Source: an optimization exercise on an open RTL-to-GDS flow (aim: a short achievable clock period and few clock cycles). Production flows keep margins and buffers that such runs may drop.
The RTL was checked by simulation tests, not by an equivalence proof against the original design.
The series may have gaps, and a smaller design here may also do less where the tests do not look.

Fig. 1: run 1, metal 4
(1.5 px per um)
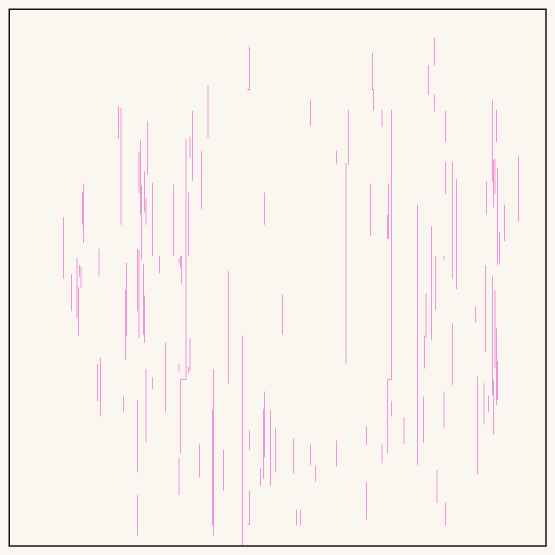
Fig. 2: run 1, sizing map
(2 px per um)
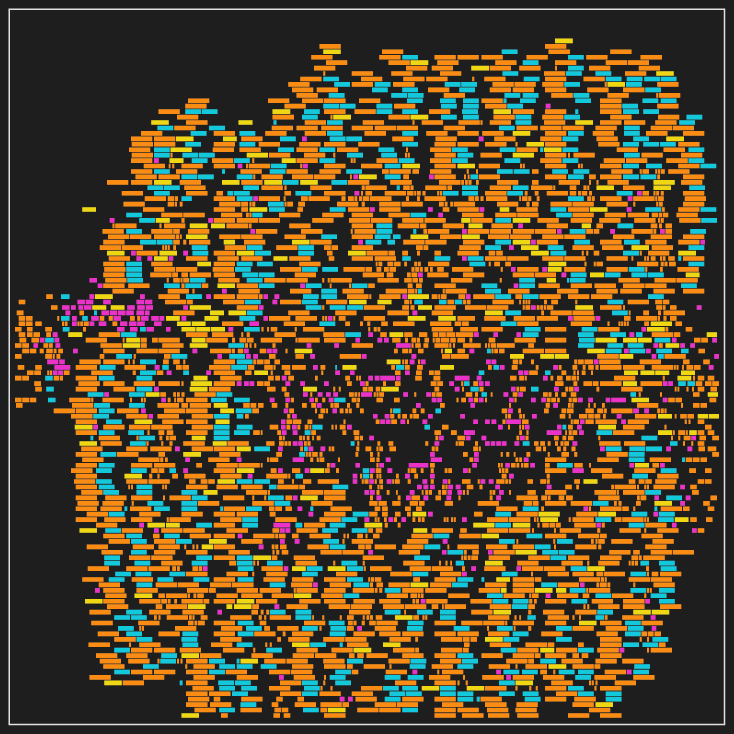
Fig. 3: run 1, wiring heat map
(1 px per um) The die is cut into 36 by 36 equal tiles; dark purple is low, yellow is high, scaled to the fullest tile. Values are wire area over tile area, all layers added.
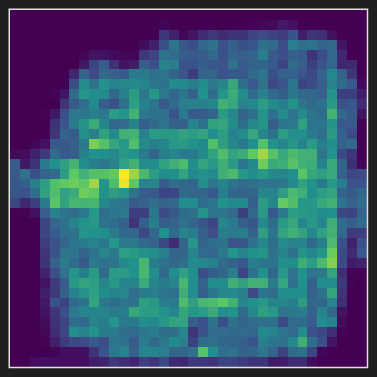
## flow/run.sh

```bash
#!/bin/bash
# synth_recipe.tcl (not shown) runs the flow's synth.tcl, then flattens the netlist and writes it again
# the make line also repeats each setting of config.mk as NAME=value (left out here)
make -C /OpenROAD-flow-scripts/flow DESIGN_CONFIG=/design/flow/config.mk WORK_HOME=/design/flow/orfs CLKGATE_MAP_FILE= SYNTH_SCRIPT=/design/flow/synth_recipe.tcl finish
```

## flow/config.mk

```make
export PLATFORM = sky130hd
export DESIGN_NAME = cpu_core
export DESIGN_NICKNAME = cpu_core
export VERILOG_FILES = /design/flow/design.v
export SDC_FILE = /design/flow/constraint.sdc
export NUM_CORES = 4
export LEC_CHECK = 0
export CAP_MARGIN = 20
export CORE_MARGIN = 2
export CORE_UTILIZATION = 40
export SLEW_MARGIN = 20
```

## flow/constraint.sdc

```tcl
create_clock -name core_clock -period 7.2 [get_ports {clk}]
set_input_delay 1.4400 -clock core_clock [delete_from_list [all_inputs] [get_ports {clk}]]
set_output_delay 1.4400 -clock core_clock [all_outputs]
set_load 0.01 [all_outputs]
```

## flow/design.v

```verilog
package cpu_package;
    typedef enum {
        ALU_ADD = 3'b000,
        ALU_SUB = 3'b001,
        ALU_AND = 3'b010,
        ALU_OR  = 3'b011
    } alu_function_t;
    typedef enum {
        R_TYPE = 0,
        I_TYPE,
        S_TYPE,
        B_TYPE,
        U_TYPE,
        J_TYPE
    } instruction_type_t;
endpackage
package cpu_control_package;
    typedef enum logic[6:0] {
        LOAD        = 7'b0000011,
        MISC_MEM    = 7'b0001111,
        OP_IMM      = 7'b0010011,
        AUIPC       = 7'b0010111,
        STORE       = 7'b0100011,
        OP          = 7'b0110011,
        LUI         = 7'b0110111,
        BRANCH      = 7'b1100011,
        JALR        = 7'b1100111,
        JAL         = 7'b1101111,
        SYSTEM      = 7'b1110011
    } opcode_type_t;
    localparam logic[2:0] SW = 3'b010;
    localparam logic[2:0] LW = 3'b010;
endpackage
module alu_decode(
    input cpu_package::instruction_type_t instruction_type,
    input logic[2:0] funct3,
    input logic[6:0] funct7,
    output cpu_package::alu_function_t alu_control
);
    always_comb begin
        alu_control = cpu_package::ALU_ADD;
        if (instruction_type == cpu_package::R_TYPE) begin
            case (funct7)
                7'b0000000: begin
                    alu_control = cpu_package::ALU_ADD;
                end
                7'b0100000: begin
                    alu_control = cpu_package::ALU_SUB;
                end
            endcase
        end
        if (instruction_type == cpu_package::B_TYPE) begin
            alu_control = cpu_package::ALU_SUB;
        end
    end
endmodule
module control_decode(
    input cpu_control_package::opcode_type_t opcode, 
    input logic[2:0] funct3,
    output logic reg_write,
    output logic alu_select,
    output logic dmem_write,
    output logic result_select,
    output logic branch,
    output cpu_package::instruction_type_t instruction_type
);
    always_comb begin
        reg_write = 0;
        alu_select = 0;
        dmem_write = 0;
        result_select = 0;
        branch = 0;
        instruction_type = cpu_package::R_TYPE;
        if (opcode == cpu_control_package::LOAD) begin
            instruction_type = cpu_package::I_TYPE;
            case (funct3)
                cpu_control_package::LW: begin
                    reg_write = 1;
                    alu_select = 1;
                    dmem_write = 0;
                    result_select = 1;
                    branch = 0;
                end
            endcase
        end
        if (opcode == cpu_control_package::STORE) begin
            instruction_type = cpu_package::S_TYPE;
            case (funct3)
                cpu_control_package::SW: begin
                    reg_write = 0;
                    alu_select = 1;
                    dmem_write = 1;
                    branch = 0;
                end
            endcase
        end
        if (opcode == cpu_control_package::OP_IMM) begin
            instruction_type = cpu_package::I_TYPE;
            reg_write = 1;
            alu_select = 1;
            dmem_write = 0;
            result_select = 0;
            branch = 0;
        end
        if (opcode == cpu_control_package::OP) begin
            instruction_type = cpu_package::R_TYPE;
            reg_write = 1;
            alu_select = 0;
            dmem_write = 0;
            result_select = 0;
            branch = 0;
        end
        if (opcode == cpu_control_package::BRANCH) begin
            instruction_type = cpu_package::B_TYPE;
            reg_write = 0;
            alu_select = 0;
            dmem_write = 0;
            branch = 1;
        end
    end
endmodule
module control(
    input logic[31:0] instruction,
    input logic alu_zero,
    output logic reg_write,
    output logic alu_select,
    output logic dmem_write,
    output logic result_select,
    output logic pc_select,
    output cpu_package::alu_function_t alu_control,
    output cpu_package::instruction_type_t instruction_type
);
    cpu_control_package::opcode_type_t opcode;
    assign opcode[6:0] = instruction[6:0];
    control_decode control_decode1(
        .opcode(opcode),
        .funct3(instruction[14:12]),
        .reg_write(reg_write),
        .alu_select(alu_select),
        .dmem_write(dmem_write),
        .result_select(result_select),
        .branch(branch),
        .instruction_type(instruction_type)
    );
    alu_decode alu_decode1(
        .instruction_type(instruction_type),
        .funct3(instruction[14:12]),
        .funct7(instruction[31:25]),
        .alu_control(alu_control)
    );
    assign pc_select = alu_zero & branch;
endmodule
module alu (
    input cpu_package::alu_function_t alu_control,
    input logic[31:0] a,
    input logic[31:0] b,
    output logic[31:0] result,
    output logic zero
);
    logic[31:0] b_inverted;
    logic[31:0] b_selected;
    logic[31:0] and_result;
    logic[31:0] or_result;
    logic[31:0] sum;
    logic carry_in;
    assign and_result = a & b;
    assign or_result = a | b;
    assign b_inverted = ~b;
    assign b_selected = alu_control == cpu_package::ALU_SUB ? b_inverted : b;
    assign carry_in   = alu_control == cpu_package::ALU_SUB ? 1 : 0;
    assign sum = a + b_selected + carry_in;
    assign zero = sum == 0 ? 1 : 0;
    always_comb begin
        case (alu_control)
            cpu_package::ALU_AND:
                result = and_result;
            cpu_package::ALU_OR:
                result = or_result;
            default:
                result = sum;
        endcase
    end
endmodule
module immediate_decode(
    input cpu_package::instruction_type_t instruction_type,
    input logic[31:0] instruction,
    output logic[31:0] immediate
);
    always_comb begin
        case (instruction_type)
            cpu_package::I_TYPE:
                immediate = {{20{instruction[31]}}, instruction[31:20]};
            cpu_package::S_TYPE:
                immediate = {{20{instruction[31]}}, instruction[31:25], instruction[11:7]};
            cpu_package::B_TYPE:
                immediate = {{19{instruction[31]}}, instruction[31], instruction[7], instruction[30:25], instruction[11:8], 1'b0};
            default:
                immediate = 0;
        endcase
    end
endmodule
module program_counter(
    input logic clk,
    input logic reset_n,
    input logic pc_select,
    input logic[31:0] branch_offset,
    output logic[31:0] pc
);
    logic[31:0] pc_next;
    logic[31:0] pc_normal, pc_branch;
    always_ff @(posedge clk, negedge reset_n) begin
        if (!reset_n)
            pc <= 0;
        else
            pc <= pc_next;
    end
    assign pc_normal = pc + 4;
    assign pc_branch = pc + branch_offset;
    assign pc_next = pc_select ? pc_branch : pc_normal;
endmodule
module reg_file(
    input logic clk,
    input logic write_enable,
    input logic[4:0] read_reg1,
    input logic[4:0] read_reg2,
    output logic[31:0] read_data1,
    output logic[31:0] read_data2,
    input logic[4:0] write_reg,
    input logic[31:0] write_data
);
    logic[31:0] registers [31:1];
    assign read_data1 = read_reg1 == 0 ? 32'd0 : registers[read_reg1];
    assign read_data2 = read_reg2 == 0 ? 32'd0 : registers[read_reg2];
    always_ff @(posedge clk) begin
        if (write_enable && write_reg != 0) begin
            registers[write_reg] <= write_data;
        end
    end
endmodule
module datapath(
    input logic clk,
    input logic reset_n,
    input logic reg_write,
    input logic alu_select,
    input logic dmem_write,
    input logic result_select,
    input logic pc_select,
    input cpu_package::alu_function_t alu_control,
    input cpu_package::instruction_type_t instruction_type,
    output logic[5:0] imem_reg,
    input logic[31:0] imem_data,
    output logic[5:0] dmem_reg,
    output logic[31:0] dmem_write_data,
    input logic[31:0] dmem_read_data,
    output logic alu_zero,
    output logic[31:0] instruction
);
    logic[31:0] pc;
    logic[31:0] immediate;
    logic[31:0] reg_data1, reg_data2;
    logic[31:0] alu_b, alu_result;
    logic[31:0] reg_write_data;
    program_counter pc1(
        .clk(clk),
        .reset_n(reset_n),
        .pc_select(pc_select),
        .branch_offset(immediate),
        .pc(pc)
    );
    assign imem_reg = pc;
    assign instruction = imem_data;
    reg_file reg_file1(
        .clk(clk), 
        .write_enable(reg_write),
        .read_reg1(instruction[19:15]), 
        .read_reg2(instruction[24:20]), 
        .read_data1(reg_data1), 
        .read_data2(reg_data2), 
        .write_reg(instruction[11:7]), 
        .write_data(reg_write_data)
    );
    immediate_decode imm_decode1(
        .instruction_type(instruction_type),
        .instruction(instruction),
        .immediate(immediate)
    );
    assign alu_b = alu_select ? immediate : reg_data2;
    alu alu1(
        .alu_control(alu_control),
        .a(reg_data1),
        .b(alu_b),
        .result(alu_result),
        .zero(alu_zero)
    );
    assign dmem_reg = alu_result;
    assign dmem_write_data = reg_data2;
    assign reg_write_data = result_select ? dmem_read_data : alu_result;
endmodule
module cpu_core(
    input logic clk,
    input logic reset_n,
    output logic[5:0] imem_reg,
    input logic[31:0] imem_data,
    output logic dmem_write,
    output logic[5:0] dmem_reg,
    output logic[31:0] dmem_write_data,
    input logic[31:0] dmem_read_data
);
    cpu_package::alu_function_t alu_control;
    cpu_package::instruction_type_t instruction_type;
    logic reg_write, alu_select, result_select, pc_select;
    logic alu_zero;
    logic[31:0] instruction;
    control control1(
        .instruction(instruction),
        .alu_zero(alu_zero),
        .reg_write(reg_write),
        .alu_select(alu_select),
        .dmem_write(dmem_write),
        .result_select(result_select),
        .pc_select(pc_select),
        .alu_control(alu_control),
        .instruction_type(instruction_type)
    );
    datapath datapath1(
        .clk(clk),
        .reset_n(reset_n),
        .reg_write(reg_write),
        .alu_select(alu_select),
        .dmem_write(dmem_write),
        .result_select(result_select),
        .pc_select(pc_select),
        .alu_control(alu_control),
        .instruction_type(instruction_type),
        .imem_reg(imem_reg),
        .imem_data(imem_data),
        .dmem_reg(dmem_reg),
        .dmem_write_data(dmem_write_data),
        .dmem_read_data(dmem_read_data),
        .alu_zero(alu_zero),
        .instruction(instruction)
    );
endmodule
```

==> impl_metrics.ini, run 1 <==
[critical_path]
cpLargestDelayFamily = buffers and inverters
arrival_ns = 5.62
worstPathCellList = buf_8 -> buf_12 -> mux4_2 -> mux4_2 -> nor2b_2 -> nor3_1 -> buf_4 -> mux2i_1 -> xnor2_1 -> ha_1 -> buf_4 -> nand2_1 -> o21ai_1 -> buf_4 -> a21oi_1 -> xnor2_1 -> buf_4 -> clkdlybuf4s50_1
max_stage_delay_ns = 0.54
crit_required_ns = 5.76
startpoint = imem_data[20]
worstReg2RegStart = datapath1.reg_file1.registers[19][4]$_DFFE_PP_
slowest_stage = clkdlybuf4s50_1
cp-endpoint = dmem_reg[5]
reg2reg_to = datapath1.pc1.pc[2]$_DFF_PN0_

[drt]
drt_iter0_markers = 4193
via_per_inst = 6.443
ant_nets = 0
wire_per_inst_um = 34.63

[logic_synthesis]
ys_seq_area_frac = 0.6013
synth-xor-area-share = 0.008443
ys_types = 79
yosysTopAreaCell = edfxtp_1
synth_top_family_by_area = multiplexers
synth_ff_type = edfxtp_1
muxShareOfSynthArea = 0.2600
yosys-top-cells-count = edfxtp_1 (992), mux4_2 (497), nand2_1 (228), mux2i_1 (155), a21oi_1 (141)
synth_cells = 2923
synthesis.area_um2 = 49790
synthAdderAreaFrac = 0.009850

[grt]
gr-total-overflow = 0
grt_antenna_before_repair = 2
grtUsageTotal = 0.2753
grt.busiest_layer = met1
grtUsageMet1 = 0.4127

[die]
die_h_um = 356.8
core_um2 = 123600
ios = 111
start_util = 0.4027

[clocking]
cts_buffers = 107
cts_tree = built
clock-sinks = 998
ctsHoldBuffers = 0

[timing]
relSlewSlack = 0.1864
finalSetupTns_ns = 0
worst_pin_slew_ns = 1.217
rsz0062_at_grt = no

[run]
drv_cap = 0

[hold_path]
holdCritPathClass = flop to flop
hold_depth = 1

[final_layout]
seqCellArea_um2 = 29940
multi_input_comb_area_um2 = 19450
final-instance-count-excl-fill = 5044
nets = 3423
post-route-util = 0.4853

[status]
outcome = timing/DRC/antenna clean
Testbench counts for the RTL of run 1, summed over its fixed seeds: cycles 32,076.
-- Fig. 1 (at the start) --
wire length on this layer: 4550 um
share of all routed wire: 2.6%
longest straight run: 180 um
main direction: vertical
nets with wire on the layer: 68
final wirelength: 174.7 mm
vias: 32.50k

-- Fig. 2 (at the start) --
[yellow] drive 6 and up | cells: 205 | most used: clkbuf_16
[magenta] drive 3 to 4 | cells: 385 | most used: buf_4
[cyan] drive 2 | cells: 579 | most used: mux4_2
[orange] drive 1 or less | cells: 2238 | most used: edfxtp_1
Non-Clock Buffer Count: 505
Final WS setup: 0.1437 ns
Area growth syn-to-layout: 20.49%
post-layout instance area: 60000 um2

-- Fig. 3 (at the start) --
fullest tile: 0.73
tiles over half the peak: 19%
nearly empty tiles: 19%
mean over tiles: 0.23
emptiest ninth of the die: top left

## run 1: worst register-to-register path, cell delays in order, from the launching register on
cell and delay [ns]:
edfxtp_1 0.42, mux4_2 0.49, mux4_2 0.49, nor2b_2 0.22, nor3_1 0.09, buf_4 0.16
mux2i_1 0.18, xnor2_1 0.09, ha_1 0.35, o21a_1 0.16, and3_1 0.21, o21ai_2 0.08
buf_4 0.17, a2111oi_4 0.40, buf_4 0.21, o21ai_0 0.13, a22oi_1 0.22, o2111ai_1 0.12
or4b_1 0.57, nor4_2 0.33, and3_1 0.32, buf_4 0.17, mux2i_1 0.21
## run 1: final cells by class
type | count | share of cell area
multi-input combinational | 1684 | 0.3242
sequential | 998 | 0.4990
clock inverter | 71 | 0.01195
tap | 1637 | 0.03414
inverter | 23 | 0.001439
timing repair buffer | 505 | 0.08244
clock buffer | 126 | 0.04684
## run 1: cell usage in the layout (no fill, tap or decap), types with 8 or more instances in the layout
master / n
a211oi_1: 21
a21o_1: 24
a21oi_1: 140
a221oi_1: 39
and2_1: 8
and3_1: 10
buf_12: 69
buf_4: 328
bufinv_16: 11
clkbuf_1: 14
clkbuf_16: 108
clkdlybuf4s50_1: 99
clkinv_1: 23
clkinv_2: 19
clkinvlp_4: 10
edfxtp_1: 992
ha_1: 36
inv_1: 21
mux2_2: 15
mux2i_1: 154
mux4_2: 497
nand2_1: 228
nand3_1: 28
nand3b_1: 8
nor2_1: 97
nor2_4: 28
nor2b_1: 17
nor3_1: 31
nor3_2: 8
o21ai_0: 60
o21ai_2: 10
o221ai_1: 24
xnor2_1: 43
## run 1: sequential cells by signal, indices dropped and copies added, names as in the netlist
name / cells
datapath1.reg_file1.registers: 992
datapath1.pc1.pc: 6
## run 1: cell families (layout without fill, tap and decap cells)
kind of cell | after synthesis | count (layout)
XOR/XNOR | 48 | 48
AO/OA/AOI/OAI | 410 | 410
multiplexers | 670 | 670
buffers and inverters | 241 | 725
adder cells (fa/ha/maj) | 38 | 38
AND/OR/NAND/NOR | 518 | 518
flip-flops | 998 | 998
## run 1: timing repair
item                                    4_1_cts  5_1_grt
gates cloned                                  0        0
endpoints found under the setup margin        3        5
buffers inserted                              0        0
resized for setup                             2        7
hold endpoints to repair                      0        0
## run 1: routing by layer
layer	up-vias	part of all wire
li1	12989	-
met1	17318	0.42
met2	1919	0.44
met3	275	0.12
met4	0	0.026
met5	-	0
## run 1: how the worst min path moves through the flow
stage	slack [ns]	end
after floorplan	0.55	datapath1.pc1.pc[0]$_DFFE_PN0P_
after global placement	0.66	datapath1.pc1.pc[0]$_DFFE_PN0P_
after detailed placement	0.70	datapath1.pc1.pc[0]$_DFFE_PN0P_
after CTS	0.71	datapath1.pc1.pc[0]$_DFFE_PN0P_
after global routing	0.75	datapath1.pc1.pc[0]$_DFFE_PN0P_
final	0.75	datapath1.pc1.pc[0]$_DFFE_PN0P_
--- run 2 (changed files replaced; the others as in run 1) ---
==> flow/design.v <==
module cpu_core(
    input logic clk,
    input logic reset_n,
    output logic[5:0] imem_reg,
    input logic[31:0] imem_data,
    output logic dmem_write,
    output logic[5:0] dmem_reg,
    output logic[31:0] dmem_write_data,
    input logic[31:0] dmem_read_data
);
    logic [3:0]  pc_f;                  
    logic [15:0] np_v, np_dir;          
    logic [3:0]  np_tgt [16];           
    logic        prev_ok, prev_dir;     
    logic [3:0]  prev_pc;               
    logic        d_valid, d_pdir;
    logic [31:0] d_ir;
    logic [3:0]  d_pc;
    logic        e_valid, e_pdir, e_br, e_lw, e_sub, e_wr, e_fa, e_fb;
    logic [31:0] e_a, e_b;
    logic [4:0]  e_rd;
    logic [3:0]  e_pc, e_alt;
    logic        r_wr;
    logic [4:0]  r_rd;
    logic [31:0] r_val;
    logic [31:0] rf [1:31];
    logic        mem_we;
    logic [5:0]  mem_addr;
    logic [31:0] mem_wdata;
    logic        f_jump, f_npv, f_pdir;
    logic [3:0]  f_jtgt, f_next;
    assign imem_reg = {pc_f, 2'b00};
    assign f_jump = imem_data[6:0] == 7'b1100011 && imem_data[19:15] == imem_data[24:20];
    assign f_jtgt = pc_f + {imem_data[25], imem_data[11:9]};
    assign f_npv  = np_v[pc_f];
    assign f_pdir = f_npv ? np_dir[pc_f] : f_jump;
    assign f_next = f_npv ? np_tgt[pc_f] : (f_jump ? f_jtgt : pc_f + 4'd1);
    logic [6:0]  d_op;
    logic [4:0]  d_rd, d_rs1, d_rs2;
    logic        d_is_op, d_is_opimm, d_is_lw, d_is_sw, d_is_br, d_wr, d_sub;
    logic [31:0] d_rf1, d_rf2, d_v1, d_v2, d_imm_i;
    logic        d_h1, d_h2;
    logic [5:0]  d_base, d_off;
    logic [3:0]  d_btgt;
    assign d_op  = d_ir[6:0];
    assign d_rd  = d_ir[11:7];
    assign d_rs1 = d_ir[19:15];
    assign d_rs2 = d_ir[24:20];
    assign d_is_op    = d_op == 7'b0110011;
    assign d_is_opimm = d_op == 7'b0010011;
    assign d_is_lw    = d_op == 7'b0000011 && d_ir[14:12] == 3'b010;
    assign d_is_sw    = d_op == 7'b0100011 && d_ir[14:12] == 3'b010;
    assign d_is_br    = d_op == 7'b1100011;
    assign d_wr       = (d_is_op || d_is_opimm || d_is_lw) && d_rd != 5'd0;
    assign d_sub      = d_is_op && d_ir[31:25] == 7'b0100000;
    assign d_imm_i    = {{20{d_ir[31]}}, d_ir[31:20]};
    assign d_rf1 = d_rs1 == 5'd0 ? 32'd0 : rf[d_rs1];
    assign d_rf2 = d_rs2 == 5'd0 ? 32'd0 : rf[d_rs2];
    assign d_v1 = (r_wr && r_rd == d_rs1) ? r_val : d_rf1;
    assign d_v2 = (r_wr && r_rd == d_rs2) ? r_val : d_rf2;
    assign d_h1 = e_valid && e_wr && e_rd == d_rs1;
    assign d_h2 = e_valid && e_wr && e_rd == d_rs2;
    assign d_btgt = d_pc + {d_ir[25], d_ir[11:9]};
    logic [31:0] e_opa, e_opb, e_sum, e_res;
    logic        e_eq, e_misp;
    assign e_opa  = e_fa ? r_val : e_a;
    assign e_opb  = e_fb ? r_val : e_b;
    assign e_sum  = e_opa + (e_sub ? ~e_opb : e_opb) + {31'd0, e_sub};
    assign e_eq   = e_opa == e_opb;
    assign e_res  = e_lw ? dmem_read_data : e_sum;
    assign e_misp = e_valid && e_br && (e_eq != e_pdir);
    assign d_base = d_h1 ? e_res[5:0] : d_v1[5:0];
    assign d_off  = d_is_sw ? {d_ir[25], d_ir[11:7]} : d_ir[25:20];
    assign dmem_write      = mem_we;
    assign dmem_reg        = mem_addr;
    assign dmem_write_data = mem_wdata;
    always_ff @(posedge clk, negedge reset_n) begin
        if (!reset_n) begin
            pc_f    <= 4'd0;
            np_v    <= 16'd0;
            prev_ok <= 1'b0;
            d_valid <= 1'b0;
            e_valid <= 1'b0;
            r_wr    <= 1'b0;
            mem_we  <= 1'b0;
        end else begin
            if (e_misp) begin
                pc_f     <= e_alt;
                prev_pc  <= e_pc;
                prev_dir <= e_eq;
            end else begin
                pc_f     <= f_next;
                prev_pc  <= pc_f;
                prev_dir <= f_pdir;
            end
            prev_ok <= 1'b1;
            d_valid <= !e_misp;
            e_valid <= d_valid && !e_misp;
            mem_we  <= d_valid && !e_misp && d_is_sw;
            r_wr    <= e_valid && e_wr;
            if (f_jump) begin
                np_v[pc_f] <= 1'b1;
                if (prev_ok)
                    np_v[prev_pc] <= 1'b1;
            end
            if (e_misp)
                np_v[e_pc] <= 1'b1;
        end
    end
    always_ff @(posedge clk) begin
        if (f_jump) begin
            np_dir[pc_f] <= 1'b1;
            np_tgt[pc_f] <= f_jtgt;
            if (prev_ok) begin
                np_dir[prev_pc] <= prev_dir;
                np_tgt[prev_pc] <= f_jtgt;
            end
        end
        if (e_misp) begin
            np_dir[e_pc] <= e_eq;
            np_tgt[e_pc] <= e_alt;
        end
        d_ir  <= imem_data;
        d_pc  <= pc_f;
        d_pdir <= f_pdir;
        e_a   <= d_v1;
        e_b   <= d_is_opimm ? d_imm_i : d_v2;
        e_fa  <= d_h1;
        e_fb  <= d_h2 && !d_is_opimm;
        e_sub <= d_sub;
        e_br  <= d_is_br;
        e_lw  <= d_is_lw;
        e_wr  <= d_wr;
        e_rd  <= d_rd;
        e_pc  <= d_pc;
        e_pdir <= d_pdir;
        e_alt <= d_pdir ? d_pc + 4'd1 : d_btgt;
        mem_addr  <= d_base + d_off;
        mem_wdata <= d_h2 ? e_res : d_v2;
        r_rd  <= e_rd;
        r_val <= e_res;
        if (r_wr)
            rf[r_rd] <= r_val;
    end
endmodule
==> flow/config.mk <==
export PLATFORM = sky130hd
export DESIGN_NAME = cpu_core
export DESIGN_NICKNAME = cpu_core
export VERILOG_FILES = /design/flow/design.v
export SDC_FILE = /design/flow/constraint.sdc
export NUM_CORES = 4
export LEC_CHECK = 0
export ABC_CLOCK_PERIOD_IN_PS = 2000
export CAP_MARGIN = 20
export CORE_MARGIN = 2
export CORE_UTILIZATION = 40
export SETUP_SLACK_MARGIN = 4.7
export SLEW_MARGIN = 20
export TNS_END_PERCENT = 100
Fig. 4: run 2, cells colored by class
(1 px per um) Fill, decap, tap and diode cells in gray.
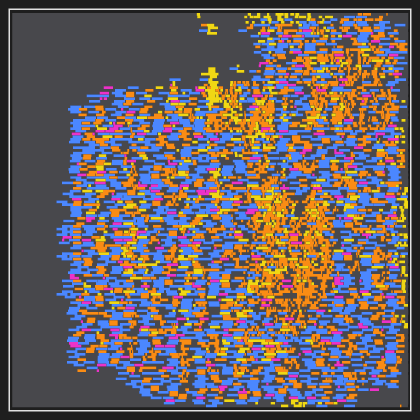
[magenta] clock drivers and dummy loads | cells: 257 | share of their area: 6.0%
[orange] all other logic | cells: 2378 | share of their area: 36%
[blue] flip-flops | cells: 1298 | share of their area: 48%
[yellow] other buffers and delay cells | cells: 611 | share of their area: 11%
core footprint: 156000 um2
fin util: 0.5150
sequential cell area share: 0.4601

Fig. 5: run 2, sizing map
(1.5 px per um)
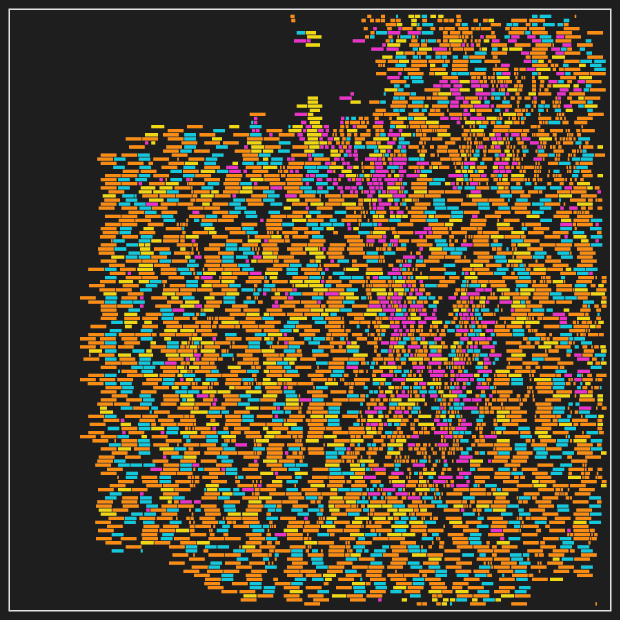
[cyan] drive 2 | cells: 896 | most used: mux4_2
[orange] drive 1 or less | cells: 2655 | most used: edfxtp_1
[yellow] drive 6 and up | cells: 517 | most used: clkbuf_16
[magenta] drive 3 to 4 | cells: 476 | most used: buf_4
Final WS setup: 3.756 ns
Non-Clock Buffer Count: 611
post-layout instance area: 80350 um2
Area growth syn-to-layout: 28.07%

==> run 2 against run 1 <==
Effect of this change: non-clock buffer count rose by 106; worst setup slack improved by 3.6 ns; die area rose by 26%; critical path depth fell by 2; clock-buffer cell count rose by 61; synthesized cell count rose by 35%.
==> impl_metrics.ini, run 2 <==
[clocking]
cts_buffers = 140
ctsHoldBuffers = 0
cts_tree = built
cts_root_buffer = clkbuf_16
cts.clk_slew.worst_paths_ns = 0.06
cts_max_level = 4
clock-sinks = 1298

[logic_synthesis]
yosys-top-cells-count = edfxtp_1 (1061), mux4_2 (512), mux2i_1 (273), dfxtp_1 (212), nor2_1 (212)
synth.most_common_cell = edfxtp_1
synthTopCellsByArea = edfxtp_1 (51%), mux4_2 (18%), dfxtp_1 (6.8%)
synth_ff_type = edfxtp_1
ys_ff_latch = 1298
synthesis.area_um2 = 62740
synth_cells = 3953
ys_types = 76
yosysTopAreaCell = edfxtp_1
ys_seq_area_frac = 0.5854

[final_layout]
nets = 4558
largest-register = rf
top_regs = rf x992, np_tgt x64
final_cell_mix = edfxtp_1 (1061), mux4_2 (512), mux2i_1 (235), buf_4 (200), clkbuf_16 (159)
largest_reg_flops = 992
final_common_cell = edfxtp_1

[status]
outcome = timing/DRC/antenna clean

[die]
ios = 111
start_util = 0.4021
die_h_um = 400.0

[hold_path]
hold_depth = 0
min_to = e_pc[2]$_DFF_P_
hold_start = d_pc[2]$_DFF_P_
holdCritPathClass = flop to flop

[grt]
grt.busiest_layer = met2
grtUsageTotal = 0.2819
grtUsageMet1 = 0.3781
gr-total-overflow = 0
grt_use_met3 = 0.05997
grt_antenna_before_repair = 6

[critical_path]
slowest_stage = ha_1
cpLargestDelayFamily = compound AO/OA/AOI/OAI gates
worstReg2RegStart = e_fb$_DFF_P_
crit_required_ns = 7.93
worstPathCellList = buf_6 -> buf_6 -> mux2i_2 -> xnor2_1 -> ha_1 -> buf_6 -> nor2_2 -> o31a_1 -> a311oi_4 -> a21oi_4 -> buf_6 -> o31ai_4 -> buf_4 -> nor3_2 -> o31ai_2 -> buf_4
arrival_ns = 4.17
max_stage_delay_ns = 0.42

[timing]
finalCritPeriodShare = 0.4783
holdWs_ns = 0.3680
finalSetupTns_ns = 0
relSlewSlack = 0.2570
rsz0062_at_grt = yes
worst_pin_slew_ns = 1.114

[drt]
drt_iter0_markers = 6258
via_per_inst = 6.442
wire_per_inst_um = 34.82
ant_nets = 0

[run]
drv_cap = 0
Testbench counts for the RTL of run 2, summed over its fixed seeds: cycles 29,863.
Fig. 6: run 2, metal 4
(1 px per um)
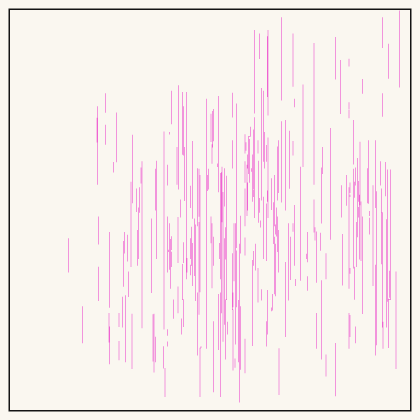
main direction: vertical
nets with wire on the layer: 151
wire length on this layer: 12400 um
share of all routed wire: 5.4%
longest straight run: 250 um
final wirelength: 229.9 mm
vias: 42.54k

## run 2: changes by cell type after synthesis, moves of 30 or more
cell      change
xnor2_1      +41
inv_1        +30
o21ai_0      +31
mux2i_1     +118
a22oi_1      +30
a21oi_1      +70
nand2_1      -75
mux2_2       +85
edfxtp_1     +69
buf_2        +44
nor2_1       +87
xor2_1       +77
dfxtp_1     +212
a211oi_1     +37
## run 2: worst max-delay path by stage
stage	startpoint	to	slack [ns]	depth (start not counted)
4_1_cts	d_ir[15]$_DFF_P_	mem_addr[5]$_DFF_P_	3.82	13
3_3_place_gp	r_val[23]$_DFF_P_	np_tgt[13][0]$_DFFE_PP_	2.55	10
3_5_place_dp	r_val[23]$_DFF_P_	np_tgt[4][3]$_DFFE_PP_	2.42	10
6_report	e_fb$_DFF_P_	r_val[21]$_DFF_P_	3.76	16
5_1_grt	e_fb$_DFF_P_	mem_wdata[25]$_DFF_P_	3.61	16
2_1_floorplan	e_fb$_DFF_P_	mem_wdata[25]$_DFF_P_	4.03	15
## run 2: kinds of logic (layout without fill, tap and decap cells)
| logic type | Yosys count | in the layout | synth area share |
|---|---|---|---|
| flops | 1298 | 1298 | 0.5854 |
| mux | 891 | 891 | 0.2467 |
| fa+ha+maj | 63 | 63 | 0.01304 |
| compound gates | 625 | 626 | 0.06453 |
| other cells | 2 | 4 | 0.0001197 |
| simple gates | 573 | 575 | 0.04467 |
| xor+xnor | 167 | 168 | 0.02361 |
| buf+inv | 334 | 920 | 0.02188 |
## run 2: per-layer routing
layer,up-vias,wire length [um]
li1,17020,-
met1,22065,85650
met2,2870,106100
met3,578,25710
met4,4,12410
met5,-,26
## run 2: area by class of cell
type,instances,area (um2),share of cell area
Inverter,52,195.2,0.002429
Clock buffer,187,3953,0.04919
Clock inverter,70,708.2,0.008814
Tap cell,2058,2575,0.03205
Sequential cell,1298,36970,0.4601
Multi-Input combinational cell,2326,27560,0.3430
Antenna cell,1,2.502,0.00003114
Timing Repair Buffer,611,8392,0.1044
## run 2: what timing repair did
action,in CTS,in global routing
pin swaps,147,130
buffers inserted,252,95
gates cloned,65,12
hold endpoints to repair,0,0
resized for setup,828,232
setup endpoints to repair,1112,465
## run 2: per-stage QoR
| step | std cells |
|---|---|
| after global routing | 6603 |
| after floorplan | 3954 |
| after detailed placement | 5921 |
| after global placement | 5921 |
| final | 6603 |
| after CTS | 6495 |
## run 2: worst reg2reg max path, stage by stage, from the launching register on
cell	delay (ns)
dfxtp_4	0.41
buf_6	0.13
buf_6	0.11
mux2i_2	0.21
xnor2_1	0.09
ha_1	0.42
buf_6	0.14
nor2_2	0.04
o31a_1	0.32
a311oi_4	0.34
a21oi_4	0.17
buf_6	0.16
o31ai_4	0.20
buf_4	0.15
nor3_2	0.03
o31ai_2	0.30
buf_4	0.19
## Run 3: what changed since run 2
==> flow/config.mk (replaced) <==
export PLATFORM = sky130hd
export DESIGN_NAME = cpu_core
export DESIGN_NICKNAME = cpu_core
export VERILOG_FILES = /design/flow/design.v
export SDC_FILE = /design/flow/constraint.sdc
export NUM_CORES = 4
export LEC_CHECK = 0
export CAP_MARGIN = 20
export CORE_MARGIN = 2
export CORE_UTILIZATION = 40
export SLEW_MARGIN = 20
Fig. 7: run 3, sizing map
(1.5 px per um)
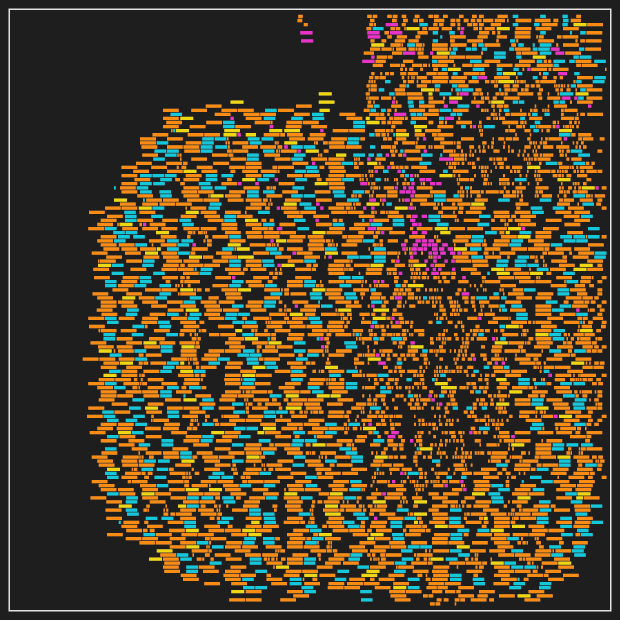
[magenta] drive 3 to 4 | cells: 169 | most used: buf_4
[orange] drive 1 or less | cells: 3126 | most used: edfxtp_1
[cyan] drive 2 | cells: 672 | most used: mux4_2
[yellow] drive 6 and up | cells: 175 | most used: clkbuf_16

Fig. 8: run 3, metal 4
(1 px per um)
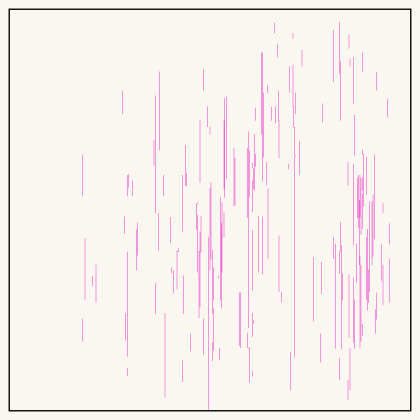
share of all routed wire: 3.5%
nets with wire on the layer: 84
wire length on this layer: 6970 um
longest straight run: 200 um
final wirelength: 198.0 mm
vias: 38.77k

==> run 3 against run 2 <==
Effect of this change: final cell count down 6.1%; sequential share of layout area up 5.8 points; worst hold slack better by 0.021 ns; global-route usage down 3.7 points; first-iteration DRC count down 18%; cell area down 12%; largest cell class unchanged; wire length down 14%; still clean; area after synthesis unchanged.
==> impl_metrics.ini, run 3 <==
[status]
outcome = timing/DRC/antenna clean

[timing]
finalSetupTns_ns = 0
worst_pin_slew_ns = 1.175
rsz0062_at_grt = no
relSlewSlack = 0.2129
finalCritPeriodShare = 0.6866

[grt]
grt_antenna_before_repair = 7
gr-total-overflow = 0

[critical_path]
slowest_stage = xor2_4
reg2reg_to = np_tgt[4][0]$_DFFE_PP_
arrival_ns = 5.37
crit_required_ns = 7.62
worstReg2RegStart = e_fa$_DFF_P_
worstPathCellList = buf_4 -> mux2_4 -> xor2_1 -> nor4_1 -> nand4_1 -> o21ai_1 -> and2_1 -> xor2_4 -> buf_4 -> nand3_2 -> o21ai_0

[logic_synthesis]
synthesis.area_um2 = 62740
ys_ff_latch = 1298
yosysTopAreaCell = edfxtp_1

[final_layout]
largest-register = rf
final_common_cell = edfxtp_1
largest_reg_flops = 992
top_regs = rf x992, np_tgt x64

[hold_path]
hold_depth = 0
hold_start = d_pc[0]$_DFF_P_

[die]
core_um2 = 156000

[clocking]
cts_max_level = 4
cts_buffers = 141
ctsResizeCount = 0

[drt]
m1WireLength_mm = 80.49
via_per_inst = 6.251
Fig. 9: run 3, cells colored by class
(1 px per um) Fill, decap, tap and diode cells in gray.
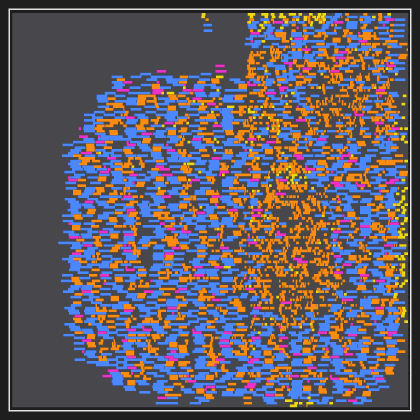
[yellow] other buffers and delay cells | cells: 218 | share of their area: 2.9%
[orange] all other logic | cells: 2374 | share of their area: 37%
[blue] flip-flops | cells: 1298 | share of their area: 54%
[magenta] clock drivers and dummy loads | cells: 252 | share of their area: 6.5%

run 3: cell counts after synthesis:
Identical to the previous run, type by type.
run 3: through the flow:
| stage | setup WS [ns] | utilization | instances | hold slack, ns |
|---|---|---|---|---|
| floorplan | 3.397 | - | 3954 | 0.3368 |
| global placement | 2.318 | 0.4260 | 5948 | 0.3753 |
| detailed placement | 2.234 | 0.4260 | 5948 | 0.3767 |
| CTS | 2.194 | 0.4545 | 6200 | 0.3889 |
| global route | 2.018 | 0.4546 | 6200 | 0.3900 |
| finish | 2.256 | 0.4546 | 6202 | 0.3886 |
run 3: metal layers:
metal / GRT usage / vias up
met4: 0.08855 / 2
met3: 0.04587 / 359
li1: - / 16150
met5: 0 / -
met1: 0.3416 / 20233
met2: 0.3847 / 2024
run 3: worst max path at each step:
stage / startpoint / to / cells past startpoint / slack (ns)
2_1_floorplan: e_fb$_DFF_P_ / mem_wdata[23]$_DFF_P_ / 15 / 3.40
3_3_place_gp: r_val[21]$_DFF_P_ / np_tgt[4][0]$_DFFE_PP_ / 10 / 2.32
3_5_place_dp: r_val[21]$_DFF_P_ / np_tgt[4][0]$_DFFE_PP_ / 10 / 2.23
4_1_cts: r_val[21]$_DFF_P_ / np_tgt[4][3]$_DFFE_PP_ / 10 / 2.19
5_1_grt: e_fa$_DFF_P_ / np_tgt[4][0]$_DFFE_PP_ / 11 / 2.02
6_report: e_fa$_DFF_P_ / np_tgt[4][0]$_DFFE_PP_ / 11 / 2.26
run 3: logic make-up after synthesis:
kind of cell             share of synthesized area
AO/OA/AOI/OAI                              0.06453
XOR/XNOR                                   0.02361
adder cells (fa/ha/maj)                    0.01304
buffers and inverters                      0.02188
flip-flops                                  0.5854
multiplexers                                0.2467
other                                    0.0001197
AND/OR/NAND/NOR                            0.04467
run 3: cell type report:
class	instances	area (um2)	area share
inverters	52	195.2	0.002752
repair buffers	218	1982	0.02794
well taps	2058	2575	0.03630
diodes	2	5.005	0.00007056
multi-input cells	2322	24940	0.3516
clock buffers	179	3721	0.05246
clock inverters	73	733.2	0.01034
flip-flops and latches	1298	36780	0.5186
run 3: critical path, delay by kind of cell (launching register included):
| kind | cells | cell delay [ns] |
|---|---|---|
| and+or+nand+nor | 4 | 1.31 |
| AOI/OAI and AO/OA | 2 | 0.49 |
| buffers and inverters | 2 | 0.89 |
| muxes | 1 | 0.37 |
| DFF | 1 | 0.58 |
| xor gates and xnor gates | 2 | 0.90 |
Fig. 10: run 3, wiring heat map
(1 px per um) The die is cut into 20 by 20 equal tiles; dark purple is low, yellow is high, scaled to the fullest tile. Values are wire area over tile area, all layers added.
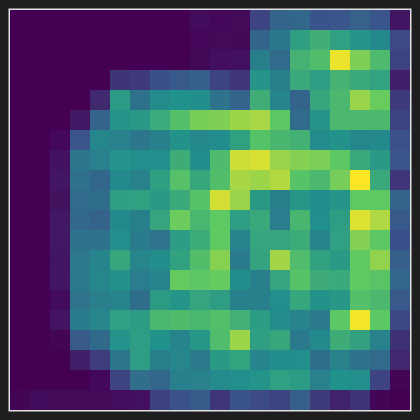

## Run 4: what changed since run 3
--- a/flow/config.mk
+++ b/flow/config.mk
@@ -5,7 +5,9 @@
 export SDC_FILE = /design/flow/constraint.sdc
 export NUM_CORES = 4
 export LEC_CHECK = 0
+export ABC_CLOCK_PERIOD_IN_PS = 2500
 export CAP_MARGIN = 20
 export CORE_MARGIN = 2
 export CORE_UTILIZATION = 40
+export SETUP_SLACK_MARGIN = 4.4
 export SLEW_MARGIN = 20
Fig. 11: run 4, wiring heat map
(1 px per um) The die is cut into 20 by 20 equal tiles; dark purple is low, yellow is high, scaled to the fullest tile. Values are wire area over tile area, all layers added.
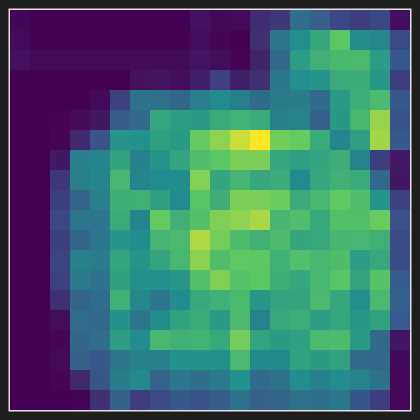
densest ninth of the die: middle
nearly empty tiles: 17%
tiles over half the peak: 41%
mean over tiles: 0.23
routed len/inst: 33.58 um
final wirelength: 218.8 mm

Fig. 12: run 4, cells colored by class
(1 px per um) Fill, decap, tap and diode cells in gray.
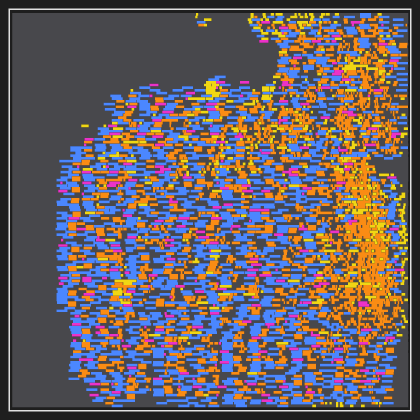
[orange] all other logic | cells: 2376 | share of their area: 36%
[magenta] clock drivers and dummy loads | cells: 261 | share of their area: 6.5%
[yellow] other buffers and delay cells | cells: 521 | share of their area: 8.5%
[blue] flip-flops | cells: 1298 | share of their area: 49%

==> run 4 against run 3 <==
Effect of this change: still clean on timing, DRC and antenna; via count grew 6.2%; clock skew grew 0.0096 ns; first-iteration DRC count grew 6.3%; register-to-register slack gained 1.5 ns; die area is the same; global-route usage grew 2.2 points; worst hold slack lost 0.044 ns; final cell count grew 5.0%.
==> impl_metrics.ini, run 4 <==
[critical_path]
worstPathCellList = buf_6 -> buf_6 -> buf_6 -> buf_12 -> mux2i_4 -> xnor2_2 -> ha_4 -> a21o_1 -> a21oi_2 -> o21ai_1 -> nand2_2 -> a32oi_2 -> a31oi_4 -> o41ai_4 -> xnor2_1 -> o21ai_1
slowest_stage = dfxtp_4
crit_required_ns = 7.83
max_stage_delay_ns = 0.39
arrival_ns = 4.08

[logic_synthesis]
synthSimpleGateAreaFrac = 0.04467
ys_types = 76
ys_seq_area_frac = 0.5854
synthTopCellsByArea = edfxtp_1 (51%), mux4_2 (18%), dfxtp_1 (6.8%)
synthAdderAreaFrac = 0.01304
synthesis.area_um2 = 62740
yosysTopAreaCell = edfxtp_1
synth-xor-area-share = 0.02361
synth_ff_type = edfxtp_1
synth-compound-area-share = 0.06453
ys_ff_latch = 1298

[final_layout]
nets = 4467
final-instance-count-excl-fill = 6515
seqCellArea_um2 = 36920
largest-register = rf
largest_reg_flops = 992
multi_input_comb_area_um2 = 27320
post-route-util = 0.5019
final_cell_mix = edfxtp_1 (1061), mux4_2 (512), mux2i_1 (229), buf_4 (206), a21oi_1 (164)

[timing]
finalCritPeriodShare = 0.4795
relSlewSlack = 0.2687
finalSetupTns_ns = 0
worst_pin_slew_ns = 1.092

[die]
core_um2 = 156000
die_h_um = 400.0
ios = 111
start_util = 0.4021

[status]
outcome = timing/DRC/antenna clean

[clocking]
cts_max_level = 4
cts_buffers = 141
clock-sinks = 1298
cts.clk_slew.worst_paths_ns = 0.06
cts_tree = built

[grt]
gr-total-overflow = 0

[drt]
via_per_inst = 6.322
vias = 41185

[placed_design]
post-place-ws_ns = 2.559
dpl.cell_count = 5924

[hold_path]
holdCritPathClass = flop to flop
Fig. 13: run 4, sizing map
(1.5 px per um)
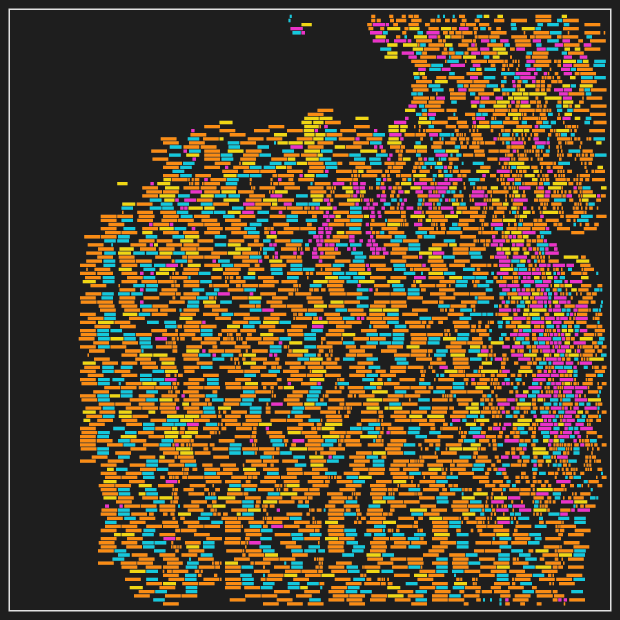
[cyan] drive 2 | cells: 849 | most used: mux4_2
[orange] drive 1 or less | cells: 2734 | most used: edfxtp_1
[yellow] drive 6 and up | cells: 401 | most used: clkbuf_16
[magenta] drive 3 to 4 | cells: 472 | most used: buf_4
post-layout instance area: 78320 um2
Non-Clock Buffer Count: 521
Final WS setup: 3.748 ns
Area growth syn-to-layout: 24.82%

run 4: cell counts after synthesis:
No cell type changed its count.
run 4: kinds of logic after synthesis:
logic type | Yosys count
AO/OA/AOI/OAI | 625
XOR/XNOR | 167
adder cells (fa/ha/maj) | 63
buffers and inverters | 334
flip-flops | 1298
multiplexers | 891
other | 2
AND/OR/NAND/NOR | 573
run 4: critical path, delay by kind of cell, from the launching register on:
kind / cells / cell delay (ns)
compound gates: 7 / 1.44
buf+inv: 4 / 0.48
flops: 1 / 0.39
xor+xnor: 2 / 0.34
fa+ha+maj: 1 / 0.30
mux: 1 / 0.19
simple gates: 1 / 0.14
run 4: per-layer routing:
| layer | GRT usage | wire [um] | vias to the layer above |
|---|---|---|---|
| met5 | 0 | 36 | - |
| met1 | 0.3601 | 84160 | 21660 |
| li1 | - | - | 16779 |
| met2 | 0.4337 | 105100 | 2333 |
| met4 | 0.09611 | 8166 | 6 |
| met3 | 0.04884 | 21330 | 407 |
run 4: what timing repair did:
action	4_1_cts	5_1_grt
endpoints found under the setup margin	637	335
gates cloned	35	6
resized for setup	639	233
hold buffers	0	0
pin swaps	124	90
buffers inserted	186	102
run 4: area by class of cell:
cell class	count	share of cell area
flip-flops and latches	1298	0.4714
repair buffers	521	0.08173
inverters	52	0.002492
clock buffers	180	0.04943
diodes	1	0.00003195
well taps	2058	0.03288
multi-input cells	2324	0.3489
clock inverters	81	0.01318
run 4: worst paths after layout:
path,depth (start not counted),to,slack (ns)
setup / recovery,16,r_val[27]$_DFF_P_,3.75
hold / removal,0,e_pc[2]$_DFF_P_,0.34
setup reg to reg,16,r_val[27]$_DFF_P_,3.75
hold reg to reg,0,e_pc[2]$_DFF_P_,0.34
max in group asynchronous,2,pc_f[2]$_DFF_PN0_,5.73
min in group asynchronous,2,np_v[1]$_DFF_PN0_,1.09
## Run 5: what changed since run 4
--- a/flow/design.v
+++ b/flow/design.v
@@ -16,7 +16,9 @@
     logic        d_valid, d_pdir;
     logic [31:0] d_ir;
     logic [3:0]  d_pc;
-    logic        e_valid, e_pdir, e_br, e_lw, e_sub, e_wr, e_fa, e_fb;
+    logic        e_valid, e_pdir, e_br, e_lw, e_sub, e_wr;
+    logic        t_misp, t_eq;            
+    logic [3:0]  t_pc, t_alt;
     logic [31:0] e_a, e_b;
     logic [4:0]  e_rd;
     logic [3:0]  e_pc, e_alt;
@@ -61,15 +63,15 @@
     assign d_h1 = e_valid && e_wr && e_rd == d_rs1;
     assign d_h2 = e_valid && e_wr && e_rd == d_rs2;
     assign d_btgt = d_pc + {d_ir[25], d_ir[11:9]};
-    logic [31:0] e_opa, e_opb, e_sum, e_res;
+    logic [31:0] e_sum, e_res, d_opa, d_opb;
     logic        e_eq, e_misp;
-    assign e_opa  = e_fa ? r_val : e_a;
-    assign e_opb  = e_fb ? r_val : e_b;
-    assign e_sum  = e_opa + (e_sub ? ~e_opb : e_opb) + {31'd0, e_sub};
-    assign e_eq   = e_opa == e_opb;
+    assign e_sum  = e_a + e_b + {31'd0, e_sub};
+    assign e_eq   = e_a == e_b;
     assign e_res  = e_lw ? dmem_read_data : e_sum;
     assign e_misp = e_valid && e_br && (e_eq != e_pdir);
     assign d_base = d_h1 ? e_res[5:0] : d_v1[5:0];
+    assign d_opa  = d_h1 ? e_res : d_v1;
+    assign d_opb  = d_is_opimm ? d_imm_i : (d_h2 ? e_res : d_v2);
     assign d_off  = d_is_sw ? {d_ir[25], d_ir[11:7]} : d_ir[25:20];
     assign dmem_write      = mem_we;
     assign dmem_reg        = mem_addr;
@@ -78,6 +80,7 @@
         if (!reset_n) begin
             pc_f    <= 4'd0;
             np_v    <= 16'd0;
+            t_misp  <= 1'b0;
             prev_ok <= 1'b0;
             d_valid <= 1'b0;
             e_valid <= 1'b0;
@@ -103,8 +106,9 @@
                 if (prev_ok)
                     np_v[prev_pc] <= 1'b1;
             end
-            if (e_misp)
-                np_v[e_pc] <= 1'b1;
+            t_misp <= e_misp;
+            if (t_misp)
+                np_v[t_pc] <= 1'b1;
         end
     end
     always_ff @(posedge clk) begin
@@ -116,17 +120,18 @@
                 np_tgt[prev_pc] <= f_jtgt;
             end
         end
-        if (e_misp) begin
-            np_dir[e_pc] <= e_eq;
-            np_tgt[e_pc] <= e_alt;
+        t_pc  <= e_pc;
+        t_eq  <= e_eq;
+        t_alt <= e_alt;
+        if (t_misp) begin
+            np_dir[t_pc] <= t_eq;
+            np_tgt[t_pc] <= t_alt;
         end
         d_ir  <= imem_data;
         d_pc  <= pc_f;
         d_pdir <= f_pdir;
-        e_a   <= d_v1;
-        e_b   <= d_is_opimm ? d_imm_i : d_v2;
-        e_fa  <= d_h1;
-        e_fb  <= d_h2 && !d_is_opimm;
+        e_a   <= d_opa;
+        e_b   <= d_sub ? ~d_opb : d_opb;
         e_sub <= d_sub;
         e_br  <= d_is_br;
         e_lw  <= d_is_lw;
==> flow/config.mk (replaced) <==
export PLATFORM = sky130hd
export DESIGN_NAME = cpu_core
export DESIGN_NICKNAME = cpu_core
export VERILOG_FILES = /design/flow/design.v
export SDC_FILE = /design/flow/constraint.sdc
export NUM_CORES = 4
export LEC_CHECK = 0
export ABC_CLOCK_PERIOD_IN_PS = 2000
export CAP_MARGIN = 20
export CORE_MARGIN = 2
export CORE_UTILIZATION = 40
export SETUP_SLACK_MARGIN = 4.7
export SLEW_MARGIN = 20
export TNS_END_PERCENT = 100
Fig. 14: run 5, cells colored by class
(1 px per um) Fill, decap, tap and diode cells in gray.
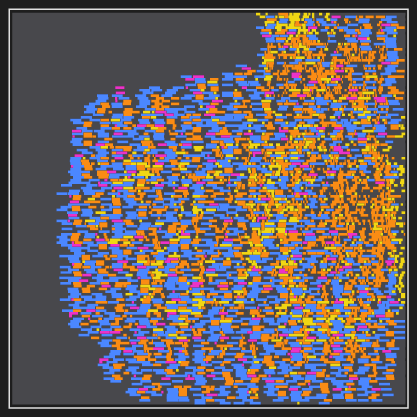
[yellow] other buffers and delay cells | cells: 666 | share of their area: 11%
[magenta] clock drivers and dummy loads | cells: 257 | share of their area: 5.9%
[orange] all other logic | cells: 2456 | share of their area: 35%
[blue] flip-flops | cells: 1306 | share of their area: 48%
num rows: 144
post-layout instance area: 79900 um2
fin util: 0.5193
sequential cell area share: 0.4635

Fig. 15: run 5, sizing map
(1.5 px per um)
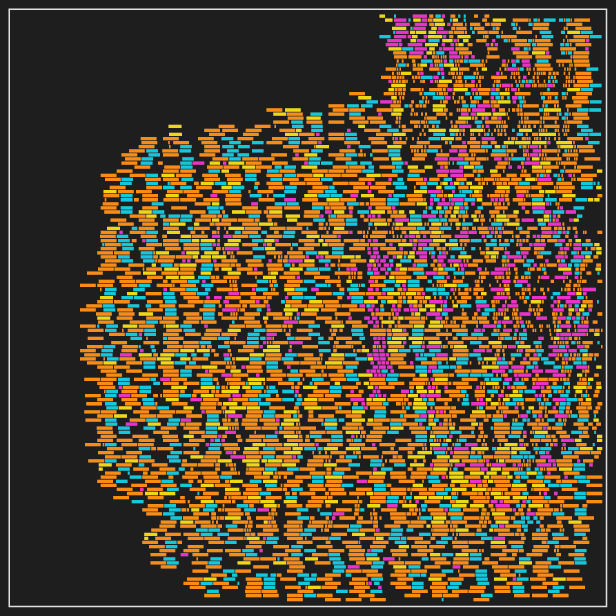
[cyan] drive 2 | cells: 911 | most used: mux4_2
[yellow] drive 6 and up | cells: 473 | most used: clkbuf_16
[orange] drive 1 or less | cells: 2737 | most used: edfxtp_1
[magenta] drive 3 to 4 | cells: 564 | most used: buf_4
Final WS setup: 3.687 ns
Area growth syn-to-layout: 29.25%
Non-Clock Buffer Count: 666

==> run 5 against run 4 <==
Effect of this change: clock-buffer cell count rose by 4; first-iteration DRC count rose by 18%; highest routed layer unchanged; register-to-register slack got worse by 0.06 ns; wire length rose by 4.9%; still clean on timing, DRC and antenna; synthesized cell count rose by 2.8%; critical path type unchanged; global-route usage rose by 1.7 points; clock skew fell by 0.0055 ns; non-clock buffer count rose by 145; utilization rose by 1.7 points.
==> impl_metrics.ini, run 5 <==
[status]
outcome = timing/DRC/antenna clean

[final_layout]
final_cell_mix = edfxtp_1 (1061), mux4_2 (479), buf_4 (300), nand2_1 (231), a21oi_1 (189)
final-instance-count-excl-fill = 6736
final_common_cell = edfxtp_1
nets = 4700

[clocking]
cts_tree = built
cts.clk_slew.worst_paths_ns = 0.06
cts_buffers = 140

[grt]
grtUsageTotal = 0.2846
gr-total-overflow = 0

[logic_synthesis]
synthSimpleGateAreaFrac = 0.05408
synth.most_common_cell = edfxtp_1
ys_ff_latch = 1306
synth-xor-area-share = 0.01006

[die]
core_um2 = 153900
die_h_um = 397.1
start_util = 0.4018

[drt]
drt_iter0_markers = 6436
wire_per_inst_um = 34.07

[timing]
relSlewSlack = 0.2031
finalSetupTns_ns = 0

[run]
drv_cap = 0

[critical_path]
worstPathCellList = buf_6 -> buf_16 -> buf_12 -> buf_6 -> mux4_2 -> mux4_2 -> nand2b_4 -> a32oi_4 -> a21oi_4 -> ha_1 -> a21oi_1 -> xor2_1 -> xnor2_1
max_stage_delay_ns = 0.54

[power_and_ir_drop]
Testbench counts for the RTL of run 5, summed over its fixed seeds: cycles 29,863.
Fig. 16: run 5, metal 4
(1 px per um)
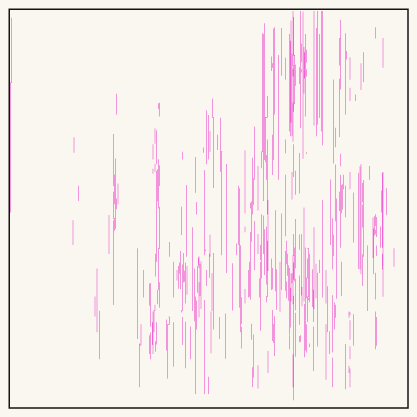
wire length on this layer: 12800 um
share of all routed wire: 5.6%
nets with wire on the layer: 212
main direction: vertical
vias: 43.59k
final wirelength: 229.5 mm

==> run 5: per-layer routing <==
metal  part of all wire  routed length [um]  track usage
met5           0.000087                  20            0
met1               0.37               85270       0.3844
met4              0.056               12840       0.1334
met2               0.45              103500       0.4360
met3               0.12               27900      0.06725
==> run 5: worst paths after layout <==
| kind | cells past startpoint | endpoint | slack (ns) | startpoint |
|---|---|---|---|---|
| setup reg to reg | 13 | mem_addr[5]$_DFF_P_ | 3.69 | d_ir[15]$_DFF_P_ |
| setup / recovery | 13 | mem_addr[5]$_DFF_P_ | 3.69 | d_ir[15]$_DFF_P_ |
| min in group asynchronous | 1 | pc_f[0]$_DFF_PN0_ | 0.77 | reset_n |
| max in group asynchronous | 1 | pc_f[0]$_DFF_PN0_ | 5.78 | reset_n |
| hold / removal | 0 | t_pc[0]$_DFF_P_ | 0.35 | e_pc[0]$_DFF_P_ |
| hold reg to reg | 0 | t_pc[0]$_DFF_P_ | 0.35 | e_pc[0]$_DFF_P_ |
==> run 5: what timing repair did <==
item                                     CTS  global route
resized for setup                        944           242
pin swaps                                171           177
endpoints found under the setup margin  1039           332
cloned                                    67             9
buffers inserted                         253           125
==> run 5: logic make-up after synthesis <==
| family | after synthesis |
|---|---|
| compound gates | 782 |
| other cells | 2 |
| buf+inv | 362 |
| simple gates | 735 |
| flops | 1306 |
| xor+xnor | 71 |
| fa+ha+maj | 64 |
| mux | 742 |
==> run 5: final cells by class <==
| type | instances | area (um2) | area share |
|---|---|---|---|
| diodes | 7 | 17.52 | 0.0002192 |
| clock buffers | 184 | 3770 | 0.04718 |
| clock inverters | 73 | 802.0 | 0.01004 |
| inverters | 55 | 232.7 | 0.002913 |
| multi-input cells | 2401 | 27030 | 0.3383 |
| flip-flops and latches | 1306 | 37030 | 0.4635 |
| well taps | 2044 | 2557 | 0.03201 |
| repair buffers | 666 | 8462 | 0.1059 |
## Run 6: files that changed since run 5, shown whole
==> flow/design.v <==
module cpu_core(
    input logic clk,
    input logic reset_n,
    output logic[5:0] imem_reg,
    input logic[31:0] imem_data,
    output logic dmem_write,
    output logic[5:0] dmem_reg,
    output logic[31:0] dmem_write_data,
    input logic[31:0] dmem_read_data
);
    function automatic logic [31:0] add32(input logic [31:0] a, input logic [31:0] b, input logic cin);
        logic [31:0] g, pp, gg, ppp;
        g = a & b;
        pp = a ^ b;
        gg = g;
        ppp = pp;
        gg[0] = g[0] | (pp[0] & cin);
        for (int l = 0; l < 5; l++) begin
            for (int i = 31; i >= 0; i--) begin
                if (i >= (1 << l)) begin
                    gg[i]  = gg[i] | (ppp[i] & gg[i - (1 << l)]);
                    ppp[i] = ppp[i] & ppp[i - (1 << l)];
                end
            end
        end
        add32 = pp ^ {gg[30:0], cin};
    endfunction
    function automatic logic [31:0] carry32(input logic [31:0] a, input logic [31:0] b, input logic cin);
        logic [31:0] g, pp, gg, ppp;
        g = a & b;
        pp = a ^ b;
        gg = g;
        ppp = pp;
        gg[0] = g[0] | (pp[0] & cin);
        for (int l = 0; l < 5; l++) begin
            for (int i = 31; i >= 0; i--) begin
                if (i >= (1 << l)) begin
                    gg[i]  = gg[i] | (ppp[i] & gg[i - (1 << l)]);
                    ppp[i] = ppp[i] & ppp[i - (1 << l)];
                end
            end
        end
        carry32 = {gg[30:0], cin};
    endfunction
    function automatic logic [5:0] add6(input logic [5:0] a, input logic [5:0] b);
        logic [5:0] g, pp, gg, ppp;
        g = a & b;
        pp = a ^ b;
        gg = g;
        ppp = pp;
        for (int l = 0; l < 3; l++) begin
            for (int i = 5; i >= 0; i--) begin
                if (i >= (1 << l)) begin
                    gg[i]  = gg[i] | (ppp[i] & gg[i - (1 << l)]);
                    ppp[i] = ppp[i] & ppp[i - (1 << l)];
                end
            end
        end
        add6 = pp ^ {gg[4:0], 1'b0};
    endfunction
    logic [3:0]  pc_f;                  
    logic [15:0] np_v, np_dir;          
    logic [3:0]  np_tgt [16];           
    logic        prev_ok, prev_dir;     
    logic [3:0]  prev_pc;               
    logic        d_valid, d_pdir;
    logic [31:0] d_ir;
    logic [3:0]  d_pc;
    logic        e_valid, e_pdir, e_br, e_lw, e_sub, e_wr;
    logic        t_misp, t_eq;            
    logic [3:0]  t_pc, t_alt;
    logic [31:0] e_a, e_b;
    logic [4:0]  e_rd;
    logic [3:0]  e_pc, e_alt;
    logic        r_wr;
    logic [4:0]  r_rd;
    logic [31:0] r_val;
    logic [31:0] rf [1:31];
    logic        mem_we;
    logic [5:0]  mem_addr;
    logic [31:0] mem_wdata;
    logic        f_jump, f_npv, f_pdir;
    logic [3:0]  f_jtgt, f_next;
    assign imem_reg = {pc_f, 2'b00};
    assign f_jump = imem_data[6:0] == 7'b1100011 && imem_data[19:15] == imem_data[24:20];
    assign f_jtgt = pc_f + {imem_data[25], imem_data[11:9]};
    assign f_npv  = np_v[pc_f];
    assign f_pdir = f_npv ? np_dir[pc_f] : f_jump;
    assign f_next = f_npv ? np_tgt[pc_f] : (f_jump ? f_jtgt : pc_f + 4'd1);
    logic [6:0]  d_op;
    logic [4:0]  d_rd, d_rs1, d_rs2;
    logic        d_is_op, d_is_opimm, d_is_lw, d_is_sw, d_is_br, d_wr, d_sub;
    logic [31:0] d_rf1, d_rf2, d_v1, d_v2, d_imm_i;
    logic        d_h1, d_h2;
    logic [5:0]  d_base, d_off;
    logic [3:0]  d_btgt;
    assign d_op  = d_ir[6:0];
    assign d_rd  = d_ir[11:7];
    assign d_rs1 = d_ir[19:15];
    assign d_rs2 = d_ir[24:20];
    assign d_is_op    = d_op == 7'b0110011;
    assign d_is_opimm = d_op == 7'b0010011;
    assign d_is_lw    = d_op == 7'b0000011 && d_ir[14:12] == 3'b010;
    assign d_is_sw    = d_op == 7'b0100011 && d_ir[14:12] == 3'b010;
    assign d_is_br    = d_op == 7'b1100011;
    assign d_wr       = (d_is_op || d_is_opimm || d_is_lw) && d_rd != 5'd0;
    assign d_sub      = d_is_op && d_ir[31:25] == 7'b0100000;
    assign d_imm_i    = {{20{d_ir[31]}}, d_ir[31:20]};
    logic [31:1] d_o1, d_o2;
    always_comb begin
        d_rf1 = '0;
        d_rf2 = '0;
        for (int r = 1; r < 32; r++) begin
            d_o1[r] = d_rs1 == 5'(r);
            d_o2[r] = d_rs2 == 5'(r);
            d_rf1 = d_rf1 | ({32{d_o1[r]}} & rf[r]);
            d_rf2 = d_rf2 | ({32{d_o2[r]}} & rf[r]);
        end
    end
    assign d_v1 = (r_wr && r_rd == d_rs1) ? r_val : d_rf1;
    assign d_v2 = (r_wr && r_rd == d_rs2) ? r_val : d_rf2;
    assign d_h1 = e_valid && e_wr && e_rd == d_rs1;
    assign d_h2 = e_valid && e_wr && e_rd == d_rs2;
    assign d_btgt = d_pc + {d_ir[25], d_ir[11:9]};
    logic [31:0] e_sum, e_res, d_opa, d_opb;
    logic        e_eq, e_misp;
    logic [31:0] e_p, e_c;
    assign e_p    = e_a ^ e_b;
    assign e_c    = carry32(e_a, e_b, e_sub);
    assign e_sum  = e_p ^ e_c;
    assign e_eq   = e_a == e_b;
    assign e_res  = e_lw ? dmem_read_data : e_sum;
    assign e_misp = e_valid && e_br && (e_eq != e_pdir);
    function automatic logic [31:0] fval(input logic h, input logic imm, input logic inv,
                                         input logic [31:0] v, input logic [31:0] immv);
        logic [31:0] early, late;
        early = (imm ? immv : v) ^ {32{inv}};
        late  = e_lw ? (dmem_read_data ^ {32{inv}}) : (e_p ^ {32{inv}} ^ e_c);
        fval  = (h && !imm) ? late : early;
    endfunction
    logic [31:0] d_sd;
    assign d_opa  = fval(d_h1, 1'b0, 1'b0, d_v1, 32'd0);
    assign d_opb  = fval(d_h2, d_is_opimm, d_sub, d_v2, d_imm_i);
    assign d_sd   = fval(d_h2, 1'b0, 1'b0, d_v2, 32'd0);
    assign d_base = d_opa[5:0];
    logic [5:0] m_addr, m_rf;
    logic       m_w;
    assign m_w    = r_wr && r_rd == d_rs1;
    assign m_rf   = d_rf1[5:0];
    assign m_addr = !d_h1 ? (m_w ? add6(r_val[5:0], d_off) : add6(m_rf, d_off))
                          : (e_lw ? add6(dmem_read_data[5:0], d_off) : add6(e_sum[5:0], d_off));
    assign d_off  = d_is_sw ? {d_ir[25], d_ir[11:7]} : d_ir[25:20];
    assign dmem_write      = mem_we;
    assign dmem_reg        = mem_addr;
    assign dmem_write_data = mem_wdata;
    always_ff @(posedge clk, negedge reset_n) begin
        if (!reset_n) begin
            pc_f    <= 4'd0;
            t_misp  <= 1'b0;
            prev_ok <= 1'b0;
            d_valid <= 1'b0;
            e_valid <= 1'b0;
            r_wr    <= 1'b0;
            mem_we  <= 1'b0;
        end else begin
            if (e_misp) begin
                pc_f     <= e_alt;
                prev_pc  <= e_pc;
                prev_dir <= e_eq;
            end else begin
                pc_f     <= f_next;
                prev_pc  <= pc_f;
                prev_dir <= f_pdir;
            end
            prev_ok <= 1'b1;
            d_valid <= !e_misp;
            e_valid <= d_valid && !e_misp;
            mem_we  <= d_valid && !e_misp && d_is_sw;
            r_wr    <= e_valid && e_wr;
            t_misp <= e_misp;
        end
    end
    always_ff @(posedge clk) begin
        t_pc  <= e_pc;
        t_eq  <= e_eq;
        t_alt <= e_alt;
        d_ir  <= imem_data;
        d_pc  <= pc_f;
        d_pdir <= f_pdir;
        e_a   <= d_opa;
        e_b   <= d_opb;
        e_sub <= d_sub;
        e_br  <= d_is_br;
        e_lw  <= d_is_lw;
        e_wr  <= d_wr;
        e_rd  <= d_rd;
        e_pc  <= d_pc;
        e_pdir <= d_pdir;
        e_alt <= d_pdir ? d_pc + 4'd1 : d_btgt;
        mem_addr  <= m_addr;
        mem_wdata <= d_sd;
        r_rd  <= e_rd;
        r_val <= e_res;
        if (r_wr)
            rf[r_rd] <= r_val;
    end
    genvar k;
    generate
        for (k = 0; k < 16; k++) begin : g_table
            logic w_j, w_prev, w_m;
            assign w_j    = f_jump && pc_f == 4'(k);
            assign w_prev = f_jump && prev_ok && prev_pc == 4'(k);
            assign w_m    = t_misp && t_pc == 4'(k);
            always_ff @(posedge clk, negedge reset_n) begin
                if (!reset_n)
                    np_v[k] <= 1'b0;
                else if (w_j || w_prev || w_m)
                    np_v[k] <= 1'b1;
            end
            always_ff @(posedge clk) begin
                if (w_m) begin
                    np_dir[k] <= t_eq;
                    np_tgt[k] <= t_alt;
                end else if (w_prev) begin
                    np_dir[k] <= prev_dir;
                    np_tgt[k] <= f_jtgt;
                end else if (w_j) begin
                    np_dir[k] <= 1'b1;
                    np_tgt[k] <= f_jtgt;
                end
            end
        end
    endgenerate
endmodule
==> flow/config.mk <==
export PLATFORM = sky130hd
export DESIGN_NAME = cpu_core
export DESIGN_NICKNAME = cpu_core
export VERILOG_FILES = /design/flow/design.v
export SDC_FILE = /design/flow/constraint.sdc
export NUM_CORES = 4
export LEC_CHECK = 0
export ABC_CLOCK_PERIOD_IN_PS = 2000
export CAP_MARGIN = 20
export CORE_MARGIN = 2
export CORE_UTILIZATION = 30
export PLACE_DENSITY = 0.5
export SETUP_SLACK_MARGIN = 4.7
export SLEW_MARGIN = 20
export TNS_END_PERCENT = 100
==> run 6 against run 5 <==
Effect of this change: still clean; flip-flop and latch count unchanged; synthesized cell count up 7.3%; die area up 22%; via count up 17%; register-to-register slack better by 0.11 ns; clock skew down 0.0024 ns; worst hold slack better by 0.011 ns; global-route usage up 2.3 points; cell area down 3.8%; worst setup slack better by 0.11 ns; critical endpoint unchanged.
==> impl_metrics.ini, run 6 <==
[logic_synthesis]
synth_cells = 4361
synth.most_common_cell = edfxtp_1
synthesis.area_um2 = 56820
synth_ff_type = edfxtp_1

[status]
outcome = timing/DRC/antenna clean

[grt]
grtUsageTotal = 0.3080
gr-total-overflow = 0

[drt]
m1WireLength_mm = 105.5
ant_nets = 0
drt_iter0_markers = 10868
drt-total-wl_mm = 309.9
via_per_inst = 6.643
met3_length_mm = 47.73

[critical_path]
startpoint = d_ir[15]$_DFF_P_
cpLargestDelayFamily = buffers and inverters
worstReg2RegStart = d_ir[15]$_DFF_P_
crit_required_ns = 7.92
crit_buf_inv = 4
worstPathCellList = buf_4 -> nand2b_4 -> buf_12 -> buf_12 -> nor2_4 -> buf_6 -> a22oi_1 -> nand3_1 -> or3_4 -> ha_4 -> a21o_1 -> a21o_1 -> maj3_2 -> a21oi_2 -> xnor2_1 -> o21ai_1
arrival_ns = 4.13
slowest_stage = buf_6
rrSetupSlack_ns = 3.79

[die]
die_h_um = 439.2
start_util = 0.3022

[final_layout]
nets = 5155
final_cell_mix = edfxtp_1 (1077), a22oi_1 (709), buf_4 (353), nand2_1 (295), buf_6 (209)

[clocking]
cts.clk_slew.worst_paths_ns = 0.06
cts_tree = built
cts_root_buffer = clkbuf_16
cts_buffers = 143

[timing]
finalSetupTns_ns = 0
worst_pin_slew_ns = 1.206
rsz0062_at_grt = yes
finalCritPeriodShare = 0.4733

[hold_path]
hold_start = e_alt[2]$_DFF_P_
holdCritPathClass = flop to flop
Testbench counts for the RTL of run 6, summed over its fixed seeds: cycles 29,863.
==> run 6: worst paths after layout <==
path / cells past startpoint / end
hold / removal: 0 / t_alt[2]$_DFF_P_
setup / recovery: 16 / mem_addr[5]$_DFF_P_
min in group asynchronous: 2 / r_wr$_DFF_PN0_
max in group asynchronous: 2 / pc_f[3]$_DFF_PN0_
hold reg to reg: 0 / t_alt[2]$_DFF_P_
setup reg to reg: 16 / mem_addr[5]$_DFF_P_
==> run 6: repair_timing <==
item / CTS / global route
hold buffers: 0 / 0
buffers inserted: 428 / 107
gates resized for setup: 1116 / 248
endpoints found under the hold margin: 0 / 0
pin swaps: 304 / 193
cloned: 24 / 5
setup endpoints to repair: 1010 / 417
==> run 6: routing by layer <==
layer	GRT usage	vias to the layer above
met5	0.002233	-
met1	0.3692	24845
met3	0.1297	1714
met2	0.4439	5360
li1	-	18859
met4	0.2175	16
==> run 6: cells by family after synthesis <==
kind of cell / synth area share
AO/OA/AOI/OAI: 0.1851
buffers and inverters: 0.02968
multiplexers: 0.01610
AND/OR/NAND/NOR: 0.08502
other: 0.0001322
XOR/XNOR: 0.01541
flip-flops: 0.6521
adder cells (fa/ha/maj): 0.01638
==> run 6: cell type report <==
type | count | area, um2
Inverter | 66 | 254.0
Fill cell | 17155 | 111100
Multi-Input combinational cell | 2695 | 22130
Clock inverter | 79 | 874.6
Tap cell | 2495 | 3122
Clock buffer | 184 | 3889
Antenna cell | 12 | 30.03
Timing Repair Buffer | 809 | 9389
Sequential cell | 1306 | 37190
==> run 6: stage by stage <==
step           hold WS [ns]  setup WS (ns)    util  std cells
2_1_floorplan        0.3257          4.144       -       4362
3_3_place_gp         0.3383          2.926  0.3297       6805
4_1_cts              0.3530          3.914  0.3975       7521
5_1_grt              0.3612          3.692  0.4088       7636
6_report             0.3581          3.793  0.4089       7646
3_5_place_dp         0.3423          2.894  0.3299       6806
Fig. 17: run 6, wiring heat map
The die is cut into 22 by 22 equal tiles; dark purple is low, yellow is high, scaled to the fullest tile. Values are wire area over tile area, all layers added.
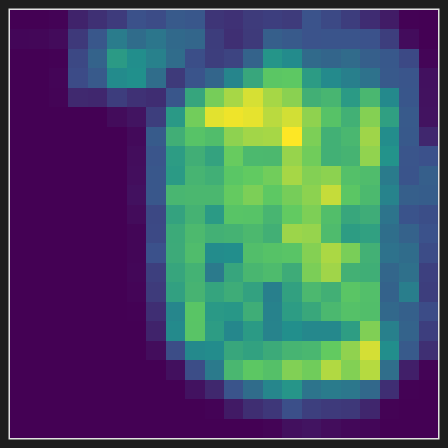
densest ninth of the die: middle
nearly empty tiles: 32%
fullest tile: 0.93
routed len/inst: 40.54 um
vias: 50.79k

Fig. 18: run 6, sizing map
(1.5 px per um)
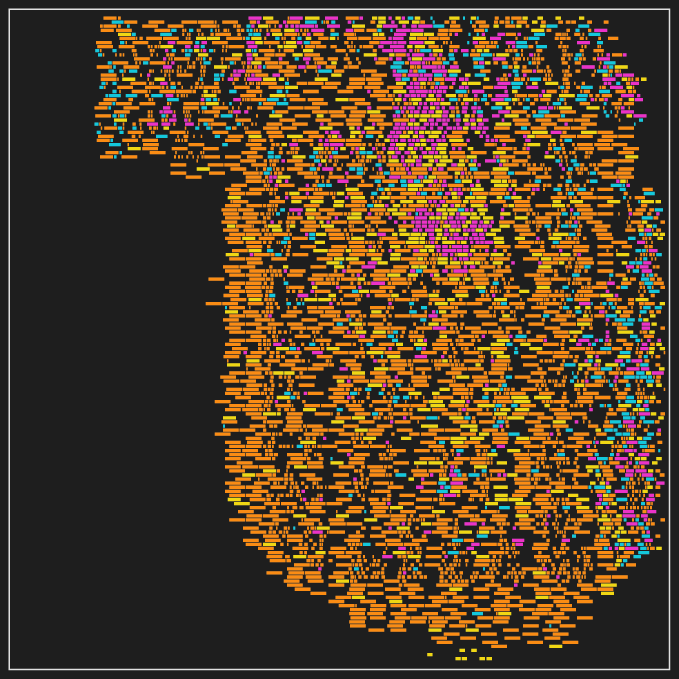
[cyan] drive 2 | cells: 472 | most used: a22oi_2
[orange] drive 1 or less | cells: 3423 | most used: edfxtp_1
[yellow] drive 6 and up | cells: 578 | most used: buf_6
[magenta] drive 3 to 4 | cells: 666 | most used: buf_4

Fig. 19: run 6, cells colored by class
(1 px per um) Fill, decap, tap and diode cells in gray.
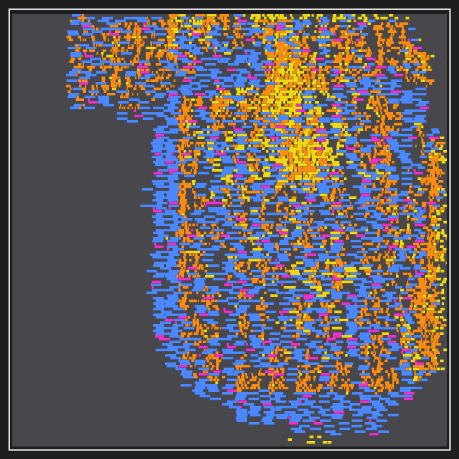
[blue] flip-flops | cells: 1306 | share of their area: 50%
[yellow] other buffers and delay cells | cells: 809 | share of their area: 13%
[orange] all other logic | cells: 2761 | share of their area: 30%
[magenta] clock drivers and dummy loads | cells: 263 | share of their area: 6.5%
post-layout instance area: 76880 um2
core footprint: 188000 um2
fin util: 0.4089
num rows: 159

## Run 7: files that changed since run 6, shown whole
==> flow/design.v <==
module cpu_core(
    input logic clk,
    input logic reset_n,
    output logic[5:0] imem_reg,
    input logic[31:0] imem_data,
    output logic dmem_write,
    output logic[5:0] dmem_reg,
    output logic[31:0] dmem_write_data,
    input logic[31:0] dmem_read_data
);
    logic [3:0]  fp;                     
    logic [3:0]  ia;                     
    logic [15:0] iv;                     
    logic [31:0] ic [16];                
    logic [15:0] np_v, np_d;             
    logic [3:0]  np_t [16];              
    logic [3:0]  q_v;
    logic [31:0] q_w [4];
    logic [3:0]  q_pc [4];
    logic [3:0]  q_pd;
    logic        last_ok, last_d;
    logic [3:0]  last_pc;
    logic        tf_v, tf_d;
    logic [3:0]  tf_pc, tf_t;
    logic        tm_v, tm_d;
    logic [3:0]  tm_pc, tm_t;
    logic        e_v0, e_v1, e_br0, e_br1, e_jmp0, e_jmp1, e_lw0, e_lw1, e_wr0, e_wr1;
    logic        e_sub0, e_sub1, e_pd0, e_pd1;
    logic [4:0]  e_rd0, e_rd1;
    logic [31:0] e_a0, e_b0, e_a1, e_b1, e_z1;
    logic [3:0]  e_pc0, e_pc1, e_alt0, e_alt1;
    logic        r_wr0, r_wr1;
    logic [4:0]  r_rd0, r_rd1;
    logic [31:0] r_val0, r_val1;
    logic [31:0] rf [1:31];
    logic        mem_we;
    logic [5:0]  mem_addr;
    logic [31:0] mem_wdata;
    assign imem_reg        = {ia, 2'b00};
    assign dmem_write      = mem_we;
    assign dmem_reg        = mem_addr;
    assign dmem_write_data = mem_wdata;
    logic [31:0] e_sum0, e_sum1, e_res0, e_res1;
    logic        e_eq0, e_eq1, m0, m1, redirect;
    logic [3:0]  rtgt;
    assign e_sum0 = e_a0 + e_b0 + {31'd0, e_sub0};
    assign e_sum1 = e_a1 + e_b1 + {31'd0, e_sub1};
    assign e_res0 = e_lw0 ? dmem_read_data : e_sum0;
    assign e_res1 = e_lw1 ? dmem_read_data : e_sum1;
    logic [31:0] fc;
    logic [31:0] fco;
    assign e_eq0 = e_a0 == e_b0;
    assign fc    = e_a1 ^ e_b1 ^ e_z1;
    assign fco   = (e_a1 & e_b1) | (e_a1 & fc) | (e_b1 & fc);
    assign e_eq1 = (fc[0] == e_sub1) && (fc[31:1] == fco[30:0]);
    logic e_t0, e_t1;
    assign e_t0 = e_jmp0 || e_eq0;
    assign e_t1 = e_jmp1 || e_eq1;
    assign m0 = e_v0 && e_br0 && (e_t0 != e_pd0);
    assign m1 = e_v1 && e_br1 && (e_t1 != e_pd1);
    assign redirect = m0 || m1;
    assign rtgt = m0 ? e_alt0 : e_alt1;
    function automatic logic rd_used1(input logic [31:0] w);
        rd_used1 = w[6:0] == 7'b0110011 || w[6:0] == 7'b0010011 || w[6:0] == 7'b0000011 ||
                   w[6:0] == 7'b0100011 || w[6:0] == 7'b1100011;
    endfunction
    function automatic logic rd_used2(input logic [31:0] w);
        rd_used2 = w[6:0] == 7'b0110011 || w[6:0] == 7'b0100011 || w[6:0] == 7'b1100011;
    endfunction
    logic [31:0] wa, wb;
    logic [4:0]  a_rd, a_rs1, a_rs2, b_rd, b_rs1, b_rs2;
    logic        a_op, a_opi, a_lw, a_sw, a_br, a_cbr, a_jmp, a_wr, a_sub, a_mem;
    logic        b_op, b_opi, b_lw, b_sw, b_br, b_cbr, b_jmp, b_wr, b_sub, b_mem;
    logic        b_dep1, b_dep2, b_fuse, pair, issue;
    logic [31:0] a_immi, b_immi;
    assign wa = q_w[0];
    assign wb = q_w[1];
    assign a_rd = wa[11:7]; assign a_rs1 = wa[19:15]; assign a_rs2 = wa[24:20];
    assign b_rd = wb[11:7]; assign b_rs1 = wb[19:15]; assign b_rs2 = wb[24:20];
    assign a_op  = wa[6:0] == 7'b0110011;
    assign a_opi = wa[6:0] == 7'b0010011;
    assign a_lw  = wa[6:0] == 7'b0000011 && wa[14:12] == 3'b010;
    assign a_sw  = wa[6:0] == 7'b0100011 && wa[14:12] == 3'b010;
    assign a_br  = wa[6:0] == 7'b1100011;
    assign a_jmp = a_br && a_rs1 == a_rs2;
    assign a_cbr = a_br && a_rs1 != a_rs2;
    assign a_wr  = (a_op || a_opi || a_lw) && a_rd != 5'd0;
    assign a_sub = a_op && wa[31:25] == 7'b0100000;
    assign a_mem = a_lw || a_sw;
    assign a_immi = {{20{wa[31]}}, wa[31:20]};
    assign b_op  = wb[6:0] == 7'b0110011;
    assign b_opi = wb[6:0] == 7'b0010011;
    assign b_lw  = wb[6:0] == 7'b0000011 && wb[14:12] == 3'b010;
    assign b_sw  = wb[6:0] == 7'b0100011 && wb[14:12] == 3'b010;
    assign b_br  = wb[6:0] == 7'b1100011;
    assign b_jmp = b_br && b_rs1 == b_rs2;
    assign b_cbr = b_br && b_rs1 != b_rs2;
    assign b_wr  = (b_op || b_opi || b_lw) && b_rd != 5'd0;
    assign b_sub = b_op && wb[31:25] == 7'b0100000;
    assign b_mem = b_lw || b_sw;
    assign b_immi = {{20{wb[31]}}, wb[31:20]};
    assign b_dep1 = a_wr && rd_used1(wb) && b_rs1 == a_rd;
    assign b_dep2 = a_wr && rd_used2(wb) && b_rs2 == a_rd;
    assign b_fuse = b_cbr && (a_op || a_opi);
    assign issue = q_v[0];
    assign pair  = q_v[0] && q_v[1]
                   && !(a_mem && b_mem)
                   && !((a_cbr || (a_jmp && !q_pd[0])) && b_sw)
                   && !(a_wr && b_wr && a_rd == b_rd)
                   && !((b_dep1 || b_dep2) && !b_fuse);
    function automatic logic [31:0] rd_early(input logic [4:0] x);
        if (x == 5'd0)                 rd_early = 32'd0;
        else if (r_wr1 && r_rd1 == x)  rd_early = r_val1;
        else if (r_wr0 && r_rd0 == x)  rd_early = r_val0;
        else                           rd_early = rf[x];
    endfunction
    logic [31:0] ve_a1, ve_a2, ve_b1, ve_b2;    
    logic        h1_a1, h1_a2, h1_b1, h1_b2;    
    logic        h0_a1, h0_a2, h0_b1, h0_b2;    
    logic [31:0] f_a1, f_a2, f_b1, f_b2;        
    assign ve_a1 = rd_early(a_rs1);
    assign ve_a2 = rd_early(a_rs2);
    assign ve_b1 = rd_early(b_rs1);
    assign ve_b2 = rd_early(b_rs2);
    assign h1_a1 = e_v1 && e_wr1 && e_rd1 == a_rs1;
    assign h1_a2 = e_v1 && e_wr1 && e_rd1 == a_rs2;
    assign h1_b1 = e_v1 && e_wr1 && e_rd1 == b_rs1;
    assign h1_b2 = e_v1 && e_wr1 && e_rd1 == b_rs2;
    assign h0_a1 = e_v0 && e_wr0 && e_rd0 == a_rs1;
    assign h0_a2 = e_v0 && e_wr0 && e_rd0 == a_rs2;
    assign h0_b1 = e_v0 && e_wr0 && e_rd0 == b_rs1;
    assign h0_b2 = e_v0 && e_wr0 && e_rd0 == b_rs2;
    assign f_a1 = h1_a1 ? e_res1 : h0_a1 ? e_res0 : ve_a1;
    assign f_a2 = h1_a2 ? e_res1 : h0_a2 ? e_res0 : ve_a2;
    assign f_b1 = h1_b1 ? e_res1 : h0_b1 ? e_res0 : ve_b1;
    assign f_b2 = h1_b2 ? e_res1 : h0_b2 ? e_res0 : ve_b2;
    logic [31:0] d_a0, d_b0, d_bsrc0, d_a1, d_b1, d_bsrc1, d_z1;
    logic        d_sub1;
    assign d_bsrc0 = a_opi ? a_immi : f_a2;
    assign d_a0    = f_a1;
    assign d_b0    = a_sub ? ~d_bsrc0 : d_bsrc0;
    assign d_bsrc1 = b_opi ? b_immi : f_b2;
    always_comb begin
        if (b_cbr && (b_dep1 || b_dep2)) begin
            d_a1   = d_a0;
            d_b1   = d_b0;
            d_sub1 = a_sub;
            d_z1   = b_dep1 ? f_b2 : f_b1;
        end else if (b_cbr) begin
            d_a1   = f_b1;
            d_b1   = 32'd0;
            d_sub1 = 1'b0;
            d_z1   = f_b2;
        end else begin
            d_a1   = f_b1;
            d_b1   = b_sub ? ~d_bsrc1 : d_bsrc1;
            d_sub1 = b_sub;
            d_z1   = f_b2;
        end
    end
    logic        d_sw;
    logic [5:0]  d_base, d_off;
    logic [31:0] d_sdata;
    assign d_sw    = a_sw || (pair && b_sw);
    assign d_base  = a_mem ? f_a1[5:0] : f_b1[5:0];
    assign d_off   = a_mem ? (a_sw ? {wa[25], wa[11:7]} : wa[25:20])
                           : (b_sw ? {wb[25], wb[11:7]} : wb[25:20]);
    assign d_sdata = a_mem ? f_a2 : f_b2;
    logic [3:0]  pt_q [16];
    logic [3:0]  pt_n [16];
    logic [15:0] pt_d0, pt_d1, pt_qc, pt_nc;
    genvar p;
    generate
        for (p = 0; p < 16; p++) begin : g_pair
            logic [3:0] sq, sn;
            assign sq = np_v[p] ? np_t[p] : 4'(p + 1);
            assign sn = np_v[sq] ? np_t[sq] : sq + 4'd1;
            always_ff @(posedge clk) begin
                pt_q[p]  <= sq;
                pt_n[p]  <= sn;
                pt_d0[p] <= np_v[p] && np_d[p];
                pt_d1[p] <= np_v[sq] && np_d[sq];
                pt_qc[p] <= iv[sq];
                pt_nc[p] <= iv[sn];
            end
        end
    endgenerate
    logic        f_hit, u_jump, g1_ok, push, push2;
    logic [3:0]  u_jt, q1, q2, fp_next, ia_next, pf, fp1;
    logic        pd0, pd1;
    logic [31:0] g0, g1;
    logic [2:0]  qc;                  
    logic [15:0] iv_f;                
    assign qc = {2'b00, q_v[0]} + {2'b00, q_v[1]} + {2'b00, q_v[2]} + {2'b00, q_v[3]};
    assign f_hit  = iv[fp];
    assign u_jump = imem_data[6:0] == 7'b1100011 && imem_data[19:15] == imem_data[24:20];
    assign u_jt   = ia + {imem_data[25], imem_data[11:9]};
    assign fp1    = fp + 4'd1;
    assign g0  = f_hit ? ic[fp] : imem_data;
    assign pd0 = f_hit ? pt_d0[fp] : u_jump;
    assign q1  = f_hit ? pt_q[fp] : (u_jump ? u_jt : fp1);
    assign g1    = ic[pt_q[fp]];
    assign g1_ok = f_hit && pt_qc[fp];
    assign pd1   = pt_d1[fp];
    assign q2    = pt_n[fp];
    assign push  = !redirect && !q_v[3];
    assign push2 = push && g1_ok;
    always_comb begin
        if (redirect)    fp_next = rtgt;
        else if (push2)  fp_next = q2;
        else if (push)   fp_next = q1;
        else             fp_next = fp;
    end
    assign iv_f = iv | (16'd1 << ia);
    always_comb begin
        pf = ia;
        for (int i = 15; i >= 0; i--)
            if (!iv_f[i]) pf = 4'(i);
    end
    logic ivf_alt0, ivf_alt1, ivf_fp, ivf_fp1;
    assign ivf_alt0 = iv_f[e_alt0];
    assign ivf_alt1 = iv_f[e_alt1];
    assign ivf_fp   = iv_f[fp];
    assign ivf_fp1  = iv_f[fp1];
    always_comb begin
        if (redirect)
            ia_next = m0 ? (ivf_alt0 ? pf : e_alt0) : (ivf_alt1 ? pf : e_alt1);
        else if (!push)
            ia_next = ivf_fp ? pf : fp;
        else if (f_hit)
            ia_next = g1_ok ? (pt_nc[fp] ? pf : q2) : pt_q[fp];
        else
            ia_next = u_jump ? u_jt : (ivf_fp1 ? pf : fp1);
    end
    logic [1:0]  npop;
    logic [2:0]  keep;
    logic [3:0]  qn_v;
    logic [31:0] qn_w [4];
    logic [3:0]  qn_pc [4];
    logic [3:0]  qn_pd;
    assign npop = !issue ? 2'd0 : (pair ? 2'd2 : 2'd1);
    assign keep = qc - {1'b0, npop};
    genvar k;
    generate
        for (k = 0; k < 4; k++) begin : g_queue
            logic        s_v, s_pd;
            logic [31:0] s_w;
            logic [3:0]  s_pc;
            always_comb begin
                s_v = q_v[k]; s_w = q_w[k]; s_pc = q_pc[k]; s_pd = q_pd[k];
                if (npop == 2'd1) begin
                    if (k + 1 < 4) begin
                        s_v = q_v[(k + 1) % 4]; s_w = q_w[(k + 1) % 4];
                        s_pc = q_pc[(k + 1) % 4]; s_pd = q_pd[(k + 1) % 4];
                    end
                end else if (npop == 2'd2) begin
                    if (k + 2 < 4) begin
                        s_v = q_v[(k + 2) % 4]; s_w = q_w[(k + 2) % 4];
                        s_pc = q_pc[(k + 2) % 4]; s_pd = q_pd[(k + 2) % 4];
                    end
                end
                if (redirect) begin
                    qn_v[k] = 1'b0;
                end else if (3'(k) < keep) begin
                    qn_v[k] = s_v;
                end else if (3'(k) == keep) begin
                    qn_v[k] = push;
                end else if (3'(k) == keep + 3'd1) begin
                    qn_v[k] = push2;
                end else begin
                    qn_v[k] = 1'b0;
                end
                if (3'(k) < keep) begin
                    qn_w[k] = s_w; qn_pc[k] = s_pc; qn_pd[k] = s_pd;
                end else if (3'(k) == keep) begin
                    qn_w[k] = g0; qn_pc[k] = fp; qn_pd[k] = pd0;
                end else begin
                    qn_w[k] = g1; qn_pc[k] = q1; qn_pd[k] = pd1;
                end
            end
            always_ff @(posedge clk) begin
                q_w[k]  <= qn_w[k];
                q_pc[k] <= qn_pc[k];
                q_pd[k] <= qn_pd[k];
            end
        end
    endgenerate
    logic        fill_j;
    assign fill_j = u_jump && !iv[ia];
    generate
        for (k = 0; k < 16; k++) begin : g_table
            logic w_fill, w_tf, w_tm;
            assign w_fill = fill_j && ia == 4'(k);
            assign w_tf   = tf_v && tf_pc == 4'(k);
            assign w_tm   = tm_v && tm_pc == 4'(k);
            always_ff @(posedge clk, negedge reset_n) begin
                if (!reset_n) begin
                    iv[k]   <= 1'b0;
                    np_v[k] <= 1'b0;
                end else begin
                    if (ia == 4'(k))
                        iv[k] <= 1'b1;
                    if (w_fill || w_tf || w_tm)
                        np_v[k] <= 1'b1;
                end
            end
            always_ff @(posedge clk) begin
                if (ia == 4'(k))
                    ic[k] <= imem_data;
                if (w_tm) begin
                    np_d[k] <= tm_d;
                    np_t[k] <= tm_t;
                end else if (w_tf) begin
                    np_d[k] <= tf_d;
                    np_t[k] <= tf_t;
                end else if (w_fill) begin
                    np_d[k] <= 1'b1;
                    np_t[k] <= u_jt;
                end
            end
        end
    endgenerate
    always_ff @(posedge clk, negedge reset_n) begin
        if (!reset_n) begin
            fp      <= 4'd0;
            ia      <= 4'd0;
            q_v     <= 4'd0;
            last_ok <= 1'b0;
            tf_v    <= 1'b0;
            tm_v    <= 1'b0;
            e_v0    <= 1'b0;
            e_v1    <= 1'b0;
            r_wr0   <= 1'b0;
            r_wr1   <= 1'b0;
            mem_we  <= 1'b0;
        end else begin
            fp  <= fp_next;
            ia  <= ia_next;
            q_v <= qn_v;
            tf_v <= !redirect && issue && ((a_jmp && last_ok) || (pair && b_jmp));
            tm_v <= redirect;
            if (redirect || issue)
                last_ok <= 1'b1;
            e_v0   <= !redirect && issue;
            e_v1   <= !redirect && pair;
            mem_we <= !redirect && issue && d_sw;
            r_wr0  <= e_v0 && e_wr0;
            r_wr1  <= e_v1 && e_wr1 && !m0;
        end
    end
    always_ff @(posedge clk) begin
        if (a_jmp && last_ok) begin
            tf_pc <= last_pc;
            tf_d  <= last_d;
            tf_t  <= q_pc[0] + {wa[25], wa[11:9]};
        end else begin
            tf_pc <= q_pc[0];
            tf_d  <= q_pd[0];
            tf_t  <= q_pc[1] + {wb[25], wb[11:9]};
        end
        tm_pc <= m0 ? e_pc0 : e_pc1;
        tm_d  <= m0 ? e_t0 : e_t1;
        tm_t  <= rtgt;
        if (redirect) begin
            last_pc <= m0 ? e_pc0 : e_pc1;
            last_d  <= m0 ? e_t0 : e_t1;
        end else if (pair) begin
            last_pc <= q_pc[1];
            last_d  <= q_pd[1];
        end else if (issue) begin
            last_pc <= q_pc[0];
            last_d  <= q_pd[0];
        end
        e_pc0  <= q_pc[0];
        e_pc1  <= q_pc[1];
        e_pd0  <= q_pd[0];
        e_pd1  <= q_pd[1];
        e_alt0 <= q_pd[0] ? q_pc[0] + 4'd1 : q_pc[0] + {wa[25], wa[11:9]};
        e_alt1 <= q_pd[1] ? q_pc[1] + 4'd1 : q_pc[1] + {wb[25], wb[11:9]};
        e_br0  <= a_br;
        e_br1  <= b_br;
        e_jmp0 <= a_jmp;
        e_jmp1 <= b_jmp;
        e_lw0  <= a_lw;
        e_lw1  <= b_lw;
        e_wr0  <= a_wr;
        e_wr1  <= b_wr;
        e_rd0  <= a_rd;
        e_rd1  <= b_rd;
        e_sub0 <= a_sub;
        e_sub1 <= d_sub1;
        e_a0   <= d_a0;
        e_b0   <= d_b0;
        e_a1   <= d_a1;
        e_b1   <= d_b1;
        e_z1   <= d_z1;
        mem_addr  <= d_base + d_off;
        mem_wdata <= d_sdata;
        r_rd0  <= e_rd0;
        r_rd1  <= e_rd1;
        r_val0 <= e_res0;
        r_val1 <= e_res1;
        if (r_wr0)
            rf[r_rd0] <= r_val0;
        if (r_wr1)
            rf[r_rd1] <= r_val1;
    end
endmodule
==> flow/config.mk <==
export PLATFORM = sky130hd
export DESIGN_NAME = cpu_core
export DESIGN_NICKNAME = cpu_core
export VERILOG_FILES = /design/flow/design.v
export SDC_FILE = /design/flow/constraint.sdc
export NUM_CORES = 4
export LEC_CHECK = 0
export ABC_CLOCK_PERIOD_IN_PS = 2000
export CAP_MARGIN = 20
export CORE_MARGIN = 2
export CORE_UTILIZATION = 40
export SETUP_SLACK_MARGIN = 4.7
export SLEW_MARGIN = 20
export TNS_END_PERCENT = 100
==> run 7 against run 6 <==
Effect of this change: the flow now stops in global routing; synthesized cell count grew to 3.3 times the previous value; area after synthesis increased to 2.9 times the previous value.
==> impl_metrics.ini, run 7 <==
[status]
outcome = aborted with a tool error
lastStage = global routing
stop_error = [ERROR GRT-0232] Routing congestion too high. Check the congestion heatmap in the GUI.

[logic_synthesis]
yosys-top-cells-count = edfxtp_1 (1737), mux4_2 (1248), mux2_2 (1101), clkbuf_1 (1096), nand2_1 (1029)
ys_types = 113
synth_cells = 14176
synthesis.area_um2 = 162600
synthTopCellsByArea = edfxtp_1 (32%), mux4_2 (17%), mux2_2 (7.6%)
ys_warn_count = 9
synth-edff-count = 1737
synth_ff_type = edfxtp_1
ys_seq_area_frac = 0.3952
ys_async_sr_fraction = 0.02233
synth.avg_cell_area_um2 = 11.47
yosysTopAreaCell = edfxtp_1
synth_top_area_share = 0.3208
ys_ff_latch = 2329
synth.most_common_cell = edfxtp_1

[clocking]
cts_buffers = 278
cts_max_level = 5
clock-sinks = 2329
clockBufferDepth = 4
ctsHoldBuffers = 0
cts_root_buffer = clkbuf_16

[die]
start_util = 0.4010
ios = 111
die_w_um = 641.6
die_h_um = 641.6
row_count = 234

[placed_design]
dp_hpwl_mm = 516.9
dpl.cell_count = 18656
routabilityCongestion = 1.049
port_buffers = 108
place_area_um2 = 172100

[grt]
grt_max_degree = 73
gr-total-overflow = 1
grtUsageTotal = 0.4497
Testbench counts for the RTL of run 7, summed over its fixed seeds: cycles 21,147.
[run 7: cell count changes after synthesis, sizes merged, moves of 394 or more]
cell,delta
nand2,+706
a22oi,-394
clkbuf,+945
mux4,+1237
mux2i,+829
nor2,+541
o21ai,+538
mux2,+1074
a21oi,+587
edfxtp,+660
[run 7: per-layer routing]
layer,track usage,GRT overflow
met5,0.04242,0
met2,0.6006,0
met3,0.2490,0
met4,0.4230,1
met1,0.4970,0
[run 7: how the worst max path moves through the flow]
stage	start	endpoint	slack, ns	cells after the start
after floorplan	q_w[1][9]$_DFFE_PN_	flop	2.44	22
after detailed placement	q_w[0][2]$_DFFE_PN_	flop	0.84	18
after CTS	q_w[1][8]$_DFFE_PN_	flop	2.37	19
after global placement	q_w[0][2]$_DFFE_PN_	flop	1.00	18
[run 7: what timing repair did]
action,4_1_cts
resized for setup,3111
setup buffers,1292
pin swaps,595
cloned,195
endpoints found under the setup margin,3193
[run 7: cell families after synthesis]
| group | Yosys count | share of synthesized area |
|---|---|---|
| other | 1 | 0.00002306 |
| buffers and inverters | 1925 | 0.04744 |
| and+or+nand+nor | 2774 | 0.07707 |
| adders and majority gates | 189 | 0.01644 |
| xor gates and xnor gates | 248 | 0.01336 |
| muxes | 3214 | 0.3026 |
| AOI/OAI and AO/OA | 3496 | 0.1478 |
| DFF | 2329 | 0.3952 |
[run 7: stage by stage]
step	hold slack, ns	worst slack [ns]	utilization
floorplan	0.3462	2.440	-
global placement	0.4368	1.002	0.4243
detailed placement	0.4497	0.8443	0.4245
CTS	0.4723	2.368	0.5187
--- run 8: outline of the changes from run 7 ---
flow/design.v: 408 -> 499 lines; modules unchanged: 0
  cpu_core: edited, 408 -> 499 lines
--- a/flow/config.mk
+++ b/flow/config.mk
@@ -8,6 +8,9 @@
 export ABC_CLOCK_PERIOD_IN_PS = 2000
 export CAP_MARGIN = 20
+export CELL_PAD_IN_SITES_DETAIL_PLACEMENT = 1
+export CELL_PAD_IN_SITES_GLOBAL_PLACEMENT = 2
 export CORE_MARGIN = 2
-export CORE_UTILIZATION = 40
+export CORE_UTILIZATION = 22
+export PLACE_DENSITY = 0.4
 export SETUP_SLACK_MARGIN = 4.7
 export SLEW_MARGIN = 20
Fig. 20: run 8, metal 4
(1 px per um)
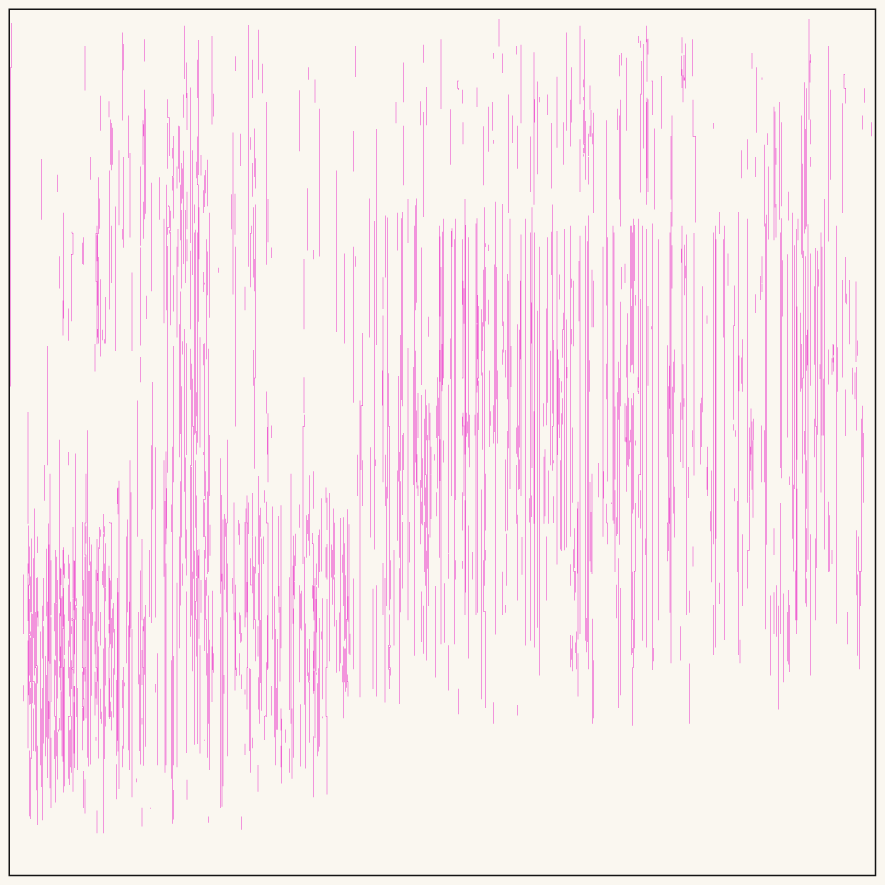
longest straight run: 454 um
share of all routed wire: 7.6%

Fig. 21: run 8, wiring heat map
The die is cut into 22 by 22 equal tiles; dark purple is low, yellow is high, scaled to the fullest tile. Values are wire area over tile area, all layers added.
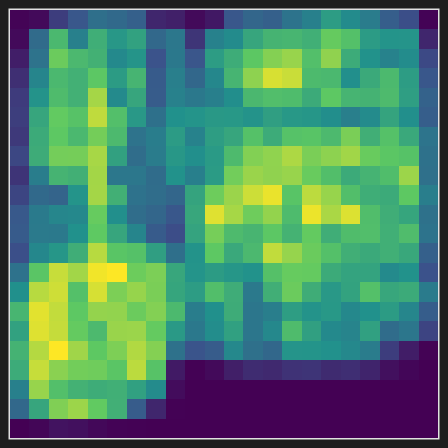
tiles over half the peak: 57%
fullest tile: 0.55
mean over tiles: 0.27
emptiest ninth of the die: bottom right
nearly empty tiles: 11%

==> run 8 against run 7 <==
Effect of this change: now clean on timing, DRC and antenna; synthesized cell count grew 2.3%; area after synthesis grew 0.26%.
==> impl_metrics.ini, run 8 <==
[final_layout]
seqCellArea_um2 = 64810
top_regs = rf x992, ic x352, icp x192
area.growth.synth_to_final_pct = 42.39
largest-register = rf

[critical_path]
crit_required_ns = 8.09
worstPathCellList = buf_16 -> buf_6 -> mux2i_4 -> fa_1 -> xnor2_2 -> nor4_4 -> nand4_1 -> nor3_2 -> buf_6 -> nor3_4 -> buf_6 -> xnor2_4 -> buf_12 -> a31oi_4 -> buf_12 -> nor2_1 -> a21oi_2 -> nand4_1 -> o211ai_1
arrival_ns = 5.36

[logic_synthesis]
synth_cells = 14508
ys_ff_latch = 2322
ys_types = 102
yosysTopAreaCell = edfxtp_1
ys_seq_area_frac = 0.3957

[die]
ios = 111
die_h_um = 864.9
start_util = 0.2205
row_count = 316

[drt]
wire_per_inst_um = 46.33
vias = 157187

[clocking]
clock-sinks = 2322
cts_buffers = 324

[grt]
grt_antenna_before_repair = 114
grtUsageTotal = 0.3097
gr-total-overflow = 0

[timing]
relSlewSlack = 0.1926
worst_pin_slew_ns = 1.198
holdWs_ns = 0.2625
setup_ws_ns = 2.734
finalSetupTns_ns = 0

[placed_design]
routabilityCongestion = 0.9351
post-place-ws_ns = 0.9464
place_area_um2 = 179600
port_buffers = 108

[status]
outcome = timing/DRC/antenna clean

[run]
drv_cap = 0

[hold_path]
holdCritPathClass = primary input to asynchronous set/reset pin
Testbench counts for the RTL of run 8, summed over its fixed seeds: cycles 21,151.
Fig. 22: run 8, cells colored by class
(1 px per um) Fill, decap, tap and diode cells in gray.
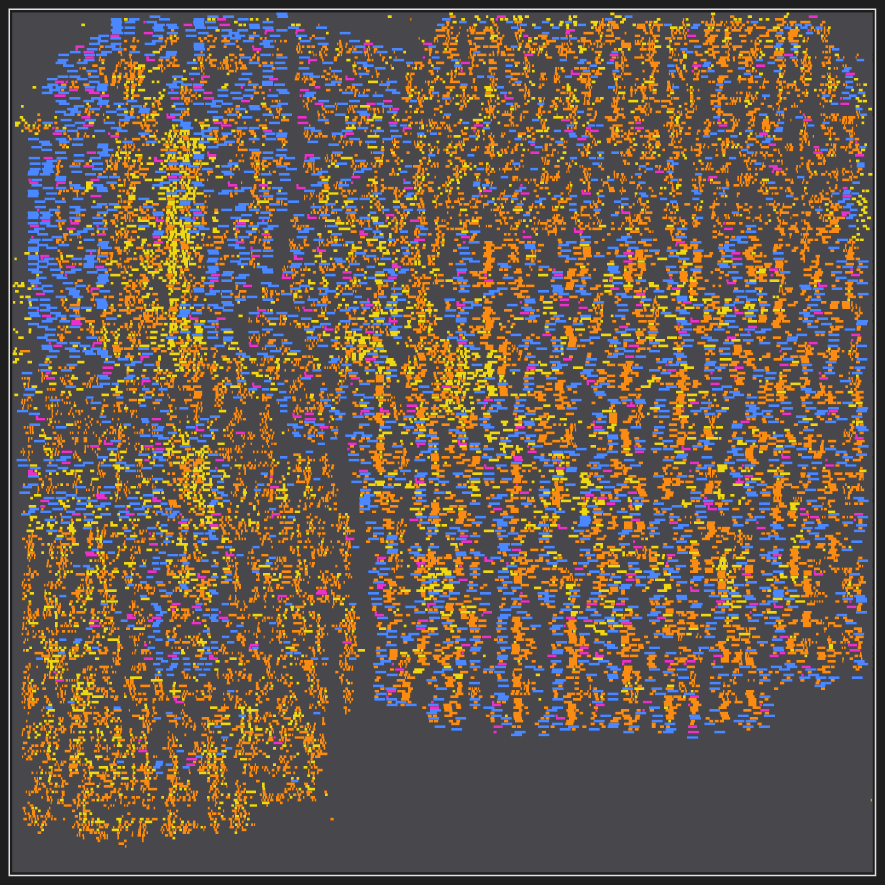
[blue] flip-flops | cells: 2322 | share of their area: 29%
[orange] all other logic | cells: 10546 | share of their area: 49%
[yellow] other buffers and delay cells | cells: 2961 | share of their area: 17%
[magenta] clock drivers and dummy loads | cells: 600 | share of their area: 4.9%

run 8: changes by cell type after synthesis, sizes merged, moves of 54 or more:
cell / delta
a211oi: +82
a21oi: +100
buf: -119
clkbuf: +207
inv: -93
mux2i: -213
mux4: -76
nand2: +86
nor3: -54
o21ai: +144
xnor2: +61
run 8: final cells by class:
type                    count  area share
multi-input cells       10318      0.4590
flip-flops and latches   2322      0.2792
repair buffers           2961      0.1565
well taps                9858     0.05313
clock buffers             407     0.03756
clock inverters           193    0.008580
inverters                 228    0.005686
diodes                     36   0.0003881
run 8: cells by family (layout without fill, tap and decap cells):
logic type,Yosys count,in the layout,share of synthesized area
mux,2955,2957,0.2801
compound gates,3987,3993,0.1676
simple gates,2785,2796,0.07552
other cells,2,75,0.00004606
flops,2322,2322,0.3957
buf+inv,1924,3789,0.04537
xor+xnor,317,317,0.01703
fa+ha+maj,216,216,0.01859
run 8: worst min path at each step:
stage               cells after the start  slack, ns                 from                   end
finish                                  1       0.26              reset_n   np_v[8]$_DFFE_PN0P_
global route                            1       0.22              reset_n   np_v[8]$_DFFE_PN0P_
CTS                                     1       0.17              reset_n  np_v[13]$_DFFE_PN0P_
detailed placement                      0       0.34  q_p[0][2]$_DFFE_PN_         e_lw0$_DFF_P_
global placement                        0       0.33  q_p[0][2]$_DFFE_PN_         e_lw0$_DFF_P_
floorplan                               0       0.32  q_p[0][4]$_DFFE_PN_         e_br0$_DFF_P_
run 8: repair_timing:
item	in CTS	in global routing
setup endpoints to repair	3291	1080
hold buffers	0	0
buffers inserted	1382	575
gates resized for setup	3478	1155
pin swaps	714	736
gates cloned	153	35
run 8: worst max-delay path: cells and delay by family, from the launching register on:
family	cells	cell delay, ns
XOR/XNOR	2	0.31
AND/OR/NAND/NOR	6	1.22
buffers and inverters	6	1.01
flip-flops	1	0.43
adder cells (fa/ha/maj)	1	0.49
multiplexers	1	0.32
AO/OA/AOI/OAI	3	0.47
run 8: per-layer routing:
layer,vias up,wire length (um)
met5,-,245
met1,84226,493300
li1,61159,-
met3,2460,94940
met2,9320,538600
met4,22,92440
run 8: metrics by stage:
step | util | std cells
6_report | 0.3140 | 26323
5_1_grt | 0.3139 | 26292
4_1_cts | 0.2993 | 25677
3_5_place_dp | 0.2430 | 23542
3_3_place_gp | 0.2426 | 23533
2_1_floorplan | - | 14545
## Run 9: what changed since run 8
--- a/flow/config.mk
+++ b/flow/config.mk
@@ -12,6 +12,6 @@
 export CORE_MARGIN = 2
 export CORE_UTILIZATION = 22
 export PLACE_DENSITY = 0.4
-export SETUP_SLACK_MARGIN = 4.7
+export SETUP_SLACK_MARGIN = 5
 export SLEW_MARGIN = 20
 export TNS_END_PERCENT = 100
Fig. 23: run 9, metal 4
(1 px per um)
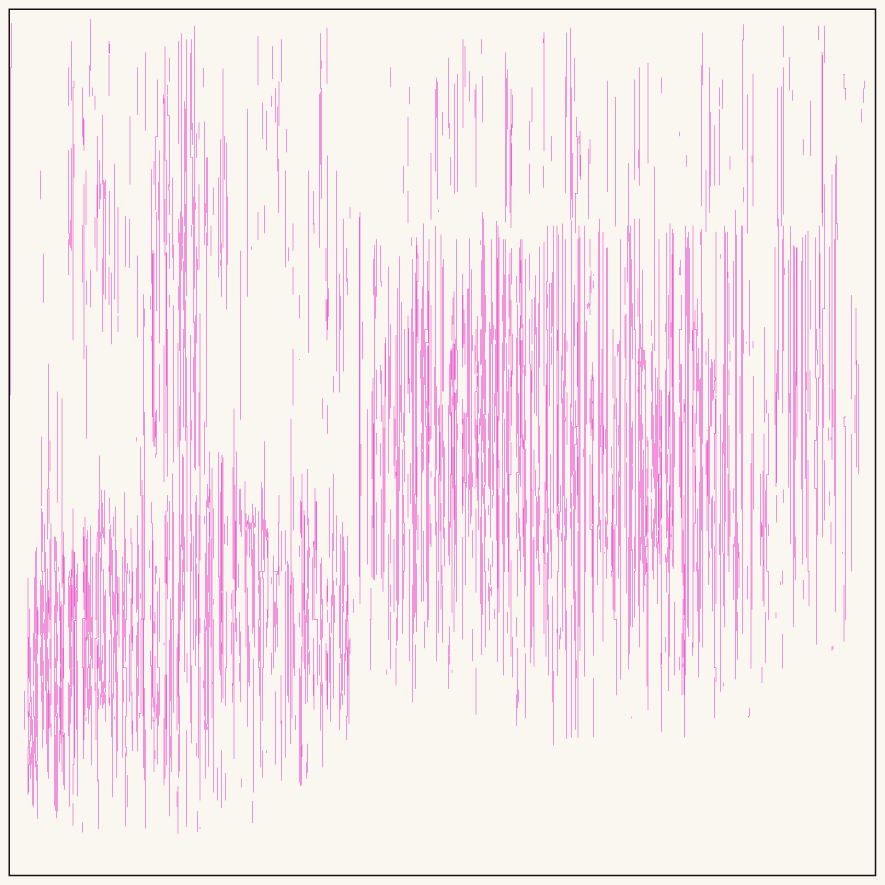
wire length on this layer: 120 mm
longest straight run: 469 um
main direction: vertical
share of all routed wire: 9.0%
nets with wire on the layer: 975
vias: 164.7k
final wirelength: 1330 mm

Fig. 24: run 9, cells colored by class
(1 px per um) Fill, decap, tap and diode cells in gray.
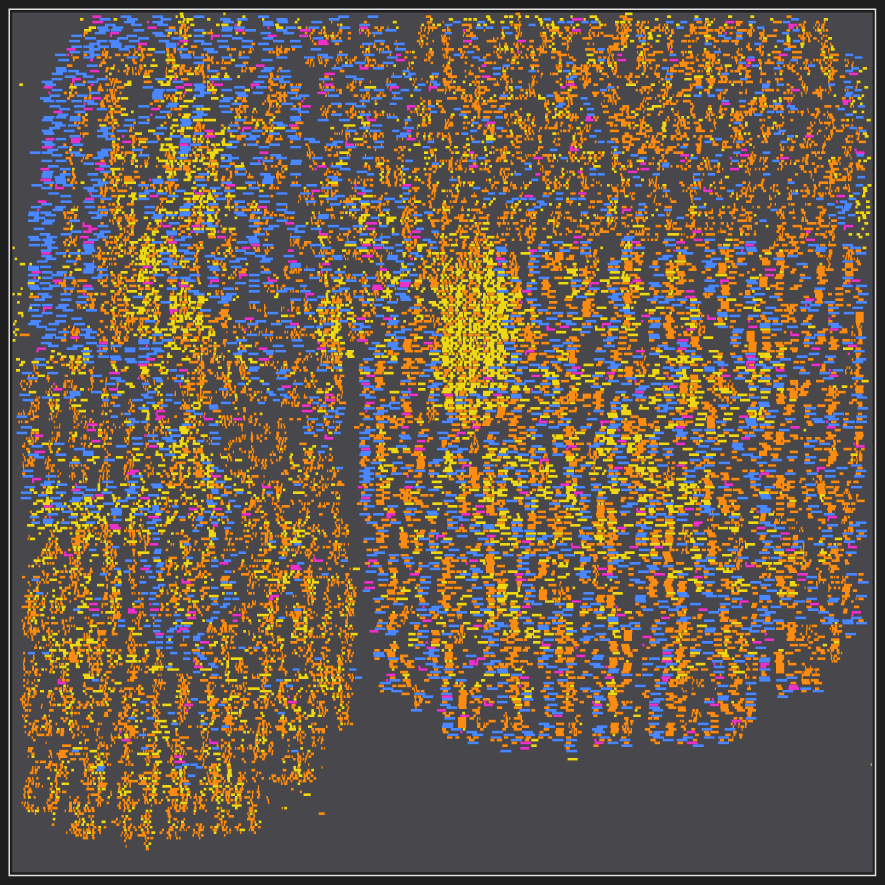
[orange] all other logic | cells: 10560 | share of their area: 47%
[yellow] other buffers and delay cells | cells: 3618 | share of their area: 21%
[magenta] clock drivers and dummy loads | cells: 593 | share of their area: 4.6%
[blue] flip-flops | cells: 2322 | share of their area: 27%

==> run 9 against run 8 <==
Effect of this change: still clean; utilization increased by 2.4 points; cell area rose by 7.5%; worst setup slack improved by 0.062 ns; highest routed layer unchanged.
==> impl_metrics.ini, run 9 <==
[die]
die_w_um = 864.9
start_util = 0.2205
core_um2 = 739400

[logic_synthesis]
ys_warn_count = 9
synth_cells = 14508
yosysTopAreaCell = edfxtp_1
synthTopCellsByArea = edfxtp_1 (33%), mux4_2 (16%), mux2_2 (7.8%)
synthSimpleGateAreaFrac = 0.07552
ys_seq_area_frac = 0.3957
synthesis.area_um2 = 163000
synth-edff-count = 1775
synth_ff_type = edfxtp_1
synthAdderAreaFrac = 0.01859
yosys-top-cells-count = edfxtp_1 (1775), clkbuf_1 (1303), mux4_2 (1172), mux2_2 (1126), nand2_1 (1114)
ys_types = 102
ys_async_sr_fraction = 0.02283

[final_layout]
final-instance-count-excl-fill = 26990
design_area_um2 = 249600
final_cell_mix = edfxtp_1 (1775), buf_4 (1546), mux4_2 (1172), nand2_1 (911), mux2_4 (773)
area.growth.synth_to_final_pct = 53.12
largest-register = rf
nets = 17108
fillCellCount = 77739
top_regs = rf x992, ic x352, icp x192

[drt]
via_per_inst = 6.103
ant_nets = 0
drt_iter0_markers = 21783

[clocking]
cts.clk_slew.worst_paths_ns = 0.07
cts_tree = built
clockBufferDepth = 4
cts_root_buffer = clkbuf_16
cts_max_level = 5
clock-sinks = 2322

[placed_design]
routabilityCongestion = 0.9133
dpl.cell_count = 23554
port_buffers = 108

[timing]
rsz0062_at_grt = yes
finalCritPeriodShare = 0.6117
finalSetupTns_ns = 0

[hold_path]
holdCritPathClass = primary input to asynchronous set/reset pin

[status]
outcome = timing/DRC/antenna clean

[critical_path]
arrival_ns = 5.15
max_stage_delay_ns = 0.52
worstReg2RegStart = fp[1]$_DFF_PN0_
slowest_stage = dfrtp_4

[grt]
grt_antenna_before_repair = 111

[run]
drv_cap = 0
Fig. 25: run 9, wiring heat map
The die is cut into 22 by 22 equal tiles; dark purple is low, yellow is high, scaled to the fullest tile. Values are wire area over tile area, all layers added.
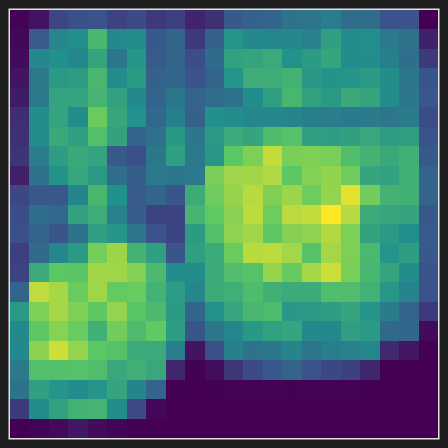
mean over tiles: 0.31
nearly empty tiles: 11%
emptiest ninth of the die: bottom right
tiles over half the peak: 47%
GRT Overall Usage: 0.3317
routed len/inst: 49.29 um

-- run 9: cell families after synthesis --
logic type                 count (synthesis)
AOI/OAI and AO/OA                       3987
xor gates and xnor gates                 317
adders and majority gates                216
buffers and inverters                   1924
DFF                                     2322
muxes                                   2955
other                                      2
and+or+nand+nor                         2785
-- run 9: routing by layer --
| metal | vias to the layer above | track usage | wire, um |
|---|---|---|---|
| met5 | - | 0 | 295 |
| met4 | 44 | 0.2256 | 119900 |
| met3 | 3256 | 0.06864 | 117500 |
| met2 | 10713 | 0.5135 | 579000 |
| met1 | 88182 | 0.4164 | 513600 |
| li1 | 62524 | - | - |
-- run 9: what timing repair did --
action / in CTS / in global routing
gates cloned: 265 / 89
pin swaps: 864 / 847
endpoints found under the setup margin: 3455 / 2679
setup buffers: 1803 / 647
gates resized for setup: 4415 / 1892
-- run 9: path summary, 6_finish.rpt --
| path | to | slack [ns] | cells past startpoint |
|---|---|---|---|
| setup / recovery | q_p[1][11]$_DFFE_PN_ | 2.80 | 20 |
| hold / removal | np_v[12]$_DFFE_PN0P_ | 0.31 | 1 |
| setup reg to reg | q_p[1][11]$_DFFE_PN_ | 2.80 | 20 |
| hold reg to reg | e_lw0$_DFF_P_ | 0.35 | 0 |
| max in group asynchronous | q_v[0]$_DFF_PN0_ | 5.66 | 2 |
| min in group core_clock | e_lw0$_DFF_P_ | 0.35 | 0 |
-- run 9: area by class of cell --
type | instances | area share
Antenna cell | 39 | 0.0003909
Clock buffer | 411 | 0.03539
Clock inverter | 182 | 0.008666
Inverter | 228 | 0.005633
Multi-Input combinational cell | 10331 | 0.4446
Sequential cell | 2322 | 0.2596
Tap cell | 9858 | 0.04941
Timing Repair Buffer | 3618 | 0.1963
Timing Repair inverter | 1 | 0.00002005
-- run 9: stage by stage --
step	hold WS, ns	utilization	worst slack (ns)
after floorplan	0.3233	-	2.932
after global placement	0.3274	0.2441	1.070
after detailed placement	0.3326	0.2444	1.063
after CTS	0.2505	0.3160	2.879
after global routing	0.3081	0.3375	2.708
final	0.3065	0.3376	2.796
## Run 10: what changed since run 9
--- a/flow/design.v
+++ b/flow/design.v
@@ -130,12 +130,18 @@
     assign e_sum1 = e_p1 ^ e_c1;
     assign e_res0 = e_lw0 ? dmem_read_data : e_sum0;
     assign e_res1 = e_lw1 ? dmem_read_data : e_sum1;
-    logic [31:0] fc, fco;
-    assign e_z1 = e_fz ? e_b1 : e_a1;
-    assign fc  = e_a0 ^ e_b0 ^ e_z1;
-    assign fco = (e_a0 & e_b0) | (e_a0 & fc) | (e_b0 & fc);
+    function automatic logic fused_eq(input logic [31:0] z);
+        logic [31:0] fc, fco;
+        fc  = e_a0 ^ e_b0 ^ z;
+        fco = (e_a0 & e_b0) | ((e_a0 ^ e_b0) & ~z);
+        fused_eq = (fc[0] == e_sub0) && (fc[31:1] == fco[30:0]);
+    endfunction
+    logic e_fq_a, e_fq_b;
+    assign e_z1   = e_fz ? e_b1 : e_a1;
+    assign e_fq_a = fused_eq(e_a1);
+    assign e_fq_b = fused_eq(e_b1);
     assign e_eq0 = e_a0 == e_b0;
-    assign e_eq1 = e_fu1 ? ((fc[0] == e_sub0) && (fc[31:1] == fco[30:0])) : (e_a1 == e_b1);
+    assign e_eq1 = e_fu1 ? (e_fz ? e_fq_b : e_fq_a) : (e_a1 == e_b1);
     assign e_t0 = e_jmp0 || e_eq0;
     assign e_t1 = e_jmp1 || e_eq1;
     assign m0 = e_v0 && e_br0 && (e_t0 != e_pd0);
@@ -314,7 +320,9 @@
     assign ivf_alt0 = iv_f[e_alt0];
     assign ivf_alt1 = iv_f[e_alt1];
     assign ivf_fp   = iv_f[fp];
-    assign ivf_fp1  = iv_f[fp1];
+    logic [15:0] iv_f1;               
+    assign iv_f1    = {iv_f[0], iv_f[15:1]};
+    assign ivf_fp1  = iv_f1[fp];
     logic hit_next;                   
     always_comb begin
         if (redirect)
@@ -322,7 +330,7 @@
         else if (!push)
             hit_next = f_hit || ivf_fp;
         else if (f_hit)
-            hit_next = g1_ok ? iv_f[pt_n[fp]] : iv_f[pt_q[fp]];
+            hit_next = g1_ok && pt_nc[fp];
         else
             hit_next = u_jump ? iv_f[u_jt] : ivf_fp1;
     end
--- a/flow/config.mk
+++ b/flow/config.mk
@@ -12,6 +12,6 @@
 export CORE_MARGIN = 2
 export CORE_UTILIZATION = 22
 export PLACE_DENSITY = 0.4
-export SETUP_SLACK_MARGIN = 5
+export SETUP_SLACK_MARGIN = 4.7
 export SLEW_MARGIN = 20
 export TNS_END_PERCENT = 100
Fig. 26: run 10, metal 4
(1 px per um)
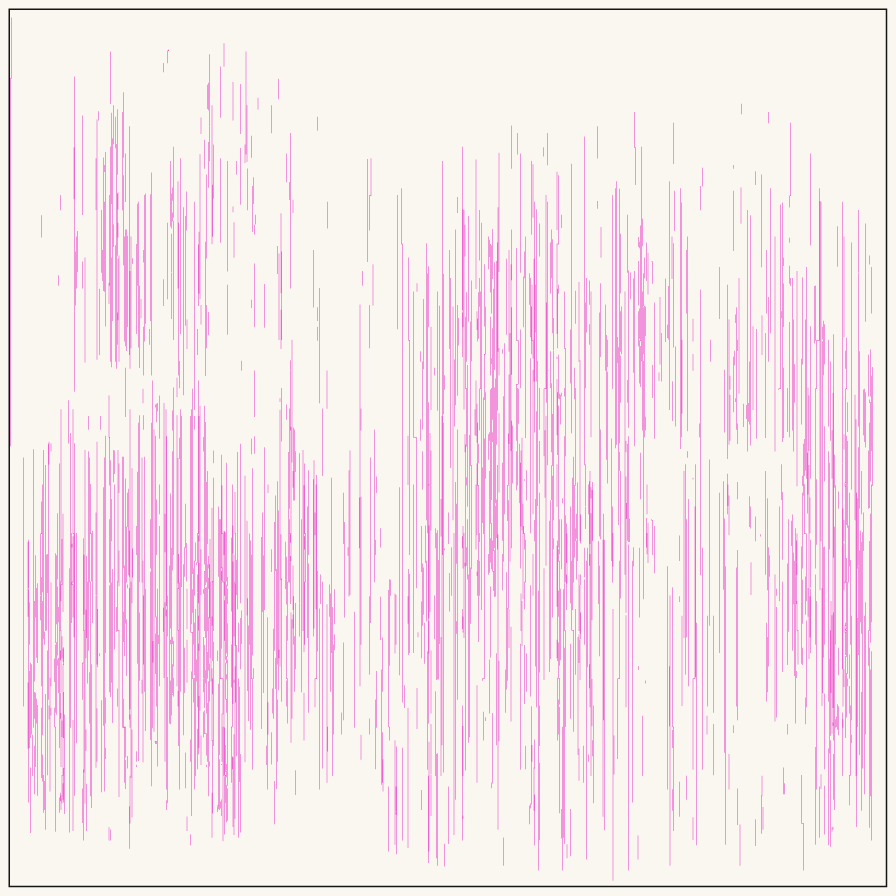
longest straight run: 458 um
share of all routed wire: 9.3%
wire length on this layer: 121 mm

Fig. 27: run 10, cells colored by class
(1 px per um) Fill, decap, tap and diode cells in gray.
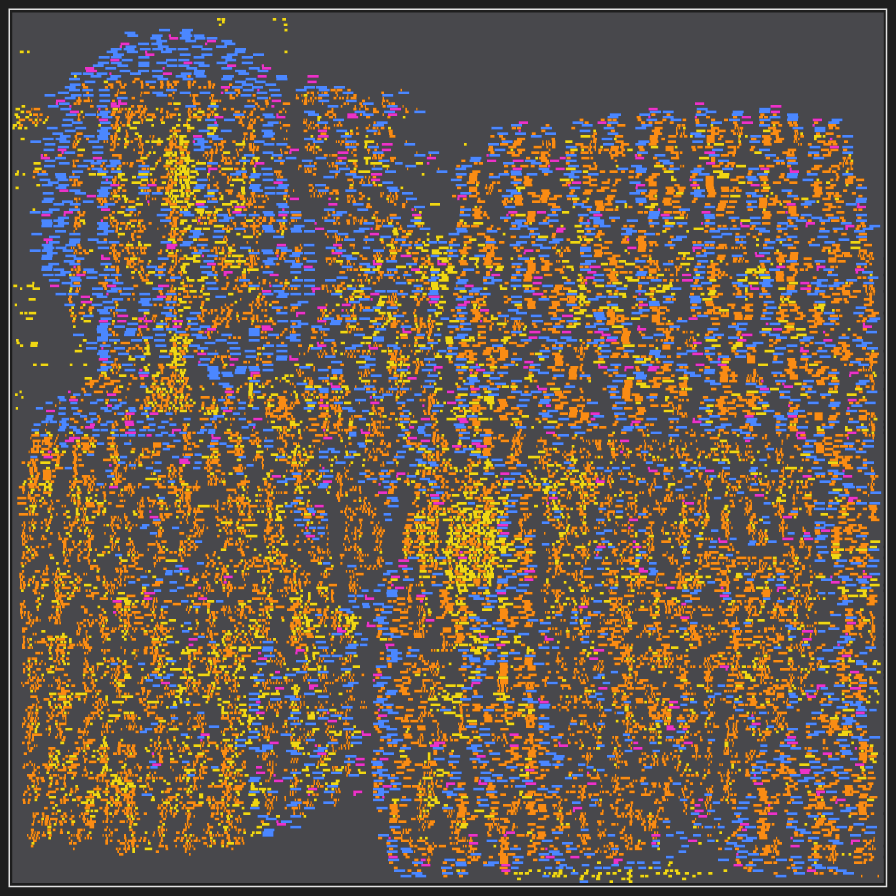
[blue] flip-flops | cells: 2338 | share of their area: 29%
[magenta] clock drivers and dummy loads | cells: 621 | share of their area: 5.1%
[yellow] other buffers and delay cells | cells: 3099 | share of their area: 17%
[orange] all other logic | cells: 10921 | share of their area: 49%
fin util: 0.3173
num rows: 320
sequential cell area share: 0.2711

Fig. 28: run 10, wiring heat map
The die is cut into 22 by 22 equal tiles; dark purple is low, yellow is high, scaled to the fullest tile. Values are wire area over tile area, all layers added.
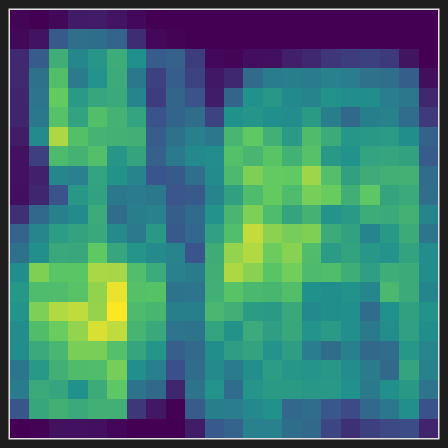
fullest tile: 0.65
mean over tiles: 0.29
nearly empty tiles: 8.3%
tiles over half the peak: 45%

==> run 10 against run 9 <==
Effect of this change: first-iteration DRC count fell by 9.4%; via count shrank 1.3%; die area is 2.5% higher; fmax up 0.62%; sequential share of layout area grew 1.2 points; utilization decreased by 2.0 points; area after synthesis increased by 2.5%; still clean on timing, DRC and antenna; worst setup slack improved by 0.027 ns.
==> impl_metrics.ini, run 10 <==
[critical_path]
worstReg2RegStart = fp[0]$_DFF_PN0_
crit_required_ns = 8.04
arrival_ns = 5.22
reg2reg_to = q_p[2][11]$_DFFE_PP_
worst-r2r-cell-count = 21

[logic_synthesis]
synth-edff-count = 1775
synthesis.area_um2 = 167100
synth.most_common_cell = edfxtp_1
synth_top_area_share = 0.3189
ys_types = 106
ys_seq_area_frac = 0.3879
synthTopCellsByArea = edfxtp_1 (32%), mux4_2 (16%), mux2_2 (7.7%)
ys_async_sr_fraction = 0.02267
yosysTopAreaCell = edfxtp_1
yosys-top-cells-count = edfxtp_1 (1775), clkbuf_1 (1294), mux4_2 (1201), mux2_2 (1148), nand2_1 (1061)
synth_cells = 14929
ys_warn_count = 9

[final_layout]
largest_reg_flops = 992
area.growth.synth_to_final_pct = 43.97
nets = 17006
final_cell_mix = edfxtp_1 (1775), buf_4 (1535), mux4_2 (1201), mux2_2 (942), nand2_1 (896)
largest-register = rf

[die]
core_um2 = 758300
start_util = 0.2204
die_w_um = 875.6

[hold_path]
hold_start = q_p[0][4]$_DFFE_PN_
min_to = e_br0$_DFF_P_
hold_depth = 0

[drt]
ant_nets = 0
wire_per_inst_um = 47.96
dr_wl_met2_mm = 585.2
drt_iter0_markers = 19734
met3_length_mm = 95.64
drt-total-wl_mm = 1304

[clocking]
ctsResizeCount = 3759
ctsHoldBuffers = 0
clockBufferDepth = 4
cts_max_level = 5
cts.clk_slew.worst_paths_ns = 0.06

[timing]
rsz0062_at_grt = yes
relSlewSlack = 0.1349
finalCritPeriodShare = 0.6079
holdWs_ns = 0.3660
setup_ws_ns = 2.823
finalSetupTns_ns = 0

[placed_design]
routabilityCongestion = 0.9161
post-place-ws_ns = 1.339

[status]
outcome = timing/DRC/antenna clean

[run]
drv_cap = 0

[grt]
grtUsageTotal = 0.3246
Testbench counts for the RTL of run 10, summed over its fixed seeds: cycles 21,147.
-- run 10: worst max path at each step --
| stage | end | cells past startpoint |
|---|---|---|
| after floorplan | ia[2]$_DFFE_PN0P_ | 12 |
| after global placement | q_p[1][1]$_DFFE_PN_ | 15 |
| after detailed placement | ia[2]$_DFFE_PN0P_ | 13 |
| after CTS | flop | 15 |
| after global routing | q_w[1][23]$_DFFE_PN_ | 17 |
| final | q_p[2][11]$_DFFE_PP_ | 21 |
-- run 10: cell families after synthesis --
group / count (synthesis) / synth area share
compound gates: 3950 / 0.1624
mux: 3075 / 0.2827
simple gates: 2898 / 0.07802
flops: 2338 / 0.3879
buf+inv: 2059 / 0.04819
xor+xnor: 359 / 0.01886
fa+ha+maj: 248 / 0.02190
other cells: 2 / 0.00004493
-- run 10: per-layer routing --
metal	GRT usage	vias to the layer above
met5	0	-
met2	0.5156	9551
met1	0.3962	87036
met4	0.2324	30
met3	0.05998	3054
li1	-	62932
-- run 10: area by class of cell --
| type | count | area, um2 |
|---|---|---|
| clock inverters | 205 | 2470 |
| well taps | 10143 | 12690 |
| fillers | 80739 | 517700 |
| multi-input cells | 10606 | 110900 |
| clock buffers | 416 | 9076 |
| repair buffers | 3099 | 38290 |
| flip-flops and latches | 2338 | 65240 |
| inverters | 315 | 1760 |
| diodes | 75 | 187.7 |
-- run 10: worst max-delay path, cell delays in order, from the launching register on --
cell and delay (ns):
dfrtp_4 0.53, buf_12 0.13, ha_4 0.17, buf_4 0.12, buf_6 0.11, buf_4 0.11, nand2_1 0.05, and3_1 0.21
or4_4 0.49, a21oi_4 0.19, buf_12 0.16, buf_4 0.19, nor4_4 0.07, buf_6 0.15, buf_12 0.13, buf_12 0.14
a22oi_1 0.18, nand4_1 0.20, nor4_4 0.30, a21o_1 0.22, o211ai_1 0.11, o21a_1 0.14
-- run 10: through the flow --
stage,instances,instance area [um2],util
6_report,27197,240600,0.3173
3_5_place_dp,24236,185100,0.2441
4_1_cts,26642,231200,0.3049
5_1_grt,27154,240500,0.3172
2_1_floorplan,14966,173800,-
3_3_place_gp,24226,184900,0.2438

-- separate check: timing with driven ports --
In the flow no input, the clock included, has a driving cell. The finished layouts below were timed again as built, in two steps. Step 1 (the two cells are an assumption about what drives the block):
set clk [get_ports {clk}]
set_driving_cell -lib_cell sky130_fd_sc_hd__clkbuf_16 $clk
set_driving_cell -lib_cell sky130_fd_sc_hd__buf_2 [delete_from_list [all_inputs] $clk]
Step 2, shift: input delay + t, output delay - t, t = (earliest + latest rising clock arrival at the registers) / 2. This alone moves slack from input paths to output paths. Slacks: no drivers / after step 1 / after step 2; pairs: no drivers / after step 1.
run	t, ns	setup slack, ns	clock arrival spread, ns	worst data-port slew with drivers (ns)
run 1	0.778	0.144 / 0.087 / -0.232	0.033 / 0.033	0.06
run 2	0.869	3.756 / 3.756 / 3.331	0.038 / 0.038	0.10
run 3	0.859	2.256 / 2.256 / 2.256	0.047 / 0.048	0.09
run 4	0.853	3.748 / 3.748 / 3.280	0.056 / 0.055	0.12
run 5	0.865	3.687 / 3.687 / 3.262	0.053 / 0.053	0.13
run 6	0.913	3.793 / 3.793 / 3.500	0.044 / 0.044	0.20
run 8	1.151	2.734 / 2.734 / 2.171	0.092 / 0.091	0.16
run 9	1.171	2.796 / 2.796 / 2.197	0.078 / 0.079	0.14
run 10	1.183	2.823 / 2.823 / 2.420	0.095 / 0.095	0.21
Met with ideal ports but missed after step 2: setup timing in run 1. The setup slack of run 9, which loses most, moves by 0.000 ns with the drivers and by -0.599 ns with both steps.
